What follows belongs to an exercise in optimizing a design on an open flow for small area; a production flow would make more cautious choices.
At most, simulation tests tie the RTL to the original design; equivalence was not proved.
Not every run is shown, and edits may drop behaviour that the tests do not exercise.
Only the layout flow was run in runs 4 to 6; the RTL was not checked for function there.

==> run_1/class_map.png <==
The bar under the picture is 50 um long.
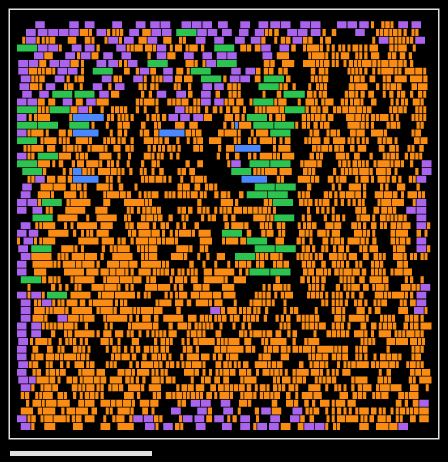
==> run_1/clock_nets.png <==
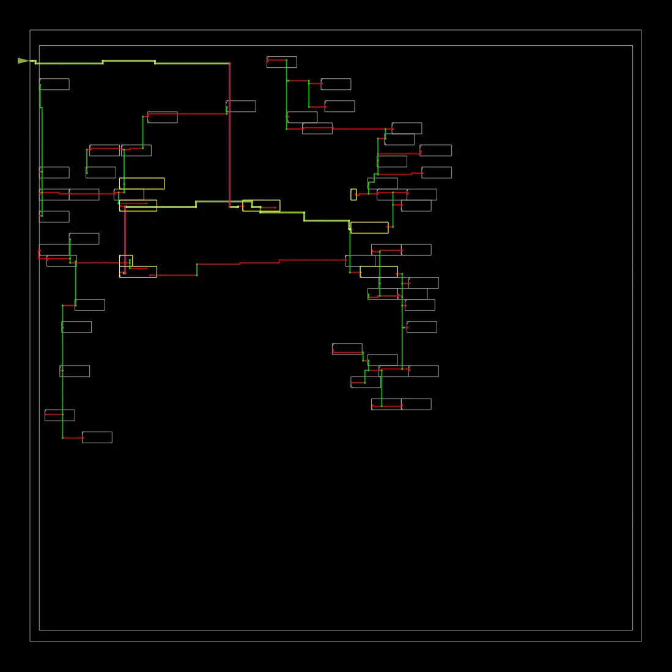
==> run_1/port_trees.png <==
The bar under the picture is 50 um long.
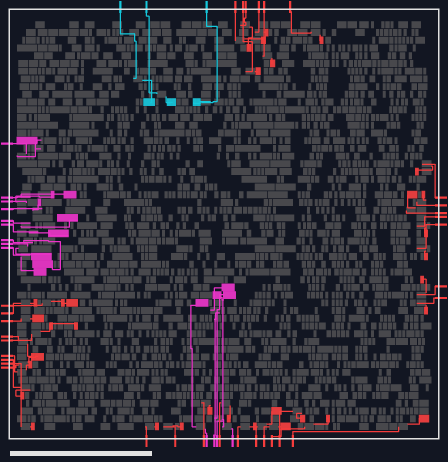
## flow/design.v in outline (module list and top-level ports)
// module display: 14422 lines
module display(pclk, rst, head_A, body_A, head_B, body_B, game_board_data, snake_data, food_time, food_count, state, winner, len_a, len_b, raddr1, raddr2, rgb, hs, vs, an, c
);
  // ...
==> flow/run.sh <==
#!/bin/bash
# synth_recipe.tcl (not shown) runs the flow's synth.tcl, then flattens the netlist and writes it again
# the make line also repeats each setting of config.mk as NAME=value (left out here)
make -C /OpenROAD-flow-scripts/flow DESIGN_CONFIG=/design/flow/config.mk WORK_HOME=/design/flow/orfs CLKGATE_MAP_FILE= SYNTH_SCRIPT=/design/flow/synth_recipe.tcl finish
==> flow/config.mk <==
export PLATFORM = sky130hd
export DESIGN_NAME = display
export DESIGN_NICKNAME = display
export VERILOG_FILES = /design/flow/design.v
export SDC_FILE = /design/flow/constraint.sdc
export NUM_CORES = 4
export LEC_CHECK = 0
export ABC_AREA = 1
export CAP_MARGIN = 20
export CORE_MARGIN = 2
export CORE_UTILIZATION = 55
export PLACE_DENSITY = 0.75
export SLEW_MARGIN = 20
==> flow/constraint.sdc <==
create_clock -name core_clock -period 40.0 [get_ports {pclk}]
set_input_delay 8.0000 -clock core_clock [delete_from_list [all_inputs] [get_ports {pclk}]]
set_output_delay 8.0000 -clock core_clock [all_outputs]
set_load 0.01 [all_outputs]
==> impl_metrics.env, run 1 <==
export IMPL_r2r_setup_slack_ns=34.19
export IMPL_multiInputGateArea_um2=9140
export IMPL_worstSetupStartpointType="primary input"
export IMPL_cts_resized=0
export IMPL_path_common_cell="nand2_1"
export IMPL_drive_gt1_frac=0.121
export IMPL_cts_max_path_buffers=2
export IMPL_cap_violations=0
export IMPL_cts_hold_buf=0
export IMPL_crit_path_max_fanout=6
export IMPL_syn_area_um2=11800
export IMPL_ys_seq_area_frac=0.0828
export IMPL_layout_common_cells="nand2_1, inv_1, clkdlybuf4s50_1, nor2_1, nand3_1"
export IMPL_fin_setup_tns_ns=0
export IMPL_final_seq_area_um2=982
export IMPL_synth_seq_cells=49
export IMPL_initial_utilization=0.562
export IMPL_clk_pin_slew_ns=0.06
export IMPL_syn_to_final_growth_pct=19.9
export IMPL_clock_sinks=49
export IMPL_dr_pass1_iters=5
export IMPL_ys_types=64
export IMPL_cts_setup_buffers=0
export IMPL_crit_path_end_kind="output pin"
export IMPL_async_flop_share=0
export IMPL_vias_per_cell=5.25
export IMPL_placed_cell_area_um2=14000
export IMPL_rsz0062_at_grt="false"
export IMPL_hold_viol=0
export IMPL_use_met2=0.486
export IMPL_met1_usage=0.360
export IMPL_worstPathRequired_ns=32.00
export IMPL_fillers=1974
export IMPL_grt_pass1_wl_mm=52.2
export IMPL_cts_tree="done"
export IMPL_synth_edf_count=0
export IMPL_final_max_slew_violation_count=0
export IMPL_critPathSlowestCell="clkdlybuf4s50_1"
export IMPL_antenna_cells=0
export IMPL_drtIter0Drc=594
export IMPL_overflow=0
export IMPL_avgRoutedWirePerCell_um=12.8
export IMPL_postSynthCellCount=1989
export IMPL_dp_cells=2439
export IMPL_tightestPinTransition_ns=0.865
export IMPL_cts_root_buf="clkbuf_16"
export IMPL_final_area_um2=14200
export IMPL_synthesis_nets=2262
export IMPL_grt_use_met3=0.0276
export IMPL_dieHeight_um=151
export IMPL_largest_register_ffs=12
export IMPL_critical_path_class="in -> out"
export IMPL_r2r_cells=35
export IMPL_finalNetCount=2444
export IMPL_dieArea_um2=22700
export IMPL_cp_arrival_ns=28.39
export IMPL_grt_busiest_layer="met2"
export IMPL_io_pins=201
export IMPL_max_freq_mhz=27.5
export IMPL_whs_ns=0.424
export IMPL_place_gp_congestion=0.952
export IMPL_grt_pass1_vias=12105
export IMPL_final_cells=2447
export IMPL_period_share=0.910
export IMPL_slew_headroom=0.421
export IMPL_final_common_cell="nand2_1"
export IMPL_die_x_um=151
export IMPL_min_path_type="reg -> reg"
export IMPL_htree_levels=2
export IMPL_portBuffers=196
export IMPL_drc=0
export IMPL_routed_wirelength_mm=31.4
export IMPL_worstSkewPairLatency_ns=0.29
export IMPL_antenna_found_initial=0
export IMPL_antenna_left=0
export IMPL_setup_viol=0
export IMPL_grt_max_degree=29
export IMPL_grtUsageTotal=0.273
export IMPL_ys_warn_count=1
export IMPL_vias=12846
export IMPL_synth_area_per_cell_um2=5.95
export IMPL_dp_hpwl_mm=26.7
export IMPL_period_minus_slack_ns=36.39
export IMPL_max_stage_delay_ns=0.53
export IMPL_synth_flop_cell="dfxtp_1"
export IMPL_outcome="complete, no violations"
export IMPL_whs_path_depth=1
-- class_map.png (at the start) --
legend:
  sequential cells:
    colour: green
    cells: 49
    share_of_their_area: 7.1%
  remaining logic cells:
    colour: orange
    cells: 1918
    share_of_their_area: 77%
  clock drivers and dummy loads:
    colour: blue
    cells: 8
    share_of_their_area: 1.2%
  remaining buffers and delay cells:
    colour: purple
    cells: 197
    share_of_their_area: 14%
Row Count: 53
Seq area share: 0.0692
core area: 21100 um2
post-route core utilization: 0.673

-- clock_nets.png (at the start) --
CTS Buf Count: 5
Max Clock Skew: 0.00629 ns

-- port_trees.png (at the start) --
legend:
  len_b:
    colour: red
    direction: input
    edge: 10 bottom, 9 left, 7 right, 6 top
    end_cells: 34
    buffers: 32
    wire: 516 um
  raddr1:
    colour: magenta
    direction: output
    edge: 9 left, 4 bottom
    end_cells: 13
    buffers: 13
    wire: 431 um
  food_time:
    colour: cyan
    direction: input
    edge: top
    end_cells: 5
    buffers: 3
    wire: 128 um

-- run 1: area by class of cell --
cell class              instances  area share
clock buffers                   6     0.00908
inverters                     423       0.112
well taps                     275      0.0242
flip-flops and latches         49      0.0692
clock inverters                 2     0.00273
multi-input cells            1495       0.644
repair buffers                197       0.139
-- run 1: layer usage --
layer,vias up,wire (um),share of wire
met4,0,421,0.013
met3,27,1480,0.047
met5,-,0,0
met2,275,15100,0.48
met1,5754,14400,0.46
li1,6790,-,-
-- run 1: cells by family after synthesis --
logic type	after synthesis	synth area share
simple gates	975	0.385
buf+inv	445	0.145
compound gates	323	0.183
fa+ha+maj	128	0.150
xor+xnor	63	0.0498
flops	49	0.0828
mux	6	0.00507
-- run 1: cell usage after synthesis, types with 15 or more instances --
cell	n	area, um2
inv_2	60	225
o22ai_1	25	156
nand2_1	479	1800
inv_1	357	1340
clkbuf_1	15	56.3
o211ai_1	17	128
o21ai_1	40	200
o21ai_0	76	380
nor2_1	156	586
nand4_1	38	238
xnor2_1	20	175
or2_2	17	106
nand3_2	29	290
xor2_1	38	333
a21oi_1	46	230
o211ai_2	15	188
nand2_2	70	438
ha_1	104	1300
o21ai_2	21	184
nor3_1	27	135
nand3_1	107	536
dfxtp_1	49	981
or2_1	15	93.8
fa_1	23	460
-- run 1: worst max-delay path, delay by kind of cell --
family          cells  cell delay (ns)
compound gates     17             3.12
buf+inv            32             2.89
simple gates       95             9.15
fa+ha+maj          18             5.25
-- run 1: through the flow --
| step | setup WS, ns | util |
|---|---|---|
| final | 3.61 | 0.673 |
| after CTS | 3.54 | 0.673 |
| after global placement | 4.13 | 0.665 |
| after detailed placement | 3.60 | 0.665 |
| after global routing | 1.11 | 0.673 |
| after floorplan | 6.70 | - |
==> run 2, diff against run 1 <==
==> flow/flow/run.sh (new file) <==
#!/bin/bash
# Own layout flow: the standard synthesis, then the combinational logic
# between the (unchanged) registers is re-mapped for area with ABC (dch +
# amap), then the standard layout from floorplan on, with the port
# buffers made from the smallest buffer cell. Each tool's output goes to a
# log file of its own in this folder.
set -euo pipefail
RES=orfs/results/${FLOW_PLATFORM}/display/base
LOGS=orfs/logs/${FLOW_PLATFORM}/display/base
YOSYS=$(command -v yosys || echo "$FLOW_HOME/../tools/install/yosys/bin/yosys")

bash standard.sh synth > std_synth.log 2>&1

cp $RES/1_2_yosys.v std_1_2_yosys.v
grep -o -- "-dont_use [A-Za-z0-9_]*" $LOGS/1_2_yosys.log | sort -u | tr '\n' ' ' > dont_use.txt
LIB=$FLOW_HOME/platforms/${FLOW_PLATFORM}/lib/sky130_fd_sc_hd__tt_025C_1v80.lib \
IN=std_1_2_yosys.v OUT=resynth.v ABCS=flow/amap.abc \
  "$YOSYS" -c flow/resynth.tcl > resynth.log 2>&1
cp resynth.v $RES/1_2_yosys.v
rm -f $RES/1_synth.odb $RES/1_synth.sdc

bash standard.sh "BUFFER_PORTS_ARGS=-buffer_cell sky130_fd_sc_hd__buf_1" finish > std_finish.log 2>&1
test -f out/final.def
==> flow/flow/amap.abc (new file) <==
strash
dch -f
amap
topo
==> flow/flow/resynth.tcl (new file) <==
# Re-map the combinational logic of the standard synthesis's netlist. The
# registers (and tie cells) are kept as they are, with their names.
set lib $::env(LIB)
yosys read_liberty -ignore_miss_func $lib
yosys read_verilog $::env(IN)
yosys hierarchy -top $::env(FLOW_TOP)
yosys setattr -mod -set keep_hierarchy 1 sky130_fd_sc_hd__df* sky130_fd_sc_hd__sdf* sky130_fd_sc_hd__ed* sky130_fd_sc_hd__dl* sky130_fd_sc_hd__conb_1
yosys flatten
yosys opt_clean -purge
yosys tee -o resynth_before.txt stat
set du [string trim [read [open dont_use.txt]]]
yosys abc -script $::env(ABCS) -liberty $lib {*}$du
yosys opt_clean -purge
yosys hilomap -singleton -hicell sky130_fd_sc_hd__conb_1 HI -locell sky130_fd_sc_hd__conb_1 LO
yosys insbuf -buf sky130_fd_sc_hd__buf_4 A X
yosys blackbox sky130_fd_sc_hd__*
yosys read_liberty -lib $lib
yosys tee -o resynth_stat.txt stat -liberty $lib
yosys check -assert -mapped
yosys write_verilog -noattr -nohex -nodec $::env(OUT)
==> flow/standard.sh (new file) <==
#!/bin/bash
# synth_recipe.tcl (not shown) runs the flow's synth.tcl, then flattens the netlist and writes it again
# the make line also repeats each setting of config.mk as NAME=value (left out here)
make -C /OpenROAD-flow-scripts/flow DESIGN_CONFIG=/design/flow/config.mk WORK_HOME=/design/flow/orfs CLKGATE_MAP_FILE= SYNTH_SCRIPT=/design/flow/synth_recipe.tcl "${@:-finish}"
--- a/flow/config.mk
+++ b/flow/config.mk
@@ -9,5 +9,6 @@
 export CAP_MARGIN = 20
 export CORE_MARGIN = 2
 export CORE_UTILIZATION = 55
+export GPL_TIMING_DRIVEN = 0
 export PLACE_DENSITY = 0.75
 export SLEW_MARGIN = 20
removed: flow/run.sh
==> run_2/m2.png <==
Cells faint in the background.
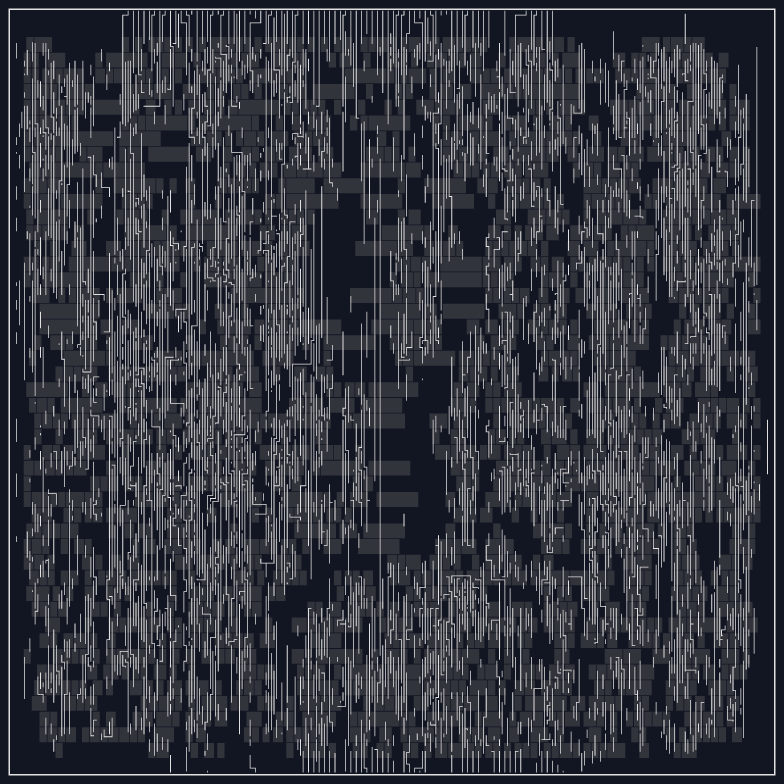
nets with wire on the layer: 1739
longest straight run: 86.0 um
main direction: vertical

==> run_2/pinout.png <==
The bar under the picture is 50 um long. Pins as bars across the die edge, other pins in grey.
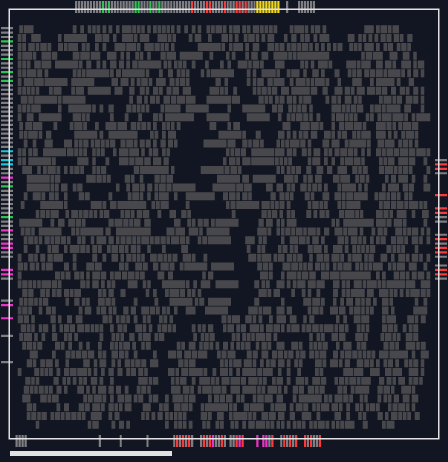
legend:
  food_time:
    colour: cyan
    pins: 3
    direction: input
    edge: left
  an:
    colour: yellow
    pins: 8
    direction: output
    edge: top
  head_B:
    colour: green
    pins: 12
    direction: input
    edge: 6 top, 6 left
  raddr1:
    colour: magenta
    pins: 13
    direction: output
    edge: 8 left, 5 bottom
  len_b:
    colour: red
    pins: 32
    direction: input
    edge: 15 bottom, 10 right, 7 top
all pins by edge: 76 top, 61 left, 45 bottom, 19 right
Port Buf Inserts: 196
Die X: 132 um
Vert. Die Dim: 132 um

==> run 2 against run 1 <==
Largest cell class unchanged. Sequential share of layout area rose by 2.3 points. Final area down 25%. Setup slack lost 1.2 ns. Still clean on timing, DRC and antenna. Clock skew is 0.0011 ns higher. Routed wire length down 7.7%. Utilization decreased by 0.37 points.
==> impl_metrics.env, run 2 <==
export IMPL_outcome="complete, no violations"
export IMPL_max_stage_delay_ns=0.30
export IMPL_initial_utilization=0.567
export IMPL_dp_slack_ns=-2.23
export IMPL_vias=12599
export IMPL_worstSkewPairLatency_ns=0.30
export IMPL_cts_hold_buf=0
export IMPL_worstPathRequired_ns=32.00
export IMPL_drtIter0Drc=948
export IMPL_layout_common_cells="nor2_1, clkinv_1, nand2_1, buf_1, o21ai_0"
export IMPL_place_gp_congestion=1.02
export IMPL_crit_path_max_fanout=7
export IMPL_antenna_found_initial=0
export IMPL_path_common_cell="clkinv_1"
export IMPL_synthesis_nets=1838
export IMPL_clk_pin_slew_ns=0.07
export IMPL_r2r_setup_slack_ns=33.28
export IMPL_cap_violations=0
export IMPL_antenna_left=0
export IMPL_htree_levels=2
export IMPL_cts_root_buf="clkbuf_16"
export IMPL_grtUsageTotal=0.302
export IMPL_drive_gt1_frac=0.0514
export IMPL_period_share=0.939
export IMPL_use_met2=0.532
export IMPL_avgRoutedWirePerCell_um=13.7
export IMPL_skew_ns=0.00737
export IMPL_finalNetCount=2050
export IMPL_cp_arrival_ns=29.54
export IMPL_largest_register_ffs=12
export IMPL_grt_use_met3=0.0326
export IMPL_vias_per_cell=5.94
export IMPL_max_freq_mhz=26.6
export IMPL_critPathSlowestCell="a21boi_2"
export IMPL_syn_to_final_growth_pct=18.0
export IMPL_slew_headroom=0.256
export IMPL_overflow=0
export IMPL_dp_hpwl_mm=22.6
export IMPL_grt_busiest_layer="met2"
export IMPL_fillers=1575
export IMPL_worstSetupStartpointType="primary input"
export IMPL_tightestPinTransition_ns=1.12
export IMPL_setup_viol=0
export IMPL_cts_tree="done"
export IMPL_period_minus_slack_ns=37.54
export IMPL_io_pins=201
export IMPL_cts_buffers=5
-- run 2: repair_timing --
action                                  CTS  global route
pin swaps                                 0             9
resized for setup                        24            95
endpoints found under the setup margin   14            14
cloned                                    0             0
buffers inserted                          1             8
-- run 2: area by class of cell --
type	count	area, um2	area share
Multi-Input combinational cell	1415	7620	0.712
Sequential cell	49	982	0.0917
Inverter	227	852	0.0795
Timing Repair Buffer	205	803	0.0750
Tap cell	216	270	0.0252
Clock buffer	7	143	0.0133
Clock inverter	1	30.0	0.00280
Buffer	1	7.51	0.000701
-- run 2: worst max-delay path: cells and delay by family --
kind	cells	cell delay, ns
AOI/OAI and AO/OA	57	9.96
buffers and inverters	35	4.28
and+or+nand+nor	57	7.33
-- run 2: routing by layer --
layer | routed length (um) | share of wire
met1 | 12800 | 0.44
met2 | 13400 | 0.46
met3 | 1910 | 0.066
met4 | 863 | 0.030
met5 | 0 | 0
-- run 2: stage by stage --
stage | instances | utilization | hold slack [ns] | TNS (ns)
after floorplan | 1692 | - | 0.409 | 0
after global placement | 2104 | 0.630 | 0.427 | -13.58
after detailed placement | 2104 | 0.631 | 0.441 | -26.51
after CTS | 2113 | 0.646 | 0.456 | 0
after global routing | 2121 | 0.669 | 0.475 | -1.85
final | 2121 | 0.669 | 0.451 | 0
==> run 3, diff against run 2 <==
--- a/flow/config.mk
+++ b/flow/config.mk
@@ -9,6 +9,5 @@
 export CAP_MARGIN = 20
 export CORE_MARGIN = 2
 export CORE_UTILIZATION = 55
-export GPL_TIMING_DRIVEN = 0
 export PLACE_DENSITY = 0.75
 export SLEW_MARGIN = 20
==> run_3/pinout.png <==
The bar under the picture is 50 um long. Pins as bars across the die edge, other pins in grey.
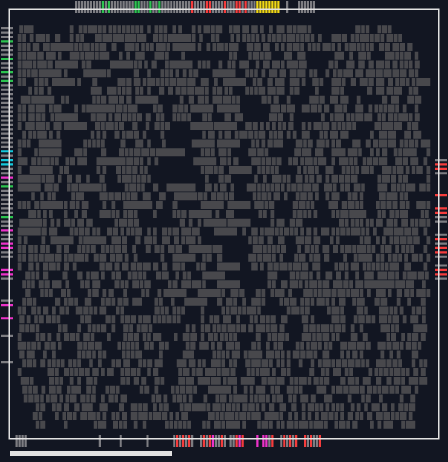
legend:
  an:
    colour: yellow
    pins: 8
    direction: output
    edge: top
  head_B:
    colour: green
    pins: 12
    direction: input
    edge: 6 top, 6 left
  raddr1:
    colour: magenta
    pins: 13
    direction: output
    edge: 8 left, 5 bottom
  food_time:
    colour: cyan
    pins: 3
    direction: input
    edge: left
  len_b:
    colour: red
    pins: 32
    direction: input
    edge: 15 bottom, 10 right, 7 top
all pins by edge: 76 top, 61 left, 45 bottom, 19 right

==> run_3/clock_nets.png <==
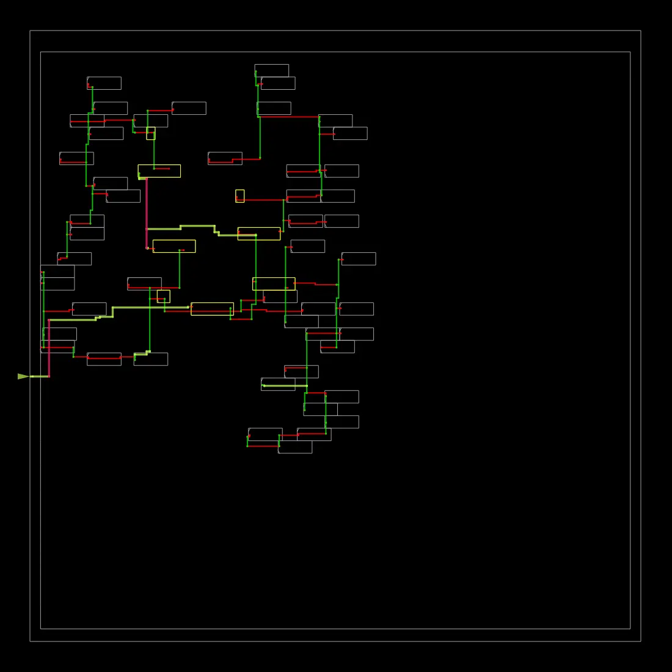
Seq Cell Count: 49
Sink Count: 49

==> run 3 against run 2 <==
Final area rose by 1.0%. Via count rose by 1.7%. Clock skew fell by 0.0013 ns. Die area did not move. Worst hold slack got worse by 0.0051 ns. Synthesized cell count did not move. Global-route usage rose by 0.46 points. Synthesized area did not move. Routed wire length rose by 0.35%. Critical path depth fell by 6. Count of clock-buffer cells in the layout fell by 2. Still clean.
==> impl_metrics.env, run 3 <==
export IMPL_outcome="complete, no violations"
export IMPL_max_stage_delay_ns=0.36
export IMPL_grt_pass1_wl_mm=47.4
export IMPL_period_share=0.934
export IMPL_syn_to_final_growth_pct=19.2
export IMPL_htree_levels=2
export IMPL_die_x_um=132
export IMPL_portBuffers=196
export IMPL_antenna_found_initial=0
export IMPL_dieArea_um2=17500
export IMPL_drive_gt1_frac=0.0566
export IMPL_worstSkewPairLatency_ns=0.29
export IMPL_vias=12807
export IMPL_whs_ns=0.446
export IMPL_critPathSlowestCell="a211oi_2"
export IMPL_io_pins=201
export IMPL_period_minus_slack_ns=37.37
export IMPL_cap_violations=0
export IMPL_cts_hold_buf=0
export IMPL_initial_utilization=0.567
export IMPL_slew_headroom=0.278
export IMPL_routed_wirelength_mm=29.1
export IMPL_avgRoutedWirePerCell_um=13.5
export IMPL_placed_cell_area_um2=10400
export IMPL_cts_root_buf="clkbuf_16"
export IMPL_cts_tree="done"
export IMPL_dp_hpwl_mm=23.3
export IMPL_max_freq_mhz=26.8
export IMPL_worstSetupStartpointType="primary input"
export IMPL_worstPathRequired_ns=32.00
export IMPL_overflow=0
export IMPL_clk_pin_slew_ns=0.07
export IMPL_antenna_left=0
export IMPL_crit_path_max_fanout=7
export IMPL_place_gp_congestion=0.989
export IMPL_largest_register_ffs=12
export IMPL_cts_buffers=5
export IMPL_cp_arrival_ns=29.37
export IMPL_fin_setup_tns_ns=0
export IMPL_synthesis_nets=1838
export IMPL_skew_ns=0.00608
export IMPL_vias_per_cell=5.93
export IMPL_drtIter0Drc=871
export IMPL_dieHeight_um=132
export IMPL_dr_pass1_iters=8
export IMPL_grtUsageTotal=0.307
export IMPL_r2r_setup_slack_ns=33.20
export IMPL_path_common_cell="nor2_1"
export IMPL_tightestPinTransition_ns=1.08
export IMPL_finalNetCount=2090
export IMPL_layout_common_cells="nor2_1, clkinv_1, nand2_1, buf_1, o21ai_0"
export IMPL_setup_viol=0
## run 3: cell count changes in the layout (fill, tap and decap cells not counted), moves of 5 or more
cell and change:
nor2_1 +5, buf_4 +40, o21ai_0 +6, o22ai_2 -6, o21ai_2 -5, nor2_2 -6
o22ai_1 +6
## run 3: worst max-delay path, delay by kind of cell
family / cells / cell delay, ns
AO/OA/AOI/OAI: 55 / 10.53
buffers and inverters: 37 / 4.43
AND/OR/NAND/NOR: 51 / 6.36
## run 3: area by class of cell
cell class / count / area (um2)
multi-input combinational: 1415 / 7460
clock inverter: 3 / 17.5
clock buffer: 5 / 125
inverter: 227 / 852
timing repair buffer: 246 / 1110
fill: 1569 / 5180
tap: 216 / 270
sequential: 49 / 981
## run 3: metal layers
layer,wire length (um),share of wire,track usage,up-vias
met5,0,0,0,-
met4,1120,0.038,0.104,0
met3,1750,0.060,0.0307,98
met2,13800,0.47,0.547,483
met1,12500,0.43,0.385,5603
li1,-,-,-,6623
## run 3: through the flow
step	setup slack (ns)	cells	util
after floorplan	2.22	1692	-
after global placement	1.05	2148	0.651
after detailed placement	0.289	2148	0.651
after CTS	0.119	2156	0.660
after global routing	-0.347	2161	0.676
final	2.63	2161	0.676
## run 3: timing repair
| action | 4_1_cts | 5_1_grt |
|---|---|---|
| setup buffers | 0 | 5 |
| gates resized for setup | 0 | 83 |
| setup endpoints to repair | 0 | 14 |
==> run 4: a larger rewrite; changed files in full <==
removed: flow/flow/run.sh
removed: flow/flow/amap.abc
removed: flow/flow/resynth.tcl
removed: flow/standard.sh
==> flow/design.v <==
`timescale 1ns / 1ps
module ChangeHtoD(bdata, odata); 
    input [31:0]bdata;
    output [15:0]odata;
    reg [63:0] idata;
    integer i; 
    always @(*)
    begin
        idata = bdata;      
        for(i = 0; i < 32; i = i + 1)
        begin         
            if(idata[35:32] > 4'h4)
                idata[35:32] = idata[35:32] + 4'h3;
            if(idata[39:36] > 4'h4)
                idata[39:36] = idata[39:36] + 4'h3;
            if(idata[43:40] > 4'h4)
                idata[43:40] = idata[43:40] + 4'h3;
            if(idata[47:44] > 4'h4)
                idata[47:44] = idata[47:44] + 4'h3;   
            if(idata[51:48] > 4'h4)
                idata[51:48] = idata[51:48] + 4'h3; 
            if(idata[55:52] > 4'h4)
                    idata[55:52] = idata[55:52] + 4'h3; 
            if(idata[59:56] > 4'h4)
                    idata[59:56] = idata[59:56] + 4'h3; 
            if(idata[63:60] > 4'h4)
                    idata[63:60] = idata[63:60] + 4'h3; 
            idata = idata << 1;      
        end             
    end 
        assign odata = idata[47:32];
endmodule
`timescale 1ns / 1ps
module digit_pro(
    input [15:0]d,
    output reg [3:1]en
    );
    always @(*)begin
        if(d[15:12] == 4'b0)begin
            if(d[11:8] == 4'b0)begin
                if(d[7:4] == 4'b0) begin
                    en = 3'b000;
                end
                else en = 3'b001;
            end
            else en = 3'b011;
        end
        else en = 3'b111;
    end
endmodule
`timescale 1ns / 1ps
module Decoder_8(
    input [2:0] din,
    input [7:0]en,
    output reg [7:0] dout
    );
    always @(*)begin
        case(din)
        3'b000: dout = 8'b11111110;
        3'b001: if(en[1]) dout = 8'b11111101; else dout = 8'b11111111;
        3'b010: if(en[2]) dout = 8'b11111011; else dout = 8'b11111111;
        3'b011: if(en[3]) dout = 8'b11110111; else dout = 8'b11111111;
        3'b100: dout = 8'b11101111; 
        3'b101: if(en[5]) dout = 8'b11011111; else dout = 8'b11111111;
        3'b110: if(en[6]) dout = 8'b10111111; else dout = 8'b11111111;
        3'b111: if(en[7]) dout = 8'b01111111; else dout = 8'b11111111;
        endcase    
    end
endmodule
`timescale 1ns / 1ps
module Mux32_4(
    input [31:0] din,
    input [2:0] sel,
    output reg [3:0] dout
    );
    always @(*) begin
        case(sel)
        3'b000: dout = din[3:0];
        3'b001: dout = din[7:4];
        3'b010: dout = din[11:8];
        3'b011: dout = din[15:12];
        3'b100: dout = din[19:16];
        3'b101: dout = din[23:20];
        3'b110: dout = din[27:24];
        3'b111: dout = din[31:28];
        endcase
    end
endmodule
`timescale 1ns / 1ps
module Digit_Decoder(
    input  [3:0]din,
    output reg [6:0]dout
    );
    always@(*) begin
        case(din)
            4'b0000: begin dout = 7'b0000001;end 
            4'b0001: begin dout = 7'b1001111;end 
            4'b0010: begin dout = 7'b0010010;end 
            4'b0011: begin dout = 7'b0000110;end 
            4'b0100: begin dout = 7'b1001100;end 
            4'b0101: begin dout = 7'b0100100;end 
            4'b0110: begin dout = 7'b0100000;end 
            4'b0111: begin dout = 7'b0001111;end 
            4'b1000: begin dout = 7'b0000000;end 
            4'b1001: begin dout = 7'b0000100;end 
            4'b1010: begin dout = 7'b0001000;end 
            4'b1011: begin dout = 7'b1100000;end 
            4'b1100: begin dout = 7'b0110001;end 
            4'b1101: begin dout = 7'b1000010;end 
            4'b1110: begin dout = 7'b0110000;end 
            4'b1111: begin dout = 7'b0111000;end 
        endcase
    end
endmodule
`timescale 1ns / 1ps
module DIS(    
    input clk,
    input rst,
    input [63:0] din_h,
    output [7:0]an,
    output [6:0]c
    );
    reg clkd;
    reg [2:0]sel;
    wire [3:0]digit;
    wire [31:0]d;
    wire [7:0]en;
    parameter N = 1000;
    reg [30:0] cnt;
    always @(posedge clk)begin
        if(rst) begin
            cnt <= 0;
            clkd <= 0;
        end
        else begin
        if(cnt == (N - 1)) cnt <= 0;
        else cnt <= cnt + 1;
        clkd <= (cnt == (N - 1));
        end
    end
    always @(posedge clk)begin
        if(rst) sel <= 0;
        else if(clkd) sel <= sel + 1;
    end
    ChangeHtoD changera(din_h[63:32], d[31:16]);
    ChangeHtoD changerb(din_h[31:0], d[15:0]);
    digit_pro ctrla(d[31:16], en[7:5]);
    digit_pro ctrlb(d[15:0], en[3:1]);
    Decoder_8 ans(sel, en, an);
    Mux32_4 mux(d, sel, digit);
    Digit_Decoder out(digit, c);
endmodule
`timescale 1ns / 1ps
module VSD( 
    input pclk,
    input rst,
    input [11:0] pdata,
    output reg [10:0] hcount,
    output reg [9:0] vcount,
    output reg [11:0] vrgb,
    output reg hs, vs
);
    reg hen, ven;
    reg temp;
    reg [11:0] trgb;
    always @( posedge pclk ) begin
        if ( rst ) begin
            hcount <= 0;
            vcount <= 0;
        end
        else if ( hcount == 1039 ) begin
            hcount <= 0;
            if ( vcount == 665 ) vcount <= 0;
            else vcount <= vcount + 1;
        end
        else hcount <= hcount + 1;
    end
    always @( posedge pclk ) begin
        if ( rst ) hen <= 0;
        else begin
        if ( hcount == 0 ) hen <= 1;
        if ( hcount == 800 ) hen <= 0;
        end
    end
    always @( posedge pclk ) begin
        if ( rst ) ven <= 0;
        else begin
        if ( vcount == 0 ) ven <= 1;
        if ( vcount == 600 ) ven <= 0;
        end
    end
    always @( posedge pclk ) begin
        if ( rst ) hs <= 0;
        else begin
        if ( hcount == 856 ) hs <= 1;
        if ( hcount == 976 ) hs <= 0;
        end
    end
    always @( posedge pclk ) begin
        if ( rst ) vs <= 0;
        else begin
        if ( vcount == 637 ) vs <= 1;
        if ( vcount == 643 ) vs <= 0;
        end
    end
    always @(*) begin
        trgb = ( hen & ven ) ? pdata : 0; 
    end
    always @( posedge pclk ) begin
        if ( rst ) vrgb <= 0;
        else vrgb <= trgb;
    end
endmodule
`timescale 1ns / 1ps
module Info#(
    parameter HEADAX = 14,
    parameter HEADAY = 30,
    parameter BODYAX = 14,
    parameter BODYAY = 33,
    parameter HEADBX = 35,
    parameter HEADBY = 30,
    parameter BODYBX = 35,
    parameter BODYBY = 33,
    parameter HEADWID = 4,
    parameter HEADHEIGHT = 4,
    parameter BODYWID = 4,
    parameter BODYHEIGHT = 24,
    parameter POINTERX = 3,
    parameter POINTER1Y = 10,
    parameter POINTER2Y = 63,
    parameter POINTER3Y = 122,
    parameter POINTER4Y = 139,
    parameter WINNERAX = 6,
    parameter WINNERBX = 27,
    parameter WINNERY = 24,
    parameter FOODX = 9,
    parameter FOODY = 73,
    parameter TIMEX = 6,
    parameter TIMEY = 110
)(
    input [7:0] x,
    input [7:0] y,
    input [11:0] head_A, body_A,
    input [11:0] head_B, body_B,
    input [11:0] rdata,
    input [5:0] foodnum,
    input [2:0] food_time_left,
    input [3:0] state,
    input [1:0] vict,
    output reg [11:0] pdata
    );
    integer i, j;
    integer k;
    always @(*) begin
        if(x > HEADAX && x < HEADAX + HEADWID && y > HEADAY && y < HEADAY + HEADHEIGHT) pdata = head_A;
        else if(x > BODYAX && x < BODYAX + BODYWID && y > BODYAY && y < BODYAY + BODYHEIGHT) pdata = body_A;
        else if(x > HEADBX && x < HEADBX + HEADWID && y > HEADBY && y < HEADBY + HEADHEIGHT) pdata = head_B;
        else if(x > BODYBX && x < BODYBX + BODYWID && y > BODYBY && y < BODYBY + BODYHEIGHT) pdata = body_B;
        else if(x == POINTERX && y > POINTER1Y - 3 && y < POINTER1Y + 3 || 
                x == POINTERX + 1 && y > POINTER1Y - 2 && y < POINTER1Y + 2 ||
                x == POINTERX + 2 && y == POINTER1Y) begin
                    if(state[0]) pdata = 12'hFFF;
                    else pdata = 0;
                end
        else if(x == POINTERX && y > POINTER2Y - 3 && y < POINTER2Y + 3 || 
                x == POINTERX + 1 && y > POINTER2Y - 2 && y < POINTER2Y + 2 ||
                x == POINTERX + 2 && y == POINTER2Y) begin
                    if(state[1]) pdata = 12'hFFF;
                    else pdata = 0;
                end
        else if(x == POINTERX && y > POINTER3Y - 3 && y < POINTER3Y + 3 || 
                x == POINTERX + 1 && y > POINTER3Y - 2 && y < POINTER3Y + 2 ||
                x == POINTERX + 2 && y == POINTER3Y) begin
                    if(state[2]) pdata = 12'hFFF;
                    else pdata = 0;
                end
        else if(x == POINTERX && y > POINTER4Y - 3 && y < POINTER4Y + 3 || 
                x == POINTERX + 1 && y > POINTER4Y - 2 && y < POINTER4Y + 2 ||
                x == POINTERX + 2 && y == POINTER4Y) begin
                    if(state[3]) pdata = 12'hFFF;
                    else pdata = 0;
                end
        else if(x == WINNERAX && y > WINNERY - 3 && y < WINNERY + 3 ||
                x == WINNERAX + 1 && y > WINNERY - 2 && y < WINNERY + 2 ||
                x == WINNERAX + 2 && y == WINNERY)begin
                    if(vict[1]) pdata = 12'h00F;
                    else pdata = 0;
                end
        else if(x == WINNERBX && y > WINNERY - 3 && y < WINNERY + 3 ||
                x == WINNERBX + 1 && y > WINNERY - 2 && y < WINNERY + 2 ||
                x == WINNERBX + 2 && y == WINNERY)begin
                    if(vict[0]) pdata = 12'h00F;
                    else pdata = 0;
                end
        else pdata = rdata;
        for(i = 0; i < 6; i = i + 1) begin
            for(j = 0; j < 6; j = j + 1)begin
                if(x >= FOODX + 6 * j && x < FOODX + 6 * j + 3 && 
                   y >= FOODY + 6 * i && y < FOODY + 6 * i + 3)begin
                    if(i * 6 + j < 36 - foodnum) begin
                        pdata = 12'h0;
                    end
                    else begin
                        if((i * 6 + j + 1) % 4 == 0) pdata = 12'h00E;
                        else pdata = 12'h48F;
                    end
                end
            end
        end
        for(k = 0; k < 42; k = k + 6)begin  
            if(x >= TIMEX + k && x < TIMEX + k + 3 && y >= TIMEY && y < TIMEY + 3)begin
                if(k < 6 * (7 - food_time_left)) pdata = 12'h0;
                else pdata = 12'h00E;
            end
        end
    end
endmodule
`timescale 1ns / 1ps
module display(
    input pclk,
    input rst,
    input [11:0] head_A, body_A, head_B, body_B,
    input game_board_data,
    input [15:0] snake_data,
    input [2:0] food_time,
    input [5:0] food_count,
    input [3:0] state,
    input [1:0] winner,
    input [31:0] len_a, len_b,
    output [12:0] raddr1, raddr2,
    output [11:0] rgb,
    output hs, vs,
    output [7:0] an,
    output [6:0] c
);
    reg [11:0] pdata;
    wire [10:0] hcount, htemp;
    wire [9:0] vcount;
    VSD VSD(
        pclk, rst,
        pdata, hcount, vcount,
        rgb, hs, vs
    );
    assign htemp = hcount - 1;
    assign raddr1 = hcount[9:2] + { vcount[9:2], 5'b00000 } + 
        { vcount[9:2], 4'b0000 } + { vcount[9:2], 1'b0 };
    assign raddr2 = hcount[9:3] - 25 + 
        { vcount[9:3], 6'b000000 } + { vcount[9:3], 3'b000 } + 
        { vcount[9:3], 1'b0 } + vcount[9:3];
    reg [11:0] rdata;
    wire [11:0] gdata;
    always @( * ) begin
        if ( game_board_data ) rdata = 12'hFFF;
        else rdata = 12'h000;
    end
    Info Info(
        htemp[9:2], vcount[9:2],
        head_A, body_A,
        head_B, body_B,
        rdata,
        food_count, food_time, state, winner,
        gdata
    );
    always @( * ) begin
        if ( htemp < 200 ) begin
            if ( gdata == rdata ) pdata = rdata;
            else pdata = gdata;
        end
        else pdata = snake_data[15:4];
    end
    DIS LEN(pclk, rst, {len_a, len_b}, an, c);
endmodule
==> flow/run.sh <==
#!/bin/bash
# synth_recipe.tcl (not shown) runs the flow's synth.tcl, then flattens the netlist and writes it again
# the make line also repeats each setting of config.mk as NAME=value (left out here)
make -C /OpenROAD-flow-scripts/flow DESIGN_CONFIG=/design/flow/config.mk WORK_HOME=/design/flow/orfs CLKGATE_MAP_FILE= SYNTH_SCRIPT=/design/flow/synth_recipe.tcl finish
==> flow/config.mk <==
export PLATFORM = sky130hd
export DESIGN_NAME = display
export DESIGN_NICKNAME = display
export VERILOG_FILES = /design/flow/design.v
export SDC_FILE = /design/flow/constraint.sdc
export NUM_CORES = 4
export LEC_CHECK = 0
export CAP_MARGIN = 20
export CORE_MARGIN = 2
export CORE_UTILIZATION = 40
export PLACE_DENSITY = 0.6
export SLEW_MARGIN = 20
==> run_4/port_trees.png <==
The bar under the picture is 100 um long.
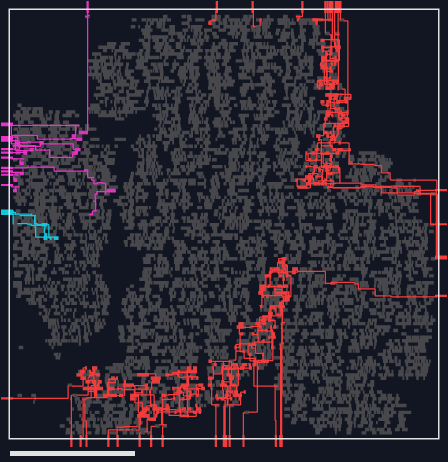
legend:
  raddr1:
    colour: magenta
    direction: output
    edge: 12 left, 1 top
    end_cells: 13
    buffers: 13
    wire: 665 um
  food_time:
    colour: cyan
    direction: input
    edge: left
    end_cells: 6
    buffers: 3
    wire: 152 um
  len_b:
    colour: red
    direction: input
    edge: 16 bottom, 10 top, 5 right, 1 left
    end_cells: 345
    buffers: 32
    wire: 4710 um

==> run_4/m2.png <==
Cells faint in the background.
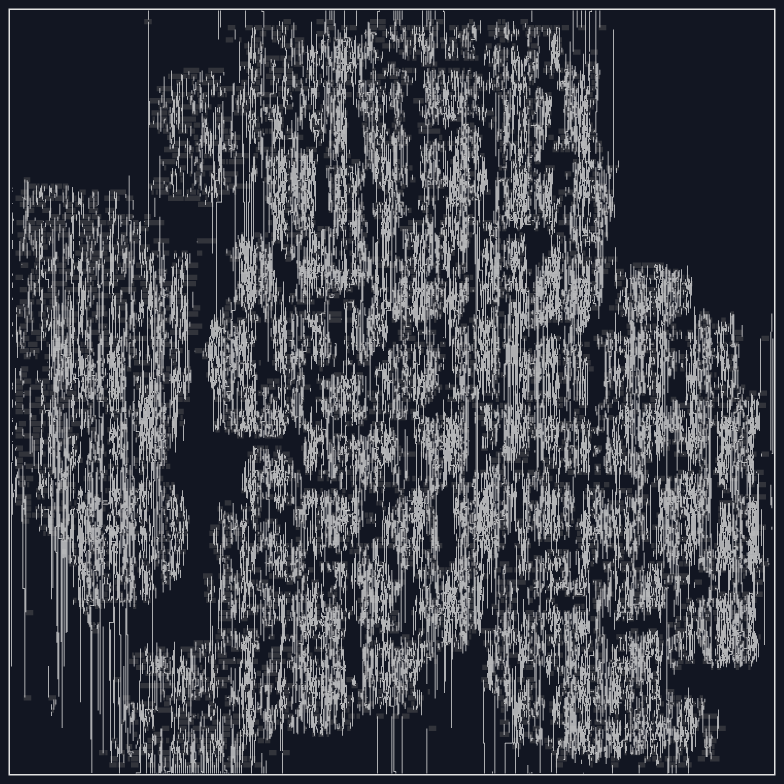
nets with wire on the layer: 5845
share of all routed wire: 46%
main direction: vertical

==> run 4 against run 3 <==
Still clean. Routed wire length rose to 5.2 times the previous value. Count of clock-buffer cells in the layout rose by 4. First-iteration DRC count rose to 7.5 times the previous value. Synthesized area rose to 5.0 times the previous value. Sequential share of layout area fell by 6.0 points. Die area rose to 6.6 times the previous value. Synthesized cell count rose to 4.0 times the previous value. Critical endpoint unchanged. Highest routed layer is now met5.
==> impl_metrics.env, run 4 <==
export IMPL_cts_max_path_buffers=2
export IMPL_clock_sinks=72
export IMPL_die_x_um=341
export IMPL_routed_wirelength_mm=151
export IMPL_finalNetCount=6898
export IMPL_largest_register_ffs=31
export IMPL_dp_hpwl_mm=112
export IMPL_period_share=0.900
export IMPL_critical_path_class="in -> out"
export IMPL_r2r_cells=46
export IMPL_overflow=0
export IMPL_dr_pass1_iters=8
export IMPL_postSynthCellCount=6831
export IMPL_synth_top_area_cell="nand2_1"
export IMPL_outcome="complete, no violations"
export IMPL_grtUsageTotal=0.243
export IMPL_finalWorstSetupSlack_ns=3.99
export IMPL_final_common_cell="nand2_1"
export IMPL_fin_setup_tns_ns=0
export IMPL_drive_gt1_frac=0.0777
export IMPL_critPathSlowestCell="xnor2_1"
export IMPL_fin_util=0.421
export IMPL_ys_types=171
export IMPL_path_common_cell="ha_1"
export IMPL_final_max_slew_violation_count=0
export IMPL_min_path_type="reg -> reg"
export IMPL_ys_seq_area_frac=0.0317
export IMPL_io_pins=201
export IMPL_tightestPinTransition_ns=1.09
export IMPL_vias_per_cell=6.79
export IMPL_cts_buffers=9
export IMPL_cts_setup_buffers=0
export IMPL_worstSetupStartpointType="primary input"
export IMPL_place_gp_congestion=0.963
export IMPL_initial_utilization=0.403
export IMPL_syn_to_final_growth_pct=4.29
export IMPL_grt_max_degree=32
export IMPL_skew_ns=0.0257
export IMPL_synth_most_common_cell="nand2_1"
export IMPL_synth_flop_cell="dfxtp_1"
export IMPL_synthTopCellsByCount="nand2_1, nor2_1, a21oi_1, o21ai_0, nand3_1"
export IMPL_grt_pass1_wl_mm=249
export IMPL_clk_pin_slew_ns=0.06
export IMPL_grt_pass1_vias=48740
export IMPL_antenna_found_initial=10
export IMPL_rsz0062_at_grt="false"
export IMPL_htree_levels=3
export IMPL_synthesis_nets=7158
export IMPL_ys_warn_count=9
export IMPL_period_minus_slack_ns=36.01
export IMPL_cts_root_buf="clkbuf_16"
export IMPL_num_rows=123
export IMPL_core_um2=113000
export IMPL_slew_headroom=0.272
export IMPL_synth_edf_count=0
export IMPL_cts_resized=0
export IMPL_fillers=11822
export IMPL_dieHeight_um=341
export IMPL_r2r_setup_slack_ns=29.48
export IMPL_synth_top_area_share=0.0528
export IMPL_dp_slack_ns=4.15
export IMPL_final_area_um2=47400
export IMPL_whs_path_depth=1
export IMPL_drc=0
export IMPL_avgRoutedWirePerCell_um=18.7
export IMPL_crit_path_end_kind="output pin"
export IMPL_placed_cell_area_um2=47100
export IMPL_syn_area_um2=45400
export IMPL_synth_area_per_cell_um2=6.65
export IMPL_crit_path_max_fanout=20
export IMPL_cp_arrival_ns=28.01
export IMPL_hold_viol=0
export IMPL_setup_viol=0
export IMPL_max_stage_delay_ns=0.82
export IMPL_synth_area_top_cells="nand2_1, a21oi_1, nor2_1"
export IMPL_whs_ns=0.446
export IMPL_portBuffers=196
export IMPL_async_flop_share=0
export IMPL_cts_hold_buf=0
export IMPL_cap_violations=0
export IMPL_drtIter0Drc=6505
export IMPL_worstPathRequired_ns=32.00
export IMPL_dp_cells=8058
export IMPL_final_seq_area_um2=1440
export IMPL_dieArea_um2=116000
export IMPL_multiInputGateArea_um2=40400
export IMPL_synth_seq_cells=72
export IMPL_cts_tree="done"
export IMPL_final_cells=8080
export IMPL_antenna_left=0
export IMPL_vias=54863
export IMPL_layout_common_cells="nand2_1, nor2_1, a21oi_1, o21ai_0, nand3_1"
export IMPL_max_freq_mhz=27.8
export IMPL_worstSkewPairLatency_ns=0.38
-- run 4: changes by cell type in the layout (fill, tap and decap cells not counted), moves of 204 or more --
cell,change
nor3_1,+265
nand3_1,+321
o21ai_0,+220
nand2_1,+439
clkinv_1,-204
a21oi_1,+351
-- run 4: area by class of cell --
class	count	share of cell area
clock inverters	7	0.00132
clock buffers	9	0.00475
well taps	1500	0.0396
repair buffers	281	0.0549
inverters	198	0.0157
diodes	4	0.000211
flip-flops and latches	72	0.0304
multi-input cells	6009	0.853
-- run 4: per-layer routing --
metal | part of all wire | vias up | wire length (um) | global-route usage
li1 | - | 26393 | - | -
met1 | 0.45 | 25936 | 67900 | 0.335
met2 | 0.46 | 2298 | 70400 | 0.405
met3 | 0.067 | 224 | 10200 | 0.0247
met4 | 0.019 | 12 | 2860 | 0.0586
met5 | 0.00053 | - | 81 | 0
-- run 4: cell families (layout without fill, tap and decap cells) --
| group | Yosys count | in the layout | share of synthesized area |
|---|---|---|---|
| other cells | 0 | 4 | 0 |
| fa+ha+maj | 181 | 181 | 0.0541 |
| compound gates | 2614 | 2614 | 0.429 |
| buf+inv | 750 | 495 | 0.0805 |
| flops | 72 | 72 | 0.0317 |
| mux | 173 | 173 | 0.0417 |
| simple gates | 2834 | 2834 | 0.318 |
| xor+xnor | 207 | 207 | 0.0442 |
-- run 4: worst max-delay path, delay by kind of cell --
| kind | cells | cell delay (ns) |
|---|---|---|
| xor gates and xnor gates | 4 | 1.80 |
| adders and majority gates | 7 | 2.15 |
| AOI/OAI and AO/OA | 27 | 7.85 |
| and+or+nand+nor | 19 | 6.04 |
| muxes | 1 | 0.47 |
| buffers and inverters | 6 | 1.67 |
--- run 5 (changed files replaced; the others as in run 4) ---
==> flow/design.v <==
`timescale 1ns / 1ps
module dd_step(
    input [2:0] e,
    input b,
    output [2:0] o,
    output c
);
    assign c    = e[2] | (e[1] & (e[0] | b));
    assign o[2] = (e[1] & ~e[0] & ~b) | (e[2] & b);
    assign o[1] = (~e[1] & e[0]) | (e[1] & e[0] & b) | (e[2] & ~b);
    assign o[0] = (~e[2] & ~e[1] & b) | (e[1] & e[0] & ~b) | (e[2] & ~b);
endmodule
module ChangeHtoD(
    input [31:0] bdata,
    output [15:0] odata
);
    wire [33*12-1:0] e;
    wire [33*4-1:0]  b;
    assign e[11:0] = 12'd0;
    assign b[3:0]  = 4'd0;
    genvar s, j;
    generate
        for (s = 0; s < 32; s = s + 1) begin : step
            wire [3:0] cy;
            for (j = 0; j < 4; j = j + 1) begin : dig
                dd_step u(.e(e[12*s+3*j+2:12*s+3*j]), .b(b[4*s+j]),
                          .o(e[12*(s+1)+3*j+2:12*(s+1)+3*j]), .c(cy[j]));
            end
            assign b[4*(s+1)+3:4*(s+1)] = {cy[2:0], bdata[31-s]};
        end
        for (j = 0; j < 4; j = j + 1) begin : outp
            assign odata[4*j+3:4*j] = {e[12*32+3*j+2:12*32+3*j], b[4*32+j]};
        end
    endgenerate
endmodule
`timescale 1ns / 1ps
module Digit_Decoder(
    input  [3:0]din,
    output reg [6:0]dout
    );
    always@(*) begin
        case(din)
            4'b0000: begin dout = 7'b0000001;end 
            4'b0001: begin dout = 7'b1001111;end 
            4'b0010: begin dout = 7'b0010010;end 
            4'b0011: begin dout = 7'b0000110;end 
            4'b0100: begin dout = 7'b1001100;end 
            4'b0101: begin dout = 7'b0100100;end 
            4'b0110: begin dout = 7'b0100000;end 
            4'b0111: begin dout = 7'b0001111;end 
            4'b1000: begin dout = 7'b0000000;end 
            4'b1001: begin dout = 7'b0000100;end 
            4'b1010: begin dout = 7'b0001000;end 
            4'b1011: begin dout = 7'b1100000;end 
            4'b1100: begin dout = 7'b0110001;end 
            4'b1101: begin dout = 7'b1000010;end 
            4'b1110: begin dout = 7'b0110000;end 
            4'b1111: begin dout = 7'b0111000;end 
        endcase
    end
endmodule
`timescale 1ns / 1ps
module DIS(
    input clk,
    input rst,
    input [31:0] len_a, len_b,
    output [7:0] an,
    output [6:0] c
    );
    reg clkd;
    reg [2:0] sel;
    reg [9:0] cnt;
    always @(posedge clk) begin
        if (rst) begin
            cnt <= 0;
            clkd <= 0;
        end
        else begin
            if (cnt == 999) cnt <= 0;
            else cnt <= cnt + 1;
            clkd <= (cnt == 999);
        end
    end
    always @(posedge clk) begin
        if (rst) sel <= 0;
        else if (clkd) sel <= sel + 1;
    end
    wire [31:0] len = sel[2] ? len_a : len_b;
    wire [15:0] d;
    ChangeHtoD conv(len, d);
    wire nz3 = d[15:12] != 0;
    wire nz2 = d[11:8] != 0;
    wire nz1 = d[7:4] != 0;
    reg lit;
    reg [3:0] digit;
    always @(*) begin
        case (sel[1:0])
        2'd0: begin lit = 1'b1;              digit = d[3:0];   end
        2'd1: begin lit = nz1 | nz2 | nz3;   digit = d[7:4];   end
        2'd2: begin lit = nz2 | nz3;         digit = d[11:8];  end
        default: begin lit = nz3;            digit = d[15:12]; end
        endcase
    end
    assign an = lit ? ~(8'b1 << sel) : 8'hFF;
    Digit_Decoder out(digit, c);
endmodule
`timescale 1ns / 1ps
module VSD(
    input pclk,
    input rst,
    input [11:0] pdata,
    output reg [10:0] hcount,
    output reg [9:0] vcount,
    output reg [11:0] vrgb,
    output reg hs, vs
);
    always @( posedge pclk ) begin
        if ( rst ) begin
            hcount <= 0;
            vcount <= 0;
        end
        else if ( hcount == 1039 ) begin
            hcount <= 0;
            if ( vcount == 665 ) vcount <= 0;
            else vcount <= vcount + 1;
        end
        else hcount <= hcount + 1;
    end
    always @( posedge pclk ) begin
        if ( rst ) hs <= 0;
        else begin
        if ( hcount == 856 ) hs <= 1;
        if ( hcount == 976 ) hs <= 0;
        end
    end
    always @( posedge pclk ) begin
        if ( rst ) vs <= 0;
        else begin
        if ( vcount == 637 ) vs <= 1;
        if ( vcount == 643 ) vs <= 0;
        end
    end
    wire vis = (hcount != 0) && (hcount <= 800) && (vcount <= 599);
    always @( posedge pclk ) begin
        if ( rst ) vrgb <= 0;
        else vrgb <= vis ? pdata : 12'h000;
    end
endmodule
`timescale 1ns / 1ps
module Info(
    input [7:0] h,
    input [9:0] v,
    input [11:0] head_A, body_A,
    input [11:0] head_B, body_B,
    input gbd,
    input [5:0] foodnum,
    input [2:0] food_time_left,
    input [3:0] state,
    input [1:0] vict,
    output [11:0] pdata
);
    wire [7:0] hm1 = h - 8'd1;
    wire [7:0] x = {2'b00, hm1[7:2]};
    wire [7:0] y = v[9:2];
    wire hA = x > 14 && x < 18 && y > 30 && y < 34;
    wire bA = x > 14 && x < 18 && y > 33 && y < 57;
    wire hB = x > 35 && x < 39 && y > 30 && y < 34;
    wire bB = x > 35 && x < 39 && y > 33 && y < 57;
    function tri_at(input [7:0] x, input [7:0] y, input [7:0] X, input [7:0] Y);
        tri_at = (x == X && y > Y - 3 && y < Y + 3) ||
                 (x == X + 1 && y > Y - 2 && y < Y + 2) ||
                 (x == X + 2 && y == Y);
    endfunction
    wire p0 = tri_at(x, y, 3, 10);
    wire p1 = tri_at(x, y, 3, 63);
    wire p2 = tri_at(x, y, 3, 122);
    wire p3 = tri_at(x, y, 3, 139);
    wire wA = tri_at(x, y, 6, 24);
    wire wB = tri_at(x, y, 27, 24);
    reg [2:0] fi, fj;
    reg fx, fy;
    integer k;
    always @(*) begin
        fx = 0; fj = 0;
        fy = 0; fi = 0;
        for (k = 0; k < 6; k = k + 1) begin
            if (x >= 9 + 6 * k && x < 12 + 6 * k) begin fx = 1; fj = k; end
            if (y >= 73 + 6 * k && y < 76 + 6 * k) begin fy = 1; fi = k; end
        end
    end
    wire food = fx & fy;
    wire [5:0] n = fi * 3'd6 + fj;
    wire food_black = (foodnum > 36) || ({1'b0, n} + {1'b0, foodnum} < 7'd36);
    wire food_dark = (n[1:0] == 2'b11);
    reg [2:0] tm;
    reg tx;
    always @(*) begin
        tx = 0; tm = 0;
        for (k = 0; k < 7; k = k + 1)
            if (x >= 6 + 6 * k && x < 9 + 6 * k) begin tx = 1; tm = k; end
    end
    wire tcell = tx && y >= 110 && y < 113;
    wire t_black = {1'b0, tm} + {1'b0, food_time_left} < 4'd7;
    wire white = (p0 & state[0]) | (p1 & state[1]) | (p2 & state[2]) | (p3 & state[3]);
    wire win = (wA & vict[1]) | (wB & vict[0]);
    wire other = hA | bA | hB | bB | p0 | p1 | p2 | p3 | wA | wB | food | tcell;
    wire bg = ~other & gbd;
    wire e3 = (food & ~food_black) | (tcell & ~t_black);    
    wire f0 = food & ~food_black & ~food_dark;              
    assign pdata = ({12{hA}} & head_A) | ({12{bA}} & body_A) |
                   ({12{hB}} & head_B) | ({12{bB}} & body_B) |
                   {12{white | bg}} |
                   {8'h00, {4{win}}} |
                   {8'h00, {3{e3}}, 1'b0} |
                   {1'b0, f0, 2'b00, f0, 6'b000000, f0};
endmodule
`timescale 1ns / 1ps
module display(
    input pclk,
    input rst,
    input [11:0] head_A, body_A, head_B, body_B,
    input game_board_data,
    input [15:0] snake_data,
    input [2:0] food_time,
    input [5:0] food_count,
    input [3:0] state,
    input [1:0] winner,
    input [31:0] len_a, len_b,
    output [12:0] raddr1, raddr2,
    output [11:0] rgb,
    output hs, vs,
    output [7:0] an,
    output [6:0] c
);
    wire [10:0] hcount;
    wire [9:0] vcount;
    wire [11:0] pdata;
    VSD VSD(
        .pclk(pclk), .rst(rst), .pdata(pdata),
        .hcount(hcount), .vcount(vcount),
        .vrgb(rgb), .hs(hs), .vs(vs)
    );
    assign raddr1 = hcount[9:2] + vcount[9:2] * 6'd50;
    assign raddr2 = hcount[9:3] - 13'd25 + vcount[9:3] * 7'd75;
    Info Info(
        .h(hcount[7:0]), .v(vcount),
        .head_A(head_A), .body_A(body_A),
        .head_B(head_B), .body_B(body_B),
        .gbd(game_board_data),
        .foodnum(food_count), .food_time_left(food_time),
        .state(state), .vict(winner),
        .pdata(pdata_panel)
    );
    wire [11:0] pdata_panel;
    wire panel = (hcount != 0) && (hcount <= 200);
    assign pdata = panel ? pdata_panel : snake_data[15:4];
    DIS LEN(.clk(pclk), .rst(rst), .len_a(len_a), .len_b(len_b), .an(an), .c(c));
endmodule
==> flow/config.mk <==
export PLATFORM = sky130hd
export DESIGN_NAME = display
export DESIGN_NICKNAME = display
export VERILOG_FILES = /design/flow/design.v
export SDC_FILE = /design/flow/constraint.sdc
export NUM_CORES = 4
export LEC_CHECK = 0
export ABC_AREA = 1
export CAP_MARGIN = 20
export CORE_MARGIN = 2
export CORE_UTILIZATION = 75
export PLACE_DENSITY = 0.85
export SLEW_MARGIN = 20
==> run 5 against run 4 <==
The run now fails in 3_3_place_gp. Synthesized cell count decreased by 59%. Synthesized area decreased by 66%.
==> impl_metrics.env, run 5 <==
export IMPL_portBuffers=196
export IMPL_initial_utilization=0.760
export IMPL_ys_seq_area_frac=0.0642
export IMPL_ys_warn_count=4
export IMPL_postSynthCellCount=2825
export IMPL_dieHeight_um=147
export IMPL_synth_area_per_cell_um2=5.41
export IMPL_async_flop_share=0
export IMPL_die_x_um=147
export IMPL_synthTopCellsByCount="nand2_1, inv_1, nand3_1, nor2_1, a21oi_1"
export IMPL_ys_types=63
export IMPL_stop_stage="3_3_place_gp"
export IMPL_synth_edf_count=0
export IMPL_synthesis_nets=3113
export IMPL_synth_seq_cells=49
export IMPL_num_rows=52
export IMPL_synth_top_area_cell="nand2_1"
export IMPL_synth_flop_cell="dfxtp_1"
export IMPL_syn_area_um2=15300
export IMPL_synth_area_top_cells="nand2_1, ha_1, nand3_1"
export IMPL_io_pins=201
export IMPL_synth_most_common_cell="nand2_1"
export IMPL_synth_top_area_share=0.221
export IMPL_outcome="did not finish"
export IMPL_stop_error="[ERROR GPL-0301] Utilization 101.751 % exceeds 100%."
[run 5: logic make-up after synthesis]
logic type / share of synthesized area
XOR/XNOR: 0.0292
buffers and inverters: 0.107
adder cells (fa/ha/maj): 0.128
flip-flops: 0.0642
AO/OA/AOI/OAI: 0.152
AND/OR/NAND/NOR: 0.520
==> run 6, diff against run 5 <==
--- a/flow/config.mk
+++ b/flow/config.mk
@@ -8,6 +8,6 @@
 export ABC_AREA = 1
 export CAP_MARGIN = 20
 export CORE_MARGIN = 2
-export CORE_UTILIZATION = 75
-export PLACE_DENSITY = 0.85
+export CORE_UTILIZATION = 55
+export PLACE_DENSITY = 0.75
 export SLEW_MARGIN = 20
==> run_6/m2.png <==
Cells faint in the background.
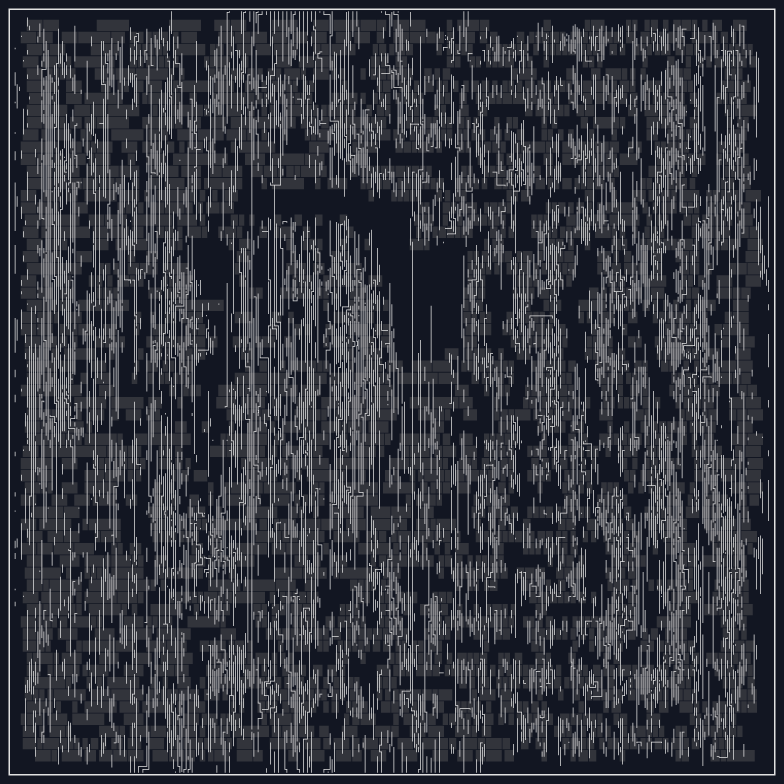
longest straight run: 140 um
nets with wire on the layer: 2717
main direction: vertical
wire length on this layer: 20.1 mm
vias post-DR: 18516
final wirelength: 42.9 mm
GR met2 Demand/Resource: 0.516

==> run_6/port_trees.png <==
The bar under the picture is 50 um long.
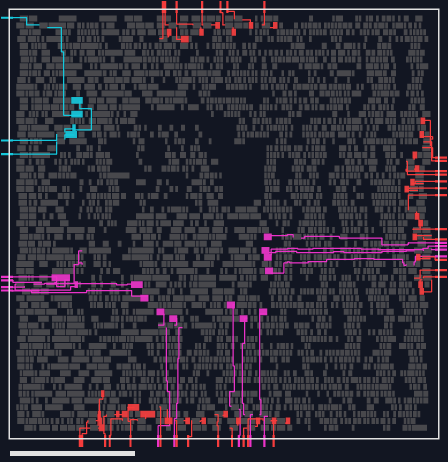
legend:
  raddr1:
    colour: magenta
    direction: output
    edge: 5 bottom, 4 left, 4 right
    end_cells: 13
    buffers: 13
    wire: 757 um
  len_b:
    colour: red
    direction: input
    edge: 13 bottom, 12 right, 7 top
    end_cells: 36
    buffers: 32
    wire: 445 um
  food_time:
    colour: cyan
    direction: input
    edge: left
    end_cells: 4
    buffers: 3
    wire: 141 um
number of top-level pins: 201

==> run 6 against run 5 <==
Now clean on timing, DRC and antenna. Synthesized area unchanged. Synthesized cell count unchanged.
==> impl_metrics.env, run 6 <==
export IMPL_max_stage_delay_ns=0.48
export IMPL_clock_sinks=49
export IMPL_final_common_cell="nand2_1"
export IMPL_ys_types=63
export IMPL_htree_levels=2
export IMPL_synth_flop_cell="dfxtp_1"
export IMPL_grt_pass1_vias=16640
export IMPL_synthTopCellsByCount="nand2_1, inv_1, nand3_1, nor2_1, a21oi_1"
export IMPL_syn_area_um2=15300
export IMPL_r2r_cells=22
export IMPL_ys_warn_count=4
export IMPL_num_rows=61
export IMPL_tightestPinTransition_ns=0.974
export IMPL_portBuffers=196
export IMPL_synth_area_top_cells="nand2_1, ha_1, nand3_1"
export IMPL_synth_top_area_cell="nand2_1"
export IMPL_synth_top_area_share=0.221
export IMPL_synth_edf_count=0
export IMPL_initial_utilization=0.555
export IMPL_dp_hpwl_mm=35.9
export IMPL_outcome="complete, no violations"
export IMPL_synthesis_nets=3113
export IMPL_ys_seq_area_frac=0.0642
export IMPL_slew_headroom=0.343
export IMPL_async_flop_share=0
export IMPL_path_common_cell="nand2_1"
export IMPL_syn_to_final_growth_pct=16.4
export IMPL_hold_viol=0
export IMPL_synth_area_per_cell_um2=5.41
export IMPL_synth_seq_cells=49
export IMPL_grt_max_degree=37
export IMPL_synth_most_common_cell="nand2_1"
export IMPL_postSynthCellCount=2825
export IMPL_drtIter0Drc=1278
export IMPL_cts_setup_buffers=0
export IMPL_rsz0062_at_grt="false"
export IMPL_dieHeight_um=171
export IMPL_die_x_um=171
export IMPL_grt_pass1_wl_mm=71.7
export IMPL_antenna_found_initial=0
export IMPL_crit_path_end_kind="output pin"
## run 6: cell families (layout without fill, tap and decap cells)
group                      after synthesis  in the layout  share of synthesized area
buffers and inverters                  424            612                      0.107
and+or+nand+nor                       1779           1779                      0.520
DFF                                     49             49                     0.0642
xor gates and xnor gates                51             51                     0.0292
adders and majority gates              142            142                      0.128
AOI/OAI and AO/OA                      380            380                      0.152
## run 6: routing by layer
metal,global-route usage,part of all wire,vias to the layer above,wire length [um]
met2,0.516,0.47,549,20100
met4,0.0710,0.019,0,816
met3,0.0280,0.058,68,2470
met5,0,0,-,0
met1,0.367,0.46,8266,19500
li1,-,-,9633,-
## run 6: final cells by class
cell class	instances	area (um2)
flip-flops and latches	49	982
fillers	2674	9770
clock inverters	3	21.3
inverters	404	1520
multi-input cells	2352	12700
well taps	378	473
repair buffers	200	1990
clock buffers	5	125
## run 6: worst max-delay path: cells and delay by family
| family | cells | cell delay, ns |
|---|---|---|
| and+or+nand+nor | 61 | 6.79 |
| AOI/OAI and AO/OA | 8 | 1.96 |
| buffers and inverters | 8 | 1.41 |
| adders and majority gates | 1 | 0.21 |
## run 6: per-stage QoR
step           worst slack, ns   util  std cells  hold WS [ns]
5_1_grt                  12.20  0.646       3391         0.474
2_1_floorplan            16.16      -       2825         0.417
3_3_place_gp             14.16  0.640       3383         0.430
3_5_place_dp             13.79  0.640       3383         0.440
6_report                 13.62  0.646       3391         0.446
4_1_cts                  13.76  0.646       3391         0.450
## Run 7: large edit since run 6, in outline
flow/design.v: 258 -> 12687 lines; modules unchanged: 0
  display: edited, 41 -> 12686 lines
  removed: dd_step, ChangeHtoD, Digit_Decoder, DIS, VSD, Info
==> flow/flow/run.sh (new file) <==
#!/bin/bash
# Own layout flow: the standard synthesis, then the combinational logic
# between the (unchanged) registers is re-mapped for area with ABC (dch +
# amap), then the standard layout from floorplan on, with the port
# buffers made from the smallest buffer cell and a clock tree of small
# clock buffers. Each tool's output goes to a
# log file of its own in this folder.
set -euo pipefail
RES=orfs/results/${FLOW_PLATFORM}/display/base
LOGS=orfs/logs/${FLOW_PLATFORM}/display/base
YOSYS=$(command -v yosys || echo "$FLOW_HOME/../tools/install/yosys/bin/yosys")

bash standard.sh synth > std_synth.log 2>&1

cp $RES/1_2_yosys.v std_1_2_yosys.v
grep -o -- "-dont_use [A-Za-z0-9_]*" $LOGS/1_2_yosys.log | sort -u | tr '\n' ' ' > dont_use.txt
LIB=$FLOW_HOME/platforms/${FLOW_PLATFORM}/lib/sky130_fd_sc_hd__tt_025C_1v80.lib \
IN=std_1_2_yosys.v OUT=resynth.v ABCS=flow/amap.abc \
  "$YOSYS" -c flow/resynth.tcl > resynth.log 2>&1
cp resynth.v $RES/1_2_yosys.v
rm -f $RES/1_synth.odb $RES/1_synth.sdc

CTS="-sink_clustering_enable -repair_clock_nets -root_buf sky130_fd_sc_hd__clkbuf_4 -buf_list sky130_fd_sc_hd__clkbuf_4 -dont_use_dummy_load"
bash standard.sh "BUFFER_PORTS_ARGS=-buffer_cell sky130_fd_sc_hd__buf_1" "CTS_ARGS=$CTS" finish > std_finish.log 2>&1
test -f out/final.def
==> flow/flow/amap.abc (new file) <==
strash
dch -f
amap
strash
dch -f
amap
topo
==> flow/flow/resynth.tcl (new file) <==
# Re-map the combinational logic of the standard synthesis's netlist. The
# registers (and tie cells) are kept as they are, with their names.
set lib $::env(LIB)
yosys read_liberty -ignore_miss_func $lib
yosys read_verilog $::env(IN)
yosys hierarchy -top $::env(FLOW_TOP)
yosys setattr -mod -set keep_hierarchy 1 sky130_fd_sc_hd__df* sky130_fd_sc_hd__sdf* sky130_fd_sc_hd__ed* sky130_fd_sc_hd__dl* sky130_fd_sc_hd__conb_1
yosys flatten
yosys opt_clean -purge
yosys tee -o resynth_before.txt stat
set du [string trim [read [open dont_use.txt]]]
yosys abc -script $::env(ABCS) -liberty $lib {*}$du
yosys opt_clean -purge
yosys hilomap -singleton -hicell sky130_fd_sc_hd__conb_1 HI -locell sky130_fd_sc_hd__conb_1 LO
yosys insbuf -buf sky130_fd_sc_hd__buf_4 A X
yosys blackbox sky130_fd_sc_hd__*
yosys read_liberty -lib $lib
yosys tee -o resynth_stat.txt stat -liberty $lib
yosys check -assert -mapped
yosys write_verilog -noattr -nohex -nodec $::env(OUT)
==> flow/standard.sh (new file) <==
#!/bin/bash
# synth_recipe.tcl (not shown) runs the flow's synth.tcl, then flattens the netlist and writes it again
# the make line also repeats each setting of config.mk as NAME=value (left out here)
make -C /OpenROAD-flow-scripts/flow DESIGN_CONFIG=/design/flow/config.mk WORK_HOME=/design/flow/orfs CLKGATE_MAP_FILE= SYNTH_SCRIPT=/design/flow/synth_recipe.tcl "${@:-finish}"
--- a/flow/config.mk
+++ b/flow/config.mk
@@ -10,4 +10,5 @@
 export CORE_MARGIN = 2
 export CORE_UTILIZATION = 55
+export GPL_TIMING_DRIVEN = 0
 export PLACE_DENSITY = 0.75
 export SLEW_MARGIN = 20
removed: flow/run.sh
==> run_7/class_map.png <==
The bar under the picture is 50 um long.
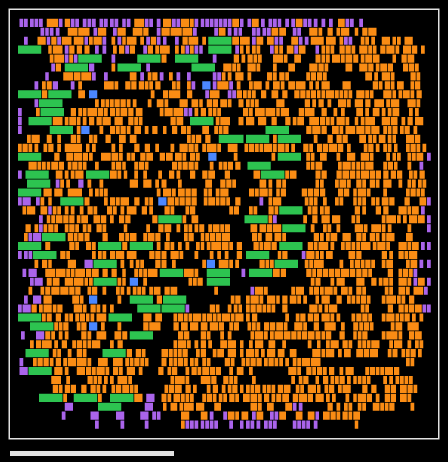
legend:
  clock-net drivers:
    colour: blue
    cells: 9
    share_of_their_area: 0.70%
  remaining buffers and delay cells:
    colour: purple
    cells: 213
    share_of_their_area: 8.9%
  remaining logic cells:
    colour: orange
    cells: 1506
    share_of_their_area: 77%
  sequential cells:
    colour: green
    cells: 62
    share_of_their_area: 13%

==> run_7/m2.png <==
Cells faint in the background.
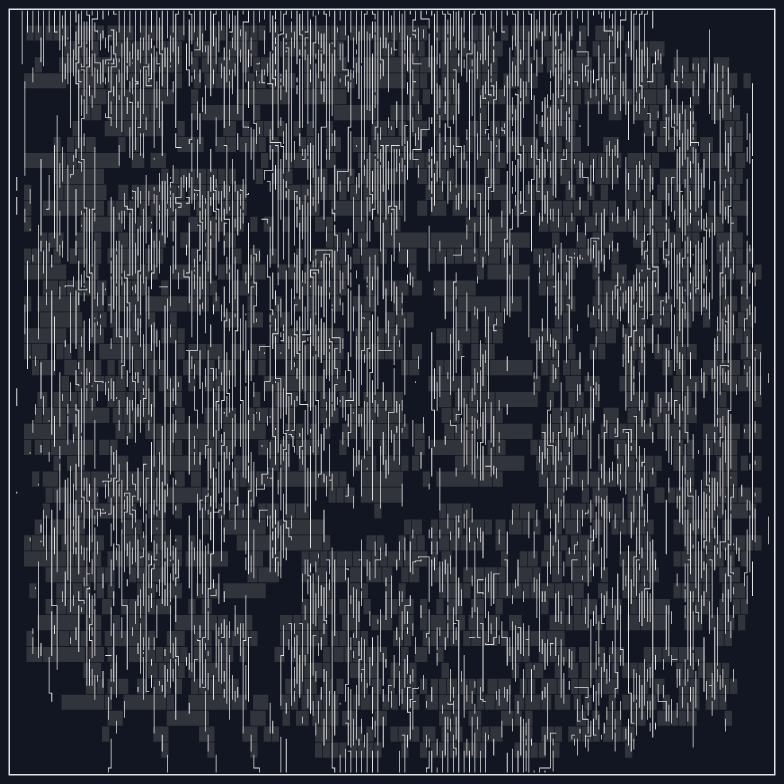
longest straight run: 45.6 um
nets with wire on the layer: 1651
share of all routed wire: 46%

==> run 7 against run 6 <==
Flip-flop and latch count rose by 13. Sequential share of layout area is 7.0 points higher. Clock skew is 0.029 ns higher. Routed wire length is 39% lower. Largest cell class unchanged. Global-route usage increased by 0.38 points. First-iteration DRC count down 36%.
==> impl_metrics.env, run 7 <==
export IMPL_cap_violations=0
export IMPL_postSynthCellCount=1582
export IMPL_grt_pass1_wl_mm=41.6
export IMPL_hold_viol=0
export IMPL_synth_area_per_cell_um2=5.55
export IMPL_avgRoutedWirePerCell_um=13.0
export IMPL_syn_to_final_growth_pct=12.6
export IMPL_met1_usage=0.383
export IMPL_max_freq_mhz=30.2
export IMPL_grt_max_degree=39
export IMPL_period_share=0.828
export IMPL_final_common_cell="nor2_1"
export IMPL_max_stage_delay_ns=0.58
export IMPL_portBuffers=196
export IMPL_multiInputGateArea_um2=6740
export IMPL_outcome="complete, no violations"
export IMPL_crit_path_max_fanout=6
export IMPL_critPathSlowestCell="a211oi_1"
export IMPL_largest_register_ffs=13
export IMPL_dp_hpwl_mm=21.0
export IMPL_vias=11510
export IMPL_tightestPinTransition_ns=1.09
export IMPL_fillers=1649
export IMPL_cts_hold_buf=0
export IMPL_whs_ns=0.439
export IMPL_final_area_um2=9890
export IMPL_cts_buffers=9
export IMPL_use_met2=0.493
export IMPL_cts_root_buf="clkbuf_4"
export IMPL_dieHeight_um=130
export IMPL_dieArea_um2=17000
export IMPL_dr_pass1_iters=6
export IMPL_fin_setup_tns_ns=0
export IMPL_cts_setup_buffers=0
export IMPL_skew_ns=0.0375
export IMPL_drc=0
export IMPL_io_pins=201
export IMPL_antenna_found_initial=0
export IMPL_overflow=0
export IMPL_clock_sinks=62
export IMPL_grt_use_met3=0.0448
export IMPL_num_rows=46
export IMPL_fin_util=0.627
export IMPL_vias_per_cell=5.74
export IMPL_finalNetCount=1938
export IMPL_routed_wirelength_mm=26.0
export IMPL_worstSetupStartpointType="primary input"
export IMPL_antenna_left=0
export IMPL_r2r_cells=30
export IMPL_crit_path_end_kind="output pin"
export IMPL_htree_levels=3
export IMPL_setup_viol=0
export IMPL_rsz0062_at_grt="false"
export IMPL_initial_utilization=0.557
export IMPL_drtIter0Drc=824
export IMPL_grt_pass1_vias=9686
export IMPL_slew_headroom=0.266
export IMPL_grt_busiest_layer="met2"
export IMPL_final_max_slew_violation_count=0
export IMPL_ys_warn_count=1
export IMPL_path_common_cell="nor2_1"
export IMPL_die_x_um=130
export IMPL_synthesis_nets=1728
export IMPL_r2r_setup_slack_ns=33.66
export IMPL_final_seq_area_um2=1240
export IMPL_syn_area_um2=8790
export IMPL_cts_resized=0
## run 7: through the flow
stage / instances / worst slack (ns)
final: 2006 / 6.86
after global routing: 2006 / 4.48
after CTS: 2006 / 6.94
after detailed placement: 1997 / 6.99
after global placement: 1994 / 7.52
after floorplan: 1582 / 9.67
## run 7: worst max-delay path: cells and delay by family
kind	cells	cell delay [ns]
buffers and inverters	13	1.61
AOI/OAI and AO/OA	32	8.16
and+or+nand+nor	52	7.36
## run 7: routing by layer
layer	part of all wire	up-vias
li1	-	6137
met5	0	-
met3	0.058	50
met4	0.019	0
met1	0.46	5017
met2	0.46	306
## run 7: cell type report
class,count,share of cell area
Multi-Input combinational cell,1317,0.682
Sequential cell,62,0.126
Timing Repair Buffer,199,0.0763
Inverter,189,0.0717
Tap cell,216,0.0273
Buffer,14,0.0106
Clock buffer,9,0.00683
==> run 8: too many edits to list; what changed since run 7 <==
flow/design.v: 12687 -> 13876 lines; modules unchanged: 0
  display: edited, 12686 -> 13875 lines
--- a/flow/flow/run.sh
+++ b/flow/flow/run.sh
@@ -21,5 +21,5 @@
 rm -f $RES/1_synth.odb $RES/1_synth.sdc
 
-CTS="-sink_clustering_enable -repair_clock_nets -root_buf sky130_fd_sc_hd__clkbuf_4 -buf_list sky130_fd_sc_hd__clkbuf_4 -dont_use_dummy_load"
+CTS="-sink_clustering_enable -repair_clock_nets -root_buf sky130_fd_sc_hd__clkbuf_8 -buf_list {sky130_fd_sc_hd__clkbuf_4 sky130_fd_sc_hd__clkbuf_8} -dont_use_dummy_load"
 bash standard.sh "BUFFER_PORTS_ARGS=-buffer_cell sky130_fd_sc_hd__buf_1" "CTS_ARGS=$CTS" finish > std_finish.log 2>&1
 test -f out/final.def
--- a/flow/flow/resynth.tcl
+++ b/flow/flow/resynth.tcl
@@ -7,4 +7,5 @@
 yosys setattr -mod -set keep_hierarchy 1 sky130_fd_sc_hd__df* sky130_fd_sc_hd__sdf* sky130_fd_sc_hd__ed* sky130_fd_sc_hd__dl* sky130_fd_sc_hd__conb_1
 yosys flatten
+yosys rename -hide w:*.*
 yosys opt_clean -purge
 yosys tee -o resynth_before.txt stat
==> run_8/port_trees.png <==
The bar under the picture is 50 um long.
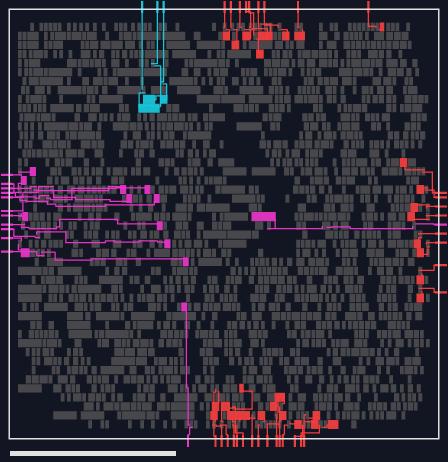
legend:
  len_b:
    colour: red
    direction: input
    edge: 15 bottom, 9 top, 8 right
    end_cells: 34
    buffers: 32
    wire: 344 um
  food_time:
    colour: cyan
    direction: input
    edge: top
    end_cells: 4
    buffers: 3
    wire: 101 um
  raddr1:
    colour: magenta
    direction: output
    edge: 11 left, 1 right, 1 bottom
    end_cells: 13
    buffers: 14
    wire: 460 um

==> run_8/pinout.png <==
The bar under the picture is 50 um long. Pins as bars across the die edge, other pins in grey.
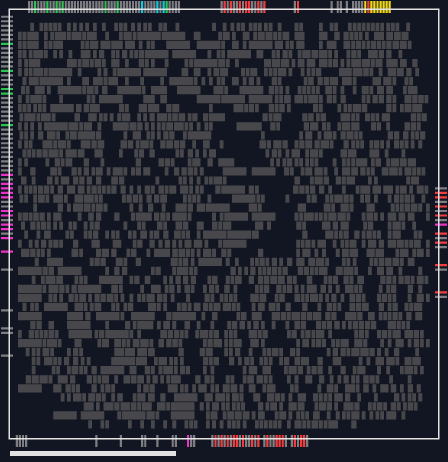
legend:
  an:
    colour: yellow
    pins: 8
    direction: output
    edge: top
  len_b:
    colour: red
    pins: 32
    direction: input
    edge: 15 bottom, 9 top, 8 right
  head_B:
    colour: green
    pins: 12
    direction: input
    edge: 7 top, 5 left
  raddr1:
    colour: magenta
    pins: 13
    direction: output
    edge: 11 left, 1 right, 1 bottom
  food_time:
    colour: cyan
    pins: 3
    direction: input
    edge: top
all pins by edge: 84 top, 56 left, 44 bottom, 17 right

==> run 8 against run 7 <==
Count of clock-buffer cells in the layout stayed put. First-iteration DRC count is 7.0% lower. Critical endpoint unchanged. Setup slack worse by 0.17 ns. Worst hold slack worse by 0.027 ns. Register-to-register slack better by 0.09 ns. Cell count is 3.6% lower. Non-clock buffer count is 12 lower. Maximum frequency is 0.50% lower.
==> impl_metrics.env, run 8 <==
export IMPL_dr_pass1_iters=8
export IMPL_grtUsageTotal=0.292
export IMPL_clock_sinks=61
export IMPL_rsz0062_at_grt="false"
export IMPL_routed_wirelength_mm=25.2
export IMPL_hold_viol=0
export IMPL_dp_hpwl_mm=20.6
export IMPL_dieHeight_um=129
export IMPL_r2r_setup_slack_ns=33.75
export IMPL_final_cells=1933
export IMPL_cp_num_buf_inv=20
export IMPL_grt_pass1_wl_mm=41.6
export IMPL_final_max_slew_violation_count=0
export IMPL_outcome="complete, no violations"
export IMPL_worstSkewPairLatency_ns=0.35
export IMPL_vias_per_cell=5.92
export IMPL_period_minus_slack_ns=33.31
export IMPL_max_stage_delay_ns=0.46
export IMPL_portBuffers=196
export IMPL_r2r_cells=29
export IMPL_layout_common_cells="nor2_1, clkinv_1, buf_1, nand2_1, o21ai_0"
export IMPL_drive_gt1_frac=0.0109
export IMPL_grt_pass1_vias=9795
export IMPL_antenna_found_initial=0
export IMPL_cts_root_buf="clkbuf_8"
export IMPL_htree_levels=3
export IMPL_finalNetCount=1893
export IMPL_synthesis_nets=1683
export IMPL_tightestPinTransition_ns=0.963
export IMPL_cts_resized=0
export IMPL_dieArea_um2=16600
export IMPL_cts_max_path_buffers=2
export IMPL_ys_warn_count=1
export IMPL_cts_setup_buffers=0
export IMPL_fin_setup_tns_ns=0
export IMPL_postSynthCellCount=1537
export IMPL_synth_area_per_cell_um2=5.58
export IMPL_cap_violations=0
export IMPL_period_share=0.833
export IMPL_overflow=0
export IMPL_worstPathRequired_ns=32.00
export IMPL_skew_ns=0.0213
export IMPL_vias=11452
export IMPL_die_x_um=129
export IMPL_final_common_cell="nor2_1"
export IMPL_path_common_cell="nor2_1"
export IMPL_clk_pin_slew_ns=0.07
export IMPL_worstSetupStartpointType="primary input"
export IMPL_cts_buffers=9
export IMPL_drc=0
export IMPL_avgRoutedWirePerCell_um=13.1
export IMPL_num_rows=45
export IMPL_cts_tree="done"
export IMPL_crit_path_end_kind="output pin"
export IMPL_place_gp_congestion=1.02
export IMPL_min_path_type="reg -> reg"
export IMPL_cp_arrival_ns=25.31
export IMPL_core_um2=15200
export IMPL_path_depth=112
export IMPL_syn_area_um2=8570
export IMPL_path_delay_family="compound AO/OA/AOI/OAI gates"
export IMPL_crit_path_max_fanout=5
export IMPL_io_pins=201
export IMPL_drtIter0Drc=766
export IMPL_antenna_cells=0
export IMPL_setup_viol=0
export IMPL_antenna_left=0
export IMPL_cts_hold_buf=0
export IMPL_dp_cells=1924
export IMPL_largest_register_ffs=13
export IMPL_grt_max_degree=39
export IMPL_syn_to_final_growth_pct=13.2
export IMPL_critPathSlowestCell="a211oi_1"
export IMPL_whs_path_depth=2
export IMPL_critical_path_class="in -> out"
export IMPL_max_freq_mhz=30.0
export IMPL_initial_utilization=0.564
export IMPL_slew_headroom=0.358
[run 8: area by class of cell]
type	count	area, um2
fillers	1579	5500
plain buffers	2	15.0
flip-flops and latches	61	1220
inverters	200	751
repair buffers	199	753
well taps	188	235
clock buffers	9	124
multi-input cells	1274	6600
[run 8: routing by layer]
layer  global-route usage  share of wire  vias to the layer above
met5                    0              0                        -
met4               0.0793          0.022                        0
met3               0.0358          0.058                       57
met2                0.510           0.47                      365
met1                0.379           0.45                     5042
li1                     -              -                     5988
[run 8: per-stage QoR]
step | utilization | setup WS (ns) | cell area (um2) | hold WS [ns]
after floorplan | - | 9.11 | 8570 | 0.403
after global placement | 0.628 | 7.38 | 9540 | 0.411
after detailed placement | 0.630 | 6.85 | 9580 | 0.412
after CTS | 0.638 | 6.73 | 9700 | 0.411
after global routing | 0.638 | 3.90 | 9700 | 0.450
final | 0.638 | 6.69 | 9700 | 0.413
[run 8: worst register-to-register path, delay by kind of cell (launching register included)]
family	cells	cell delay [ns]
AOI/OAI and AO/OA	13	3.36
and+or+nand+nor	12	1.55
buffers and inverters	4	0.65
DFF	1	0.56
--- run 9: outline of the changes from run 8 ---
flow/design.v: 13876 -> 13087 lines; modules unchanged: 0
  display: edited, 13875 -> 13086 lines
--- a/flow/flow/run.sh
+++ b/flow/flow/run.sh
@@ -21,5 +21,5 @@
 rm -f $RES/1_synth.odb $RES/1_synth.sdc
 
-CTS="-sink_clustering_enable -repair_clock_nets -root_buf sky130_fd_sc_hd__clkbuf_8 -buf_list {sky130_fd_sc_hd__clkbuf_4 sky130_fd_sc_hd__clkbuf_8} -dont_use_dummy_load"
+CTS="-sink_clustering_enable -repair_clock_nets -root_buf sky130_fd_sc_hd__clkbuf_8 -buf_list sky130_fd_sc_hd__clkbuf_4 -dont_use_dummy_load"
 bash standard.sh "BUFFER_PORTS_ARGS=-buffer_cell sky130_fd_sc_hd__buf_1" "CTS_ARGS=$CTS" finish > std_finish.log 2>&1
 test -f out/final.def
==> run_9/clock_nets.png <==
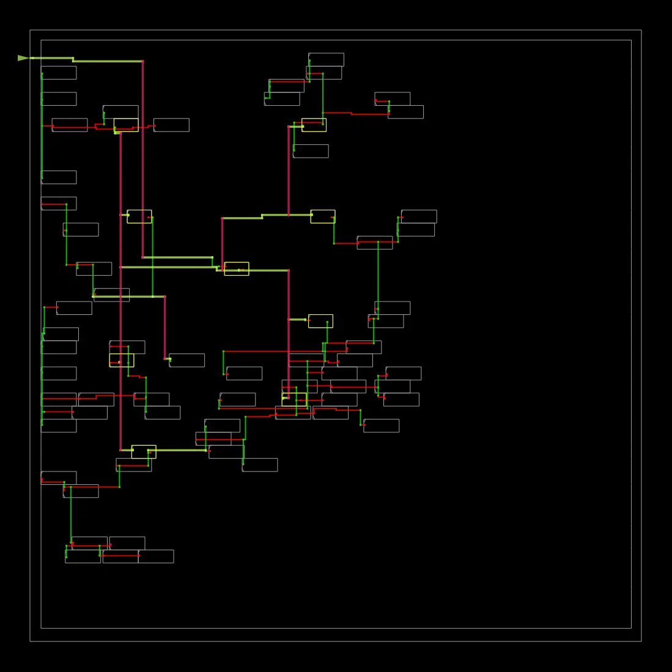
Seq Cell Count: 61
Sink Count: 61

==> run_9/class_map.png <==
The bar under the picture is 50 um long.
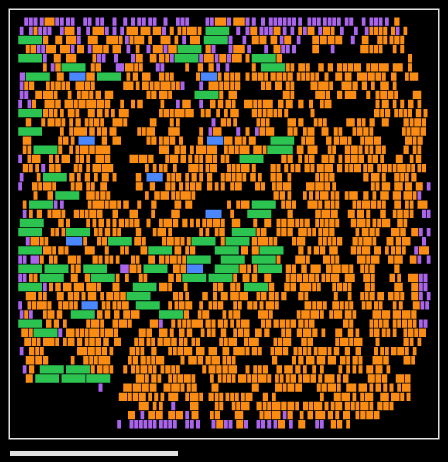
legend:
  clock-net drivers:
    colour: blue
    cells: 9
    share_of_their_area: 1.3%
  sequential cells:
    colour: green
    cells: 61
    share_of_their_area: 13%
  remaining logic cells:
    colour: orange
    cells: 1418
    share_of_their_area: 77%
  remaining buffers and delay cells:
    colour: purple
    cells: 199
    share_of_their_area: 8.2%
post-route core utilization: 0.630
core area: 15000 um2
Design Area, Final: 9480 um2
Seq area share: 0.129
Row Count: 45

==> run 9 against run 8 <==
Via count is 2.8% lower. Critical path depth is 18 lower. Non-clock buffer count is 2 lower. Cell count is 3.0% lower. Critical endpoint is now c[0]. Synthesized cell count is 3.7% lower. Flip-flop and latch count stayed put. First-iteration DRC count is 19% higher.
==> impl_metrics.env, run 9 <==
export IMPL_drc=0
export IMPL_antenna_left=0
export IMPL_outcome="complete, no violations"
export IMPL_cts_hold_buf=0
export IMPL_overflow=0
export IMPL_dp_hpwl_mm=20.0
export IMPL_cp_arrival_ns=26.49
export IMPL_syn_to_final_growth_pct=13.5
export IMPL_setup_viol=0
export IMPL_drtIter0Drc=915
export IMPL_cap_violations=0
export IMPL_placed_cell_area_um2=9350
export IMPL_routed_wirelength_mm=24.9
export IMPL_period_minus_slack_ns=34.49
export IMPL_max_freq_mhz=29.0
export IMPL_path_common_cell="nor2_1"
export IMPL_dieArea_um2=16200
export IMPL_crit_path_end_kind="output pin"
export IMPL_min_path_type="reg -> reg"
export IMPL_antenna_found_initial=0
export IMPL_final_common_cell="nor2_1"
export IMPL_vias_per_cell=5.94
export IMPL_grt_pass1_vias=9208
export IMPL_grt_max_degree=40
export IMPL_r2r_cells=22
export IMPL_r2r_setup_slack_ns=34.14
export IMPL_tightestPinTransition_ns=0.962
export IMPL_portBuffers=196
export IMPL_cts_tree="done"
export IMPL_avgRoutedWirePerCell_um=13.3
export IMPL_rsz0062_at_grt="false"
export IMPL_critPathSlowestCell="a2111oi_0"
export IMPL_period_share=0.862
export IMPL_slew_headroom=0.357
export IMPL_place_gp_congestion=0.974
export IMPL_finalNetCount=1835
export IMPL_worstPathRequired_ns=32.00
export IMPL_io_pins=201
export IMPL_dieHeight_um=127
export IMPL_critical_path_class="in -> out"
export IMPL_vias=11136
export IMPL_syn_area_um2=8350
export IMPL_skew_ns=0.0190
export IMPL_grt_pass1_wl_mm=40.4
export IMPL_ys_warn_count=1
export IMPL_max_stage_delay_ns=0.63
export IMPL_synthesis_nets=1626
export IMPL_clk_pin_slew_ns=0.07
export IMPL_worstSkewPairLatency_ns=0.35
export IMPL_largest_register_ffs=13
export IMPL_die_x_um=127
export IMPL_synth_area_per_cell_um2=5.64
export IMPL_fillers=1509
export IMPL_whs_ns=0.432
export IMPL_initial_utilization=0.556
export IMPL_cts_resized=0
export IMPL_drive_gt1_frac=0.0101
export IMPL_cts_buffers=9
export IMPL_antenna_cells=0
export IMPL_cts_root_buf="clkbuf_8"
export IMPL_worstSetupStartpointType="primary input"
export IMPL_cts_max_path_buffers=2
export IMPL_cts_setup_buffers=0
export IMPL_crit_path_max_fanout=5
export IMPL_htree_levels=3
==> run 9: worst max-delay path: cells and delay by family <==
kind                   cells  cell delay (ns)
buffers and inverters     14             1.69
AOI/OAI and AO/OA         26             7.26
and+or+nand+nor           54             9.48
==> run 9: final cells by class <==
type	instances	area, um2	share of cell area
well taps	188	235	0.0248
inverters	181	679	0.0717
flip-flops and latches	61	1220	0.129
repair buffers	198	752	0.0794
clock buffers	9	124	0.0131
multi-input cells	1237	6450	0.681
plain buffers	1	7.51	0.000792
==> run 9: per-layer routing <==
| layer | vias to the layer above | track usage | share of wire |
|---|---|---|---|
| met5 | - | 0 | 0 |
| met4 | 0 | 0.0866 | 0.023 |
| met1 | 4885 | 0.403 | 0.47 |
| met3 | 62 | 0.0398 | 0.063 |
| met2 | 390 | 0.484 | 0.44 |
| li1 | 5799 | - | - |
==> run 9: per-stage QoR <==
stage          std cells  setup slack [ns]
6_report            1875              5.51
5_1_grt             1875              3.14
4_1_cts             1875              5.87
3_5_place_dp        1866              5.93
3_3_place_gp        1864              6.70
2_1_floorplan       1480              8.82
==> run 10, diff against run 9 <==
==> flow/flow/run.sh (replaced) <==
#!/bin/bash
# Own layout flow: the standard synthesis, then the combinational logic
# between the (unchanged) registers is re-mapped for area with ABC (dch +
# amap, a few variants, keeping the smallest), then the standard layout from floorplan on, with the port
# buffers made from the smallest buffer cell and a clock tree of small
# clock buffers. Each tool's output goes to a
# log file of its own in this folder.
set -euo pipefail
RES=orfs/results/${FLOW_PLATFORM}/display/base
LOGS=orfs/logs/${FLOW_PLATFORM}/display/base
YOSYS=$(command -v yosys || echo "$FLOW_HOME/../tools/install/yosys/bin/yosys")

bash standard.sh synth > std_synth.log 2>&1

cp $RES/1_2_yosys.v std_1_2_yosys.v
grep -o -- "-dont_use [A-Za-z0-9_]*" $LOGS/1_2_yosys.log | sort -u | tr '\n' ' ' > dont_use.txt
# a few area mapping scripts; keep the smallest result
LIB=$FLOW_HOME/platforms/${FLOW_PLATFORM}/lib/sky130_fd_sc_hd__tt_025C_1v80.lib
best=""; best_area=""
for m in map1 map2 map3 map4; do
  LIB=$LIB IN=std_1_2_yosys.v OUT=resynth_$m.v ABCS=flow/$m.abc STAT=resynth_stat_$m.txt \
    "$YOSYS" -c flow/resynth.tcl > resynth_$m.log 2>&1
  a=$(awk '/Chip area/ {print $NF}' resynth_stat_$m.txt)
  echo "$m $a" >> resynth_areas.txt
  if [[ -z "$best" ]] || awk -v a="$a" -v b="$best_area" 'BEGIN {exit !(a < b)}'; then
    best=$m; best_area=$a
  fi
done
echo "chosen $best $best_area" >> resynth_areas.txt
cp resynth_$best.v $RES/1_2_yosys.v
rm -f $RES/1_synth.odb $RES/1_synth.sdc

CTS="-sink_clustering_enable -repair_clock_nets -root_buf sky130_fd_sc_hd__clkbuf_8 -buf_list sky130_fd_sc_hd__clkbuf_4 -dont_use_dummy_load"
bash standard.sh "BUFFER_PORTS_ARGS=-buffer_cell sky130_fd_sc_hd__buf_1" "CTS_ARGS=$CTS" finish > std_finish.log 2>&1
test -f out/final.def
==> flow/flow/map1.abc (new file) <==
strash
dch -f
amap
strash
dch -f
amap
topo
==> flow/flow/map2.abc (new file) <==
strash
dch -f
amap
strash
dch -f
map -a
strash
dch -f
amap
topo
==> flow/flow/map3.abc (new file) <==
strash
dch -f
amap
strash
dch -f
amap
strash
dch -f
amap
topo
==> flow/flow/map4.abc (new file) <==
strash
dch -f
amap
topo
--- a/flow/flow/resynth.tcl
+++ b/flow/flow/resynth.tcl
@@ -16,6 +16,6 @@
 yosys insbuf -buf sky130_fd_sc_hd__buf_4 A X
 yosys blackbox sky130_fd_sc_hd__*
 yosys read_liberty -lib $lib
-yosys tee -o resynth_stat.txt stat -liberty $lib
+yosys tee -o $::env(STAT) stat -liberty $lib
 yosys check -assert -mapped
 yosys write_verilog -noattr -nohex -nodec $::env(OUT)
removed: flow/flow/amap.abc
==> run_10/m2.png <==
Cells faint in the background.
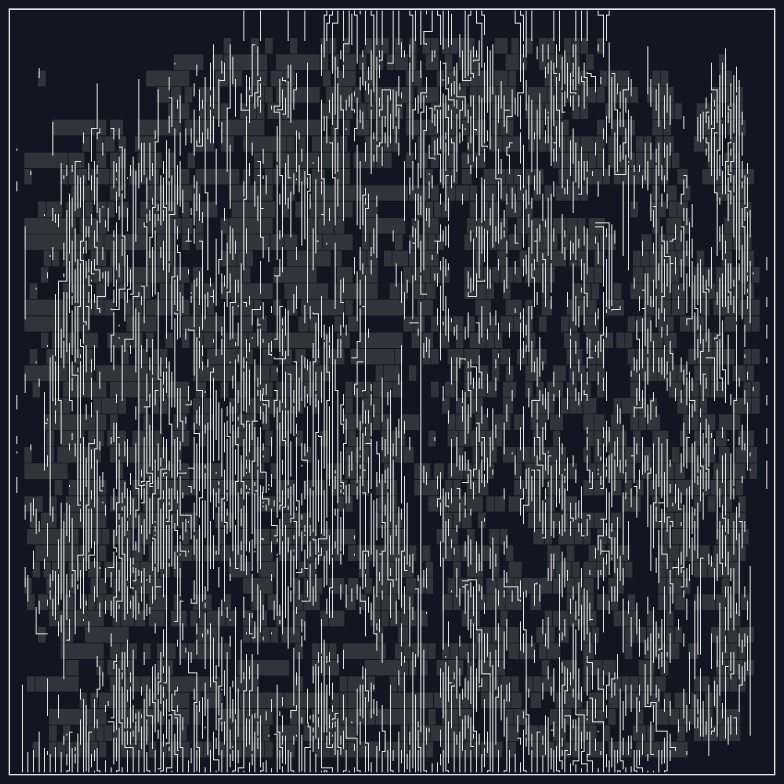
main direction: vertical
nets with wire on the layer: 1584

==> run_10/pinout.png <==
The bar under the picture is 50 um long. Pins as bars across the die edge, other pins in grey.
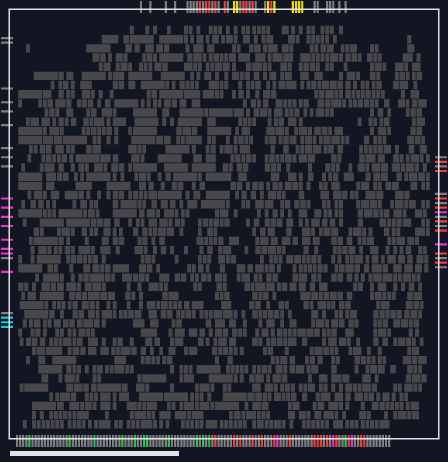
legend:
  head_B:
    colour: green
    pins: 12
    direction: input
    edge: bottom
  food_time:
    colour: cyan
    pins: 3
    direction: input
    edge: left
  len_b:
    colour: red
    pins: 32
    direction: input
    edge: 15 bottom, 9 top, 8 right
  an:
    colour: yellow
    pins: 8
    direction: output
    edge: top
  raddr1:
    colour: magenta
    pins: 13
    direction: output
    edge: 8 left, 3 bottom, 2 right
all pins by edge: 121 bottom, 40 top, 22 left, 18 right

==> run 10 against run 9 <==
Routed wire length is 4.4% higher. Critical path depth up 14. Cell count is 0.96% lower. Still clean on timing, DRC and antenna. Worst hold slack lost 0.021 ns. Global-route usage rose by 2.0 points. Critical path type unchanged. Utilization grew 1.4 points.
==> impl_metrics.env, run 10 <==
export IMPL_outcome="complete, no violations"
export IMPL_fin_setup_tns_ns=0
export IMPL_hold_viol=0
export IMPL_cts_resized=0
export IMPL_layout_common_cells="nor2_1, buf_1, clkinv_1, nand2_1, o21ai_0"
export IMPL_max_stage_delay_ns=0.78
export IMPL_min_path_type="reg -> reg"
export IMPL_dp_hpwl_mm=20.8
export IMPL_r2r_cells=20
export IMPL_syn_area_um2=8320
export IMPL_cts_root_buf="clkbuf_8"
export IMPL_drc=0
export IMPL_period_share=0.853
export IMPL_syn_to_final_growth_pct=13.4
export IMPL_finalWorstSetupSlack_ns=5.87
export IMPL_largest_register_ffs=13
export IMPL_slew_headroom=0.273
export IMPL_crit_path_max_fanout=4
export IMPL_r2r_setup_slack_ns=34.36
export IMPL_drtIter0Drc=800
export IMPL_worstSkewPairLatency_ns=0.36
export IMPL_clock_sinks=61
export IMPL_io_pins=201
export IMPL_grt_max_degree=39
export IMPL_postSynthCellCount=1466
export IMPL_setup_viol=0
export IMPL_dieHeight_um=127
export IMPL_num_rows=44
export IMPL_initial_utilization=0.568
export IMPL_final_common_cell="nor2_1"
export IMPL_crit_path_end_kind="output pin"
export IMPL_vias=11178
export IMPL_portBuffers=196
export IMPL_max_freq_mhz=29.3
export IMPL_antenna_left=0
export IMPL_cts_buffers=9
export IMPL_worstSetupStartpointType="primary input"
export IMPL_vias_per_cell=6.02
export IMPL_cts_hold_buf=0
export IMPL_cts_tree="done"
export IMPL_whs_path_depth=2
export IMPL_grtUsageTotal=0.314
export IMPL_synth_area_per_cell_um2=5.67
export IMPL_dr_pass1_iters=7
export IMPL_dp_slack_ns=6.20
export IMPL_tightestPinTransition_ns=1.09
export IMPL_final_max_slew_violation_count=0
export IMPL_antenna_cells=0
export IMPL_cts_max_path_buffers=2
export IMPL_avgRoutedWirePerCell_um=14.0
export IMPL_critical_path_class="in -> out"
export IMPL_htree_levels=3
export IMPL_cap_violations=0
export IMPL_core_um2=14600
export IMPL_overflow=0
export IMPL_clk_pin_slew_ns=0.07
export IMPL_rsz0062_at_grt="false"
export IMPL_critPathSlowestCell="a2111oi_0"
export IMPL_finalNetCount=1821
export IMPL_antenna_found_initial=0
export IMPL_path_common_cell="nor2_1"
export IMPL_ys_warn_count=1
export IMPL_dieArea_um2=16100
export IMPL_die_x_um=127
export IMPL_routed_wirelength_mm=26.0
export IMPL_drive_gt1_frac=0.00956
export IMPL_skew_ns=0.0166
export IMPL_worstPathRequired_ns=32.00
export IMPL_period_minus_slack_ns=34.13
export IMPL_synthesis_nets=1612
export IMPL_place_gp_congestion=0.968
export IMPL_grt_pass1_vias=9782
export IMPL_cts_setup_buffers=0
export IMPL_grt_pass1_wl_mm=43.3
export IMPL_cp_arrival_ns=26.13
## run 10: per-layer routing
metal / up-vias / global-route usage / part of all wire
met4: 0 / 0.0944 / 0.023
met5: - / 0 / 0
li1: 5772 / - / -
met2: 412 / 0.526 / 0.45
met1: 4938 / 0.419 / 0.46
met3: 56 / 0.0452 / 0.069
## run 10: area by class of cell
type                    instances  area [um2]
plain buffers                   1        7.51
clock buffers                   9         124
fillers                      1445        5210
inverters                     163         612
multi-input cells            1241        6490
flip-flops and latches         61        1220
well taps                     184         230
repair buffers                198         748
## run 10: worst max-delay path: cells and delay by family
family                 cells  cell delay (ns)
AND/OR/NAND/NOR           65             9.71
AO/OA/AOI/OAI             28             6.84
buffers and inverters     15             1.56
## run 10: through the flow
step	util	std cells	hold WS, ns	area (um2)
detailed placement	0.636	1848	0.416	9310
global route	0.644	1857	0.447	9430
global placement	0.634	1846	0.418	9290
floorplan	-	1466	0.403	8320
finish	0.644	1857	0.411	9430
CTS	0.644	1857	0.415	9430
## Run 11: large edit since run 10, in outline
flow/design.v: 13087 -> 13085 lines; modules unchanged: 0
  display: edited, 13086 -> 13084 lines
==> run_11/port_trees.png <==
The bar under the picture is 50 um long.
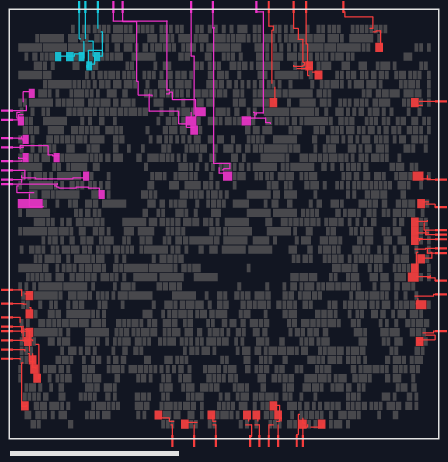
legend:
  len_b:
    colour: red
    direction: input
    edge: 11 right, 9 bottom, 8 left, 4 top
    end_cells: 32
    buffers: 32
    wire: 368 um
  raddr1:
    colour: magenta
    direction: output
    edge: 8 left, 5 top
    end_cells: 13
    buffers: 14
    wire: 379 um
  food_time:
    colour: cyan
    direction: input
    edge: top
    end_cells: 5
    buffers: 3
    wire: 63.9 um

==> run_11/pinout.png <==
The bar under the picture is 50 um long. Pins as bars across the die edge, other pins in grey.
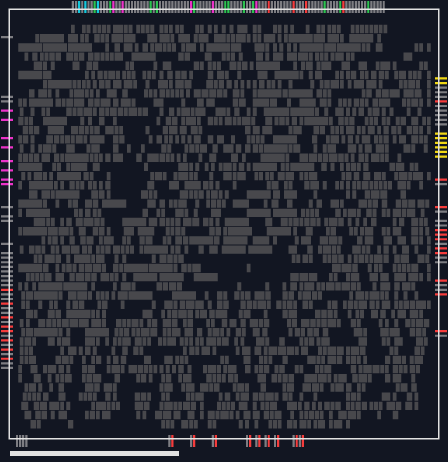
legend:
  head_B:
    colour: green
    pins: 12
    direction: input
    edge: top
  len_b:
    colour: red
    pins: 32
    direction: input
    edge: 11 right, 9 bottom, 8 left, 4 top
  food_time:
    colour: cyan
    pins: 3
    direction: input
    edge: top
  raddr1:
    colour: magenta
    pins: 13
    direction: output
    edge: 8 left, 5 top
  an:
    colour: yellow
    pins: 8
    direction: output
    edge: right
all pins by edge: 101 top, 41 left, 37 right, 22 bottom

==> run 11 against run 10 <==
Still clean. Clock skew grew 0.0046 ns. Via count shrank 0.64%. Worst hold slack gained 0.029 ns. First-iteration DRC count grew 5.3%. Final area shrank 0.49%. Global-route usage shrank 1.9 points. Synthesized area shrank 0.50%. Critical endpoint unchanged. Highest routed layer unchanged.
==> impl_metrics.env, run 11 <==
export IMPL_final_max_slew_violation_count=0
export IMPL_drive_gt1_frac=0.00899
export IMPL_whs_path_depth=2
export IMPL_crit_path_max_fanout=4
export IMPL_grt_pass1_vias=9377
export IMPL_worstPathRequired_ns=32.00
export IMPL_whs_ns=0.440
export IMPL_final_seq_area_um2=1220
export IMPL_num_rows=44
export IMPL_dp_cells=1842
export IMPL_io_pins=201
export IMPL_place_gp_congestion=0.985
export IMPL_rsz0062_at_grt="false"
export IMPL_clock_sinks=61
export IMPL_outcome="complete, no violations"
export IMPL_final_common_cell="nor2_1"
export IMPL_tightestPinTransition_ns=0.993
export IMPL_cts_tree="done"
export IMPL_dr_pass1_iters=6
export IMPL_r2r_cells=18
export IMPL_finalNetCount=1816
export IMPL_r2r_setup_slack_ns=33.64
export IMPL_slew_headroom=0.338
export IMPL_cp_num_buf_inv=22
export IMPL_vias=11107
export IMPL_dp_hpwl_mm=20.2
export IMPL_die_x_um=127
export IMPL_max_freq_mhz=29.6
export IMPL_syn_to_final_growth_pct=13.4
export IMPL_final_cells=1852
export IMPL_setup_viol=0
export IMPL_drc=0
export IMPL_critPathSlowestCell="a2111oi_1"
export IMPL_largest_register_ffs=13
export IMPL_dieArea_um2=16000
export IMPL_cts_root_buf="clkbuf_8"
export IMPL_finalWorstSetupSlack_ns=6.27
export IMPL_cts_buffers=9
export IMPL_multiInputGateArea_um2=6390
export IMPL_core_um2=14600
export IMPL_crit_path_end_kind="output pin"
export IMPL_min_path_type="reg -> reg"
run 11: cell type report:
cell class / instances / area share
tap: 184 / 0.0245
clock buffer: 9 / 0.0132
sequential: 61 / 0.130
inverter: 177 / 0.0709
multi-input combinational: 1222 / 0.681
buffer: 1 / 0.000800
timing repair buffer: 198 / 0.0794
run 11: stage by stage:
step,util,area (um2)
3_5_place_dp,0.632,9260
6_report,0.641,9390
4_1_cts,0.641,9380
5_1_grt,0.641,9390
2_1_floorplan,-,8280
3_3_place_gp,0.631,9240
run 11: worst register-to-register path: stages, from the launching register on:
cell and delay [ns]:
dfxtp_1 0.47, clkinv_1 0.32, nor2_1 0.27, clkinv_1 0.12
o21ai_0 0.15, nor2_1 0.10, nand2_1 0.08, o21ai_0 0.09
a2111oi_0 0.75, o311ai_0 0.40, or4_1 0.51, nor2_1 0.66
clkinv_1 0.31, o211ai_1 0.15, nor4_1 0.07, nor3_1 0.73
nand3_1 0.27, a2111oi_0 0.63, nor3_1 0.13
run 11: metal layers:
layer | up-vias | global-route usage | wire, um
met3 | 44 | 0.0464 | 1620
li1 | 5775 | - | -
met2 | 392 | 0.491 | 11400
met4 | 0 | 0.0769 | 435
met1 | 4896 | 0.398 | 11400
met5 | - | 0 | 0
==> run 12, diff against run 11 <==
--- a/flow/flow/run.sh
+++ b/flow/flow/run.sh
@@ -30,6 +30,6 @@
 cp resynth_$best.v $RES/1_2_yosys.v
 rm -f $RES/1_synth.odb $RES/1_synth.sdc
 
-CTS="-sink_clustering_enable -repair_clock_nets -root_buf sky130_fd_sc_hd__clkbuf_8 -buf_list sky130_fd_sc_hd__clkbuf_4 -dont_use_dummy_load"
+CTS="-sink_clustering_enable -repair_clock_nets -root_buf sky130_fd_sc_hd__clkbuf_4 -buf_list sky130_fd_sc_hd__clkbuf_4 -dont_use_dummy_load"
 bash standard.sh "BUFFER_PORTS_ARGS=-buffer_cell sky130_fd_sc_hd__buf_1" "CTS_ARGS=$CTS" finish > std_finish.log 2>&1
 test -f out/final.def
--- a/flow/config.mk
+++ b/flow/config.mk
@@ -8,7 +8,7 @@
 export ABC_AREA = 1
 export CAP_MARGIN = 20
 export CORE_MARGIN = 2
-export CORE_UTILIZATION = 55
+export CORE_UTILIZATION = 65
 export GPL_TIMING_DRIVEN = 0
-export PLACE_DENSITY = 0.75
+export PLACE_DENSITY = 0.8
 export SLEW_MARGIN = 20
==> run_12/pinout.png <==
The bar under the picture is 20 um long. Pins as bars across the die edge, other pins in grey.
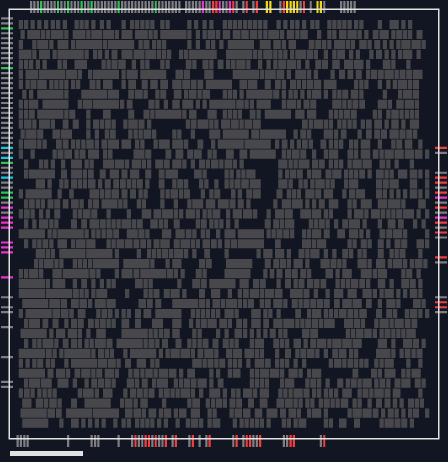
legend:
  len_b:
    colour: red
    pins: 32
    direction: input
    edge: 15 bottom, 10 right, 7 top
  raddr1:
    colour: magenta
    pins: 13
    direction: output
    edge: 8 left, 3 top, 2 right
  an:
    colour: yellow
    pins: 8
    direction: output
    edge: top
  food_time:
    colour: cyan
    pins: 3
    direction: input
    edge: left
  head_B:
    colour: green
    pins: 12
    direction: input
    edge: 7 top, 5 left
Die X: 117 um
Vert. Die Dim: 117 um

==> run_12/m2.png <==
Cells faint in the background.
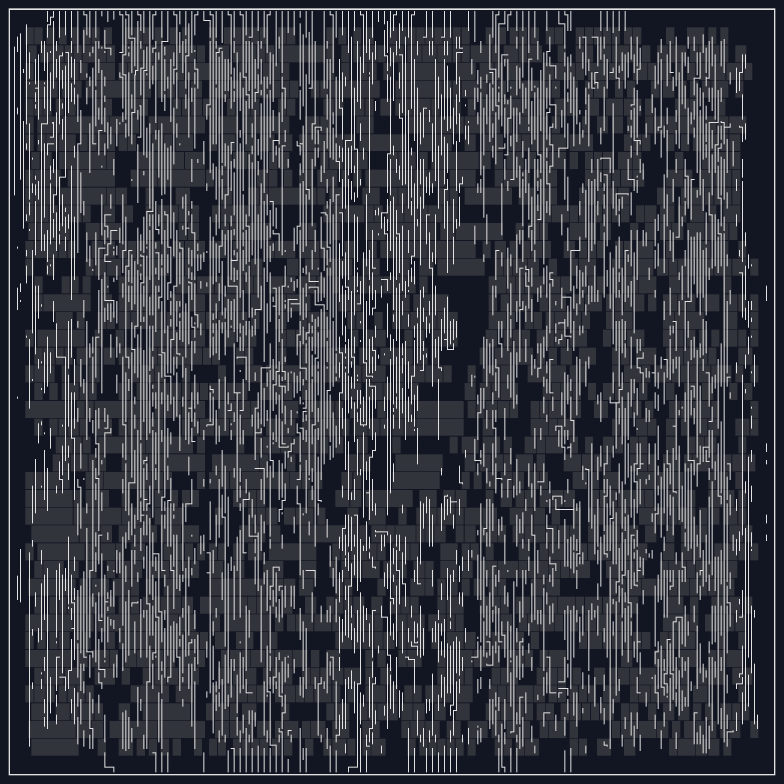
nets with wire on the layer: 1592
main direction: vertical
share of all routed wire: 47%
longest straight run: 77.7 um

==> run 12 against run 11 <==
Still clean. Utilization is 10 points higher. Register-to-register slack better by 0.24 ns. Flip-flop and latch count stayed put. Critical path depth is 2 lower. Critical path type unchanged. Final area is 0.80% lower.
==> impl_metrics.env, run 12 <==
export IMPL_whs_path_depth=2
export IMPL_drive_gt1_frac=0.00840
export IMPL_htree_levels=3
export IMPL_syn_area_um2=8280
export IMPL_synthesis_nets=1607
export IMPL_place_gp_congestion=1.04
export IMPL_dp_cells=1830
export IMPL_vias_per_cell=6.10
export IMPL_cts_max_path_buffers=2
export IMPL_cts_setup_buffers=0
export IMPL_fin_setup_tns_ns=0
export IMPL_grtUsageTotal=0.335
export IMPL_synth_area_per_cell_um2=5.67
export IMPL_grt_pass1_wl_mm=38.6
export IMPL_ys_warn_count=1
export IMPL_clk_pin_slew_ns=0.10
export IMPL_final_max_slew_violation_count=0
export IMPL_max_freq_mhz=29.4
export IMPL_whs_ns=0.417
export IMPL_final_common_cell="nor2_1"
export IMPL_cp_arrival_ns=25.98
export IMPL_drtIter0Drc=746
export IMPL_r2r_setup_slack_ns=33.88
export IMPL_routed_wirelength_mm=23.8
export IMPL_portBuffers=196
export IMPL_worstPathRequired_ns=32.00
export IMPL_num_rows=41
export IMPL_dieArea_um2=13700
export IMPL_cts_buffers=9
export IMPL_crit_path_end_kind="output pin"
export IMPL_cts_resized=0
export IMPL_outcome="complete, no violations"
export IMPL_crit_path_max_fanout=4
export IMPL_finalNetCount=1815
export IMPL_grt_max_degree=39
export IMPL_placed_cell_area_um2=9240
export IMPL_min_path_type="reg -> reg"
export IMPL_critPathSlowestCell="a2111oi_1"
export IMPL_overflow=0
export IMPL_period_share=0.849
export IMPL_grt_pass1_vias=9435
export IMPL_initial_utilization=0.661
export IMPL_path_common_cell="nor2_1"
export IMPL_io_pins=201
export IMPL_worstSetupStartpointType="primary input"
export IMPL_skew_ns=0.0236
export IMPL_antenna_left=0
export IMPL_max_stage_delay_ns=0.74
export IMPL_dr_pass1_iters=6
export IMPL_postSynthCellCount=1461
export IMPL_largest_register_ffs=13
export IMPL_final_cells=1840
export IMPL_slew_headroom=0.287
export IMPL_core_um2=12500
export IMPL_clock_sinks=61
export IMPL_critical_path_class="in -> out"
export IMPL_antenna_found_initial=0
export IMPL_worstSkewPairLatency_ns=0.43
export IMPL_layout_common_cells="nor2_1, buf_1, nand2_1, clkinv_1, o21ai_0"
export IMPL_avgRoutedWirePerCell_um=12.9
export IMPL_cts_hold_buf=0
export IMPL_r2r_cells=18
export IMPL_rsz0062_at_grt="false"
export IMPL_drc=0
export IMPL_tightestPinTransition_ns=1.07
export IMPL_dp_hpwl_mm=19.2
export IMPL_period_minus_slack_ns=33.98
export IMPL_hold_viol=0
export IMPL_final_area_um2=9310
export IMPL_cts_root_buf="clkbuf_4"
export IMPL_setup_viol=0
export IMPL_syn_to_final_growth_pct=12.5
export IMPL_cap_violations=0
export IMPL_cts_tree="done"
export IMPL_vias=11233
[run 12: critical path: cells and delay by family]
kind / cells / cell delay (ns)
AOI/OAI and AO/OA: 28 / 7.97
and+or+nand+nor: 50 / 7.30
buffers and inverters: 22 / 2.66
[run 12: layout make-up]
cell class                      count  area [um2]
Sequential cell                    61        1220
Fill cell                        1147        3200
Inverter                          177         664
Timing Repair Buffer              197         741
Clock buffer                        9        67.6
Tap cell                          172         215
Buffer                              1        7.51
Multi-Input combinational cell   1222        6390
Antenna cell                        1        2.50
[run 12: per-stage QoR]
stage | util | setup slack, ns
2_1_floorplan | - | 8.50
3_3_place_gp | 0.737 | 6.95
3_5_place_dp | 0.738 | 6.11
4_1_cts | 0.744 | 6.07
5_1_grt | 0.744 | 3.44
6_report | 0.744 | 6.02
[run 12: layer usage]
| metal | global-route usage | routed length, um | vias up |
|---|---|---|---|
| met5 | 0 | 0 | - |
| met4 | 0.125 | 651 | 0 |
| met3 | 0.0566 | 1740 | 72 |
| met2 | 0.590 | 11100 | 415 |
| met1 | 0.412 | 10300 | 4980 |
| li1 | - | - | 5766 |

==> layout pictures side by side <==
Clock wiring as the flow saved it.
(a)
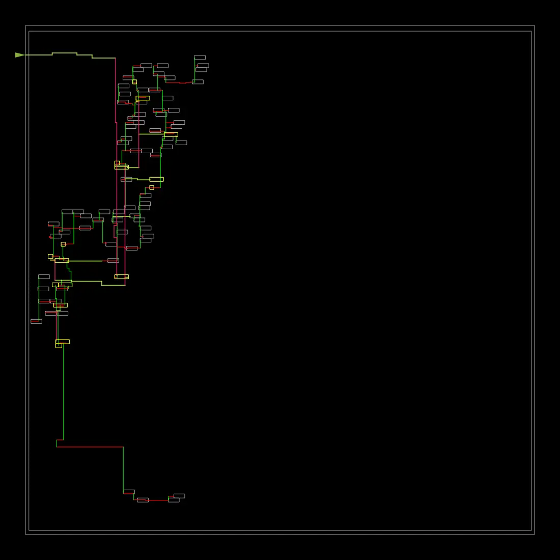
(b)
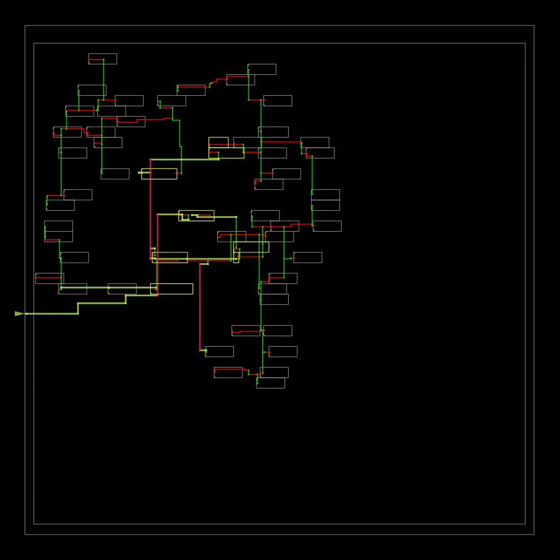
(c)
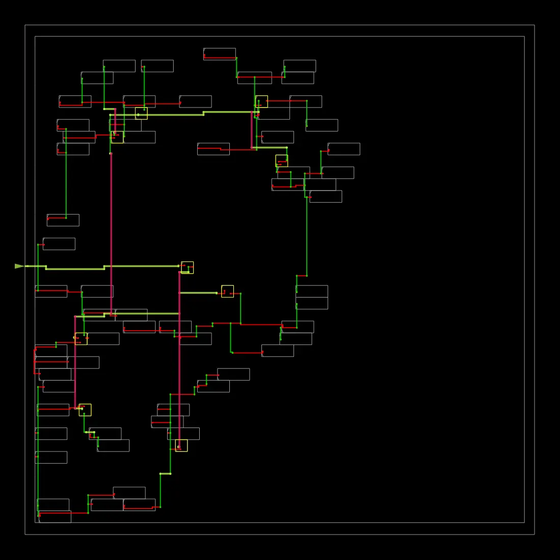
(d)
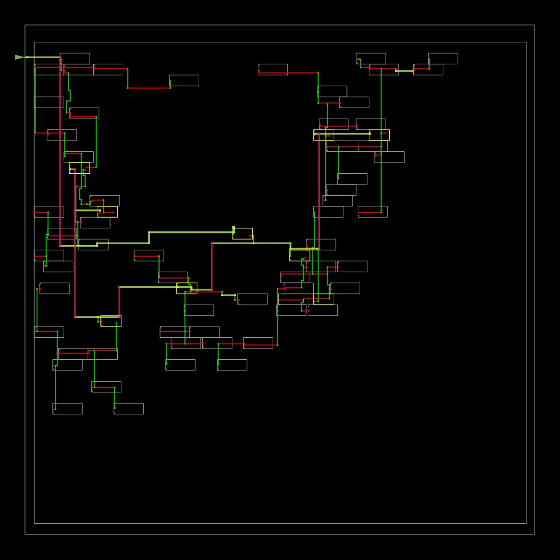
(e)
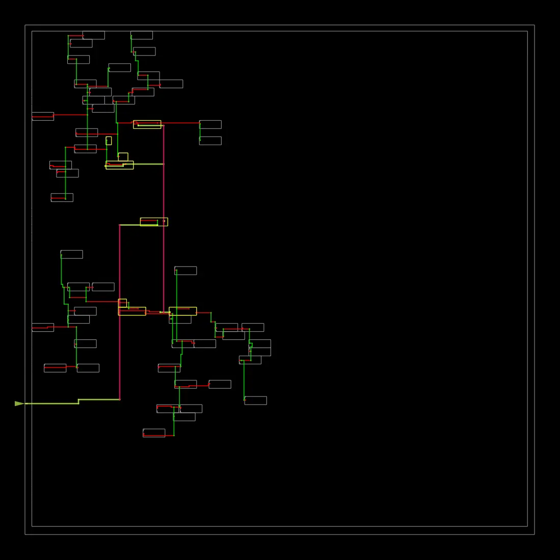
(f)
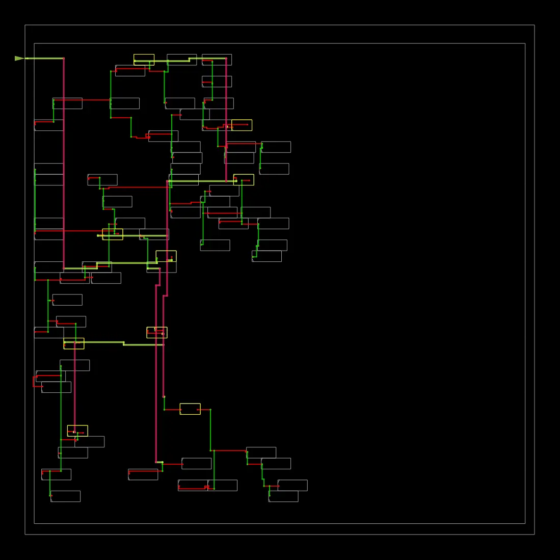
(b) is run 2.
(d) is run 11.
(e) is run 6.
(f) is run 10.
(a) is run 4.
(c) is run 12.


==> screenshots <==
Met2 routing.
Cells faint in the background.
image #1
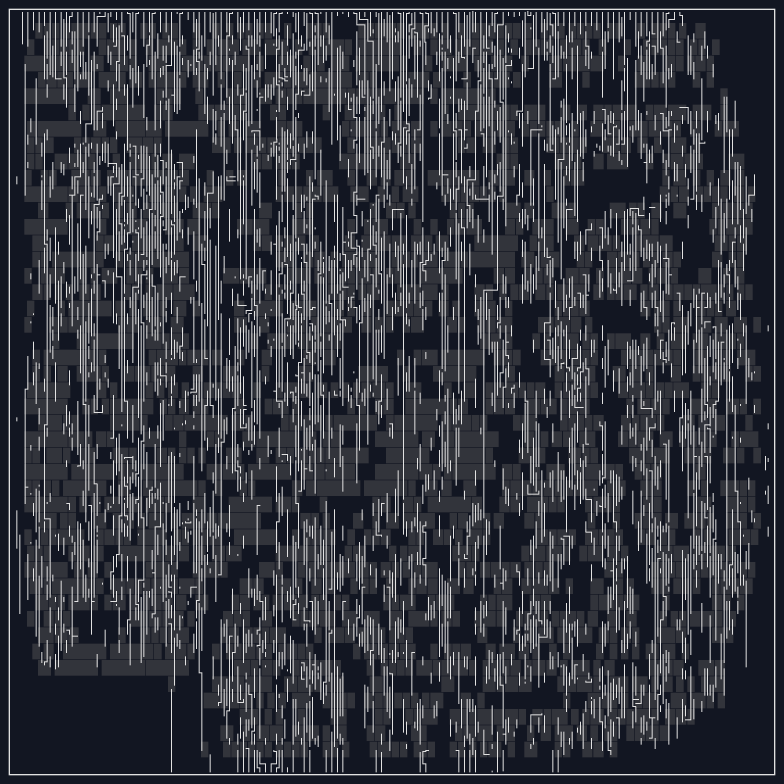
image #2
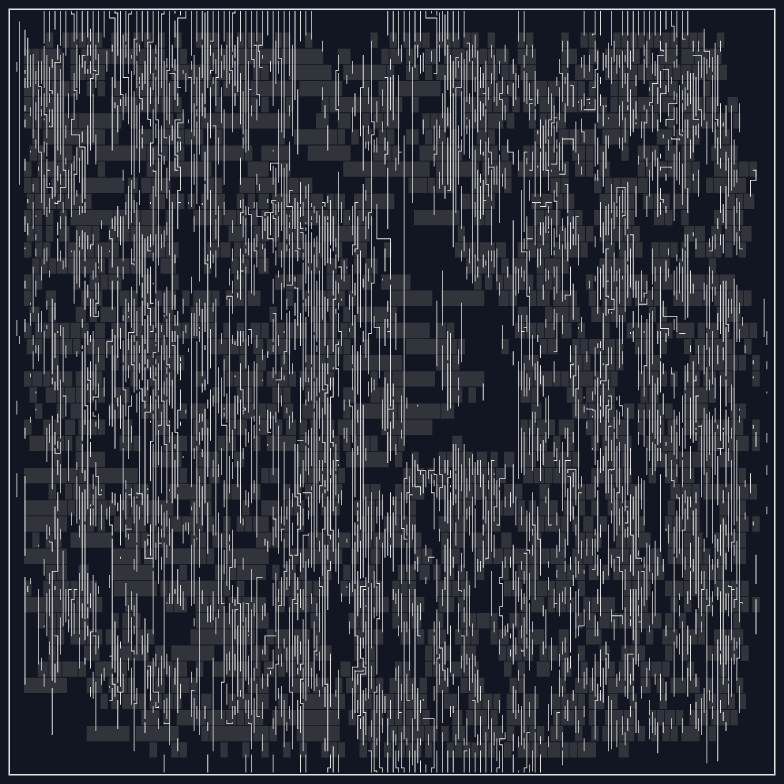
image #3
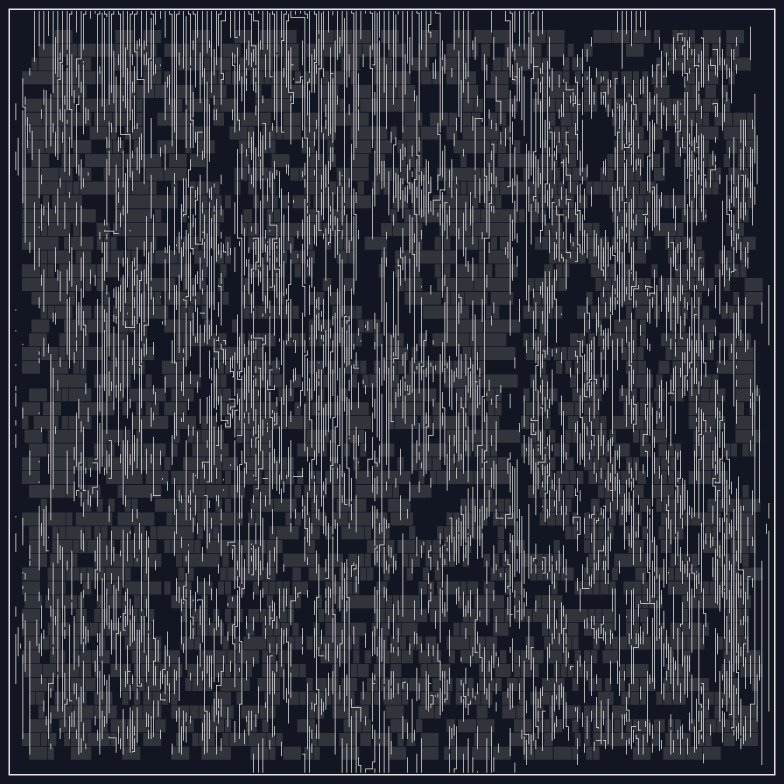
image #4
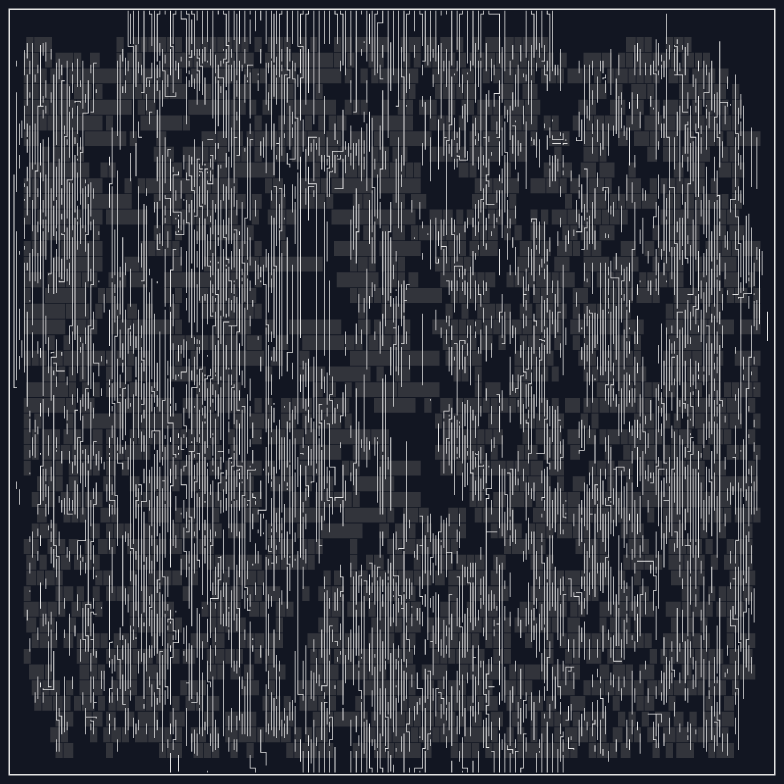
image #5
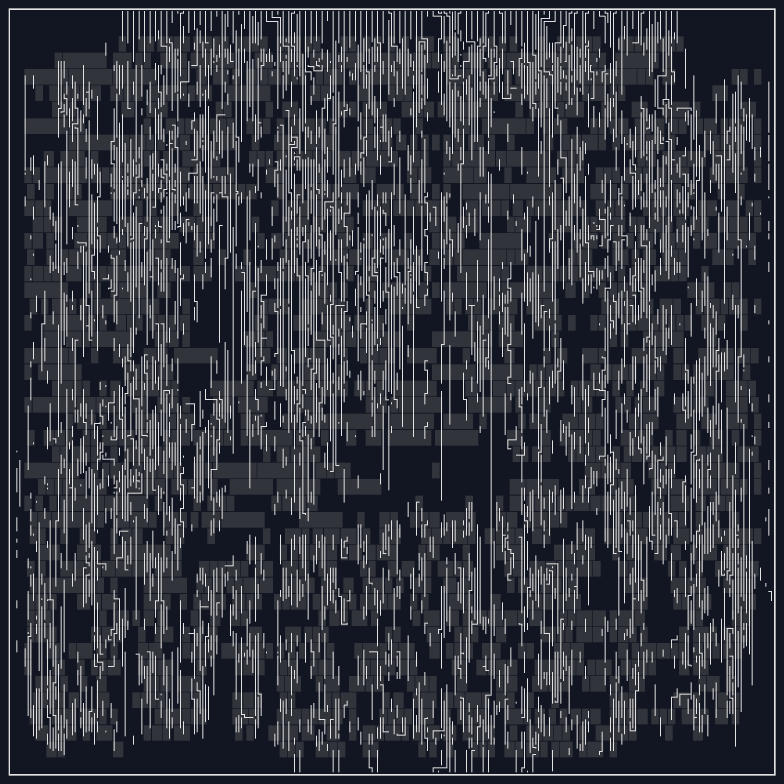
Run 11 is image #5.
Run 1 is image #3.
Run 9 is image #1.
Run 8 is image #2.
Run 3 is image #4.

-- what the ideal ports hide --
The flow's constraints put no driver on any port. The routed layouts listed below were extracted and timed again, unchanged, in two steps. Step 1 (the two cells are an assumption about what drives the block):
set clk [get_ports {pclk}]
set_driving_cell -lib_cell sky130_fd_sc_hd__clkbuf_16 $clk
set_driving_cell -lib_cell sky130_fd_sc_hd__buf_2 [delete_from_list [all_inputs] $clk]
Step 2, shift: input delay + t, output delay - t, t = (earliest + latest rising clock arrival at the registers) / 2. This alone moves slack from input paths to output paths. Three values: ideal ports, drivers, drivers and shift; two values: the first two.
| run | t, ns | setup WS [ns] | worst hold slack (ns) | latest minus earliest clock arrival (ns) |
|---|---|---|---|---|
| run 1 | 0.330 | 3.613 / 3.593 / 3.593 | 0.424 / 0.424 / 0.424 | 0.007 / 0.007 |
| run 2 | 0.330 | 2.456 / 2.436 / 2.436 | 0.451 / 0.451 / 0.451 | 0.008 / 0.007 |
| run 3 | 0.318 | 2.630 / 2.604 / 2.604 | 0.446 / 0.446 / 0.446 | 0.007 / 0.006 |
| run 4 | 0.423 | 3.989 / 3.967 / 3.967 | 0.446 / 0.446 / 0.446 | 0.026 / 0.026 |
| run 6 | 0.339 | 13.616 / 13.593 / 13.593 | 0.446 / 0.446 / 0.446 | 0.009 / 0.009 |
| run 7 | 0.445 | 6.861 / 6.839 / 6.839 | 0.439 / 0.439 / 0.439 | 0.037 / 0.038 |
| run 8 | 0.362 | 6.695 / 6.675 / 6.675 | 0.413 / 0.413 / 0.413 | 0.022 / 0.022 |
| run 9 | 0.376 | 5.514 / 5.492 / 5.492 | 0.432 / 0.432 / 0.432 | 0.019 / 0.020 |
| run 10 | 0.383 | 5.867 / 5.843 / 5.843 | 0.411 / 0.411 / 0.411 | 0.018 / 0.017 |
| run 11 | 0.376 | 6.270 / 6.250 / 6.250 | 0.440 / 0.440 / 0.440 | 0.022 / 0.022 |
| run 12 | 0.444 | 6.020 / 6.001 / 6.001 | 0.417 / 0.417 / 0.417 | 0.024 / 0.024 |
After both steps setup and hold are still met in every run listed. The setup slack of run 3, which loses most, moves by -0.026 ns with the drivers and by -0.026 ns with both steps.
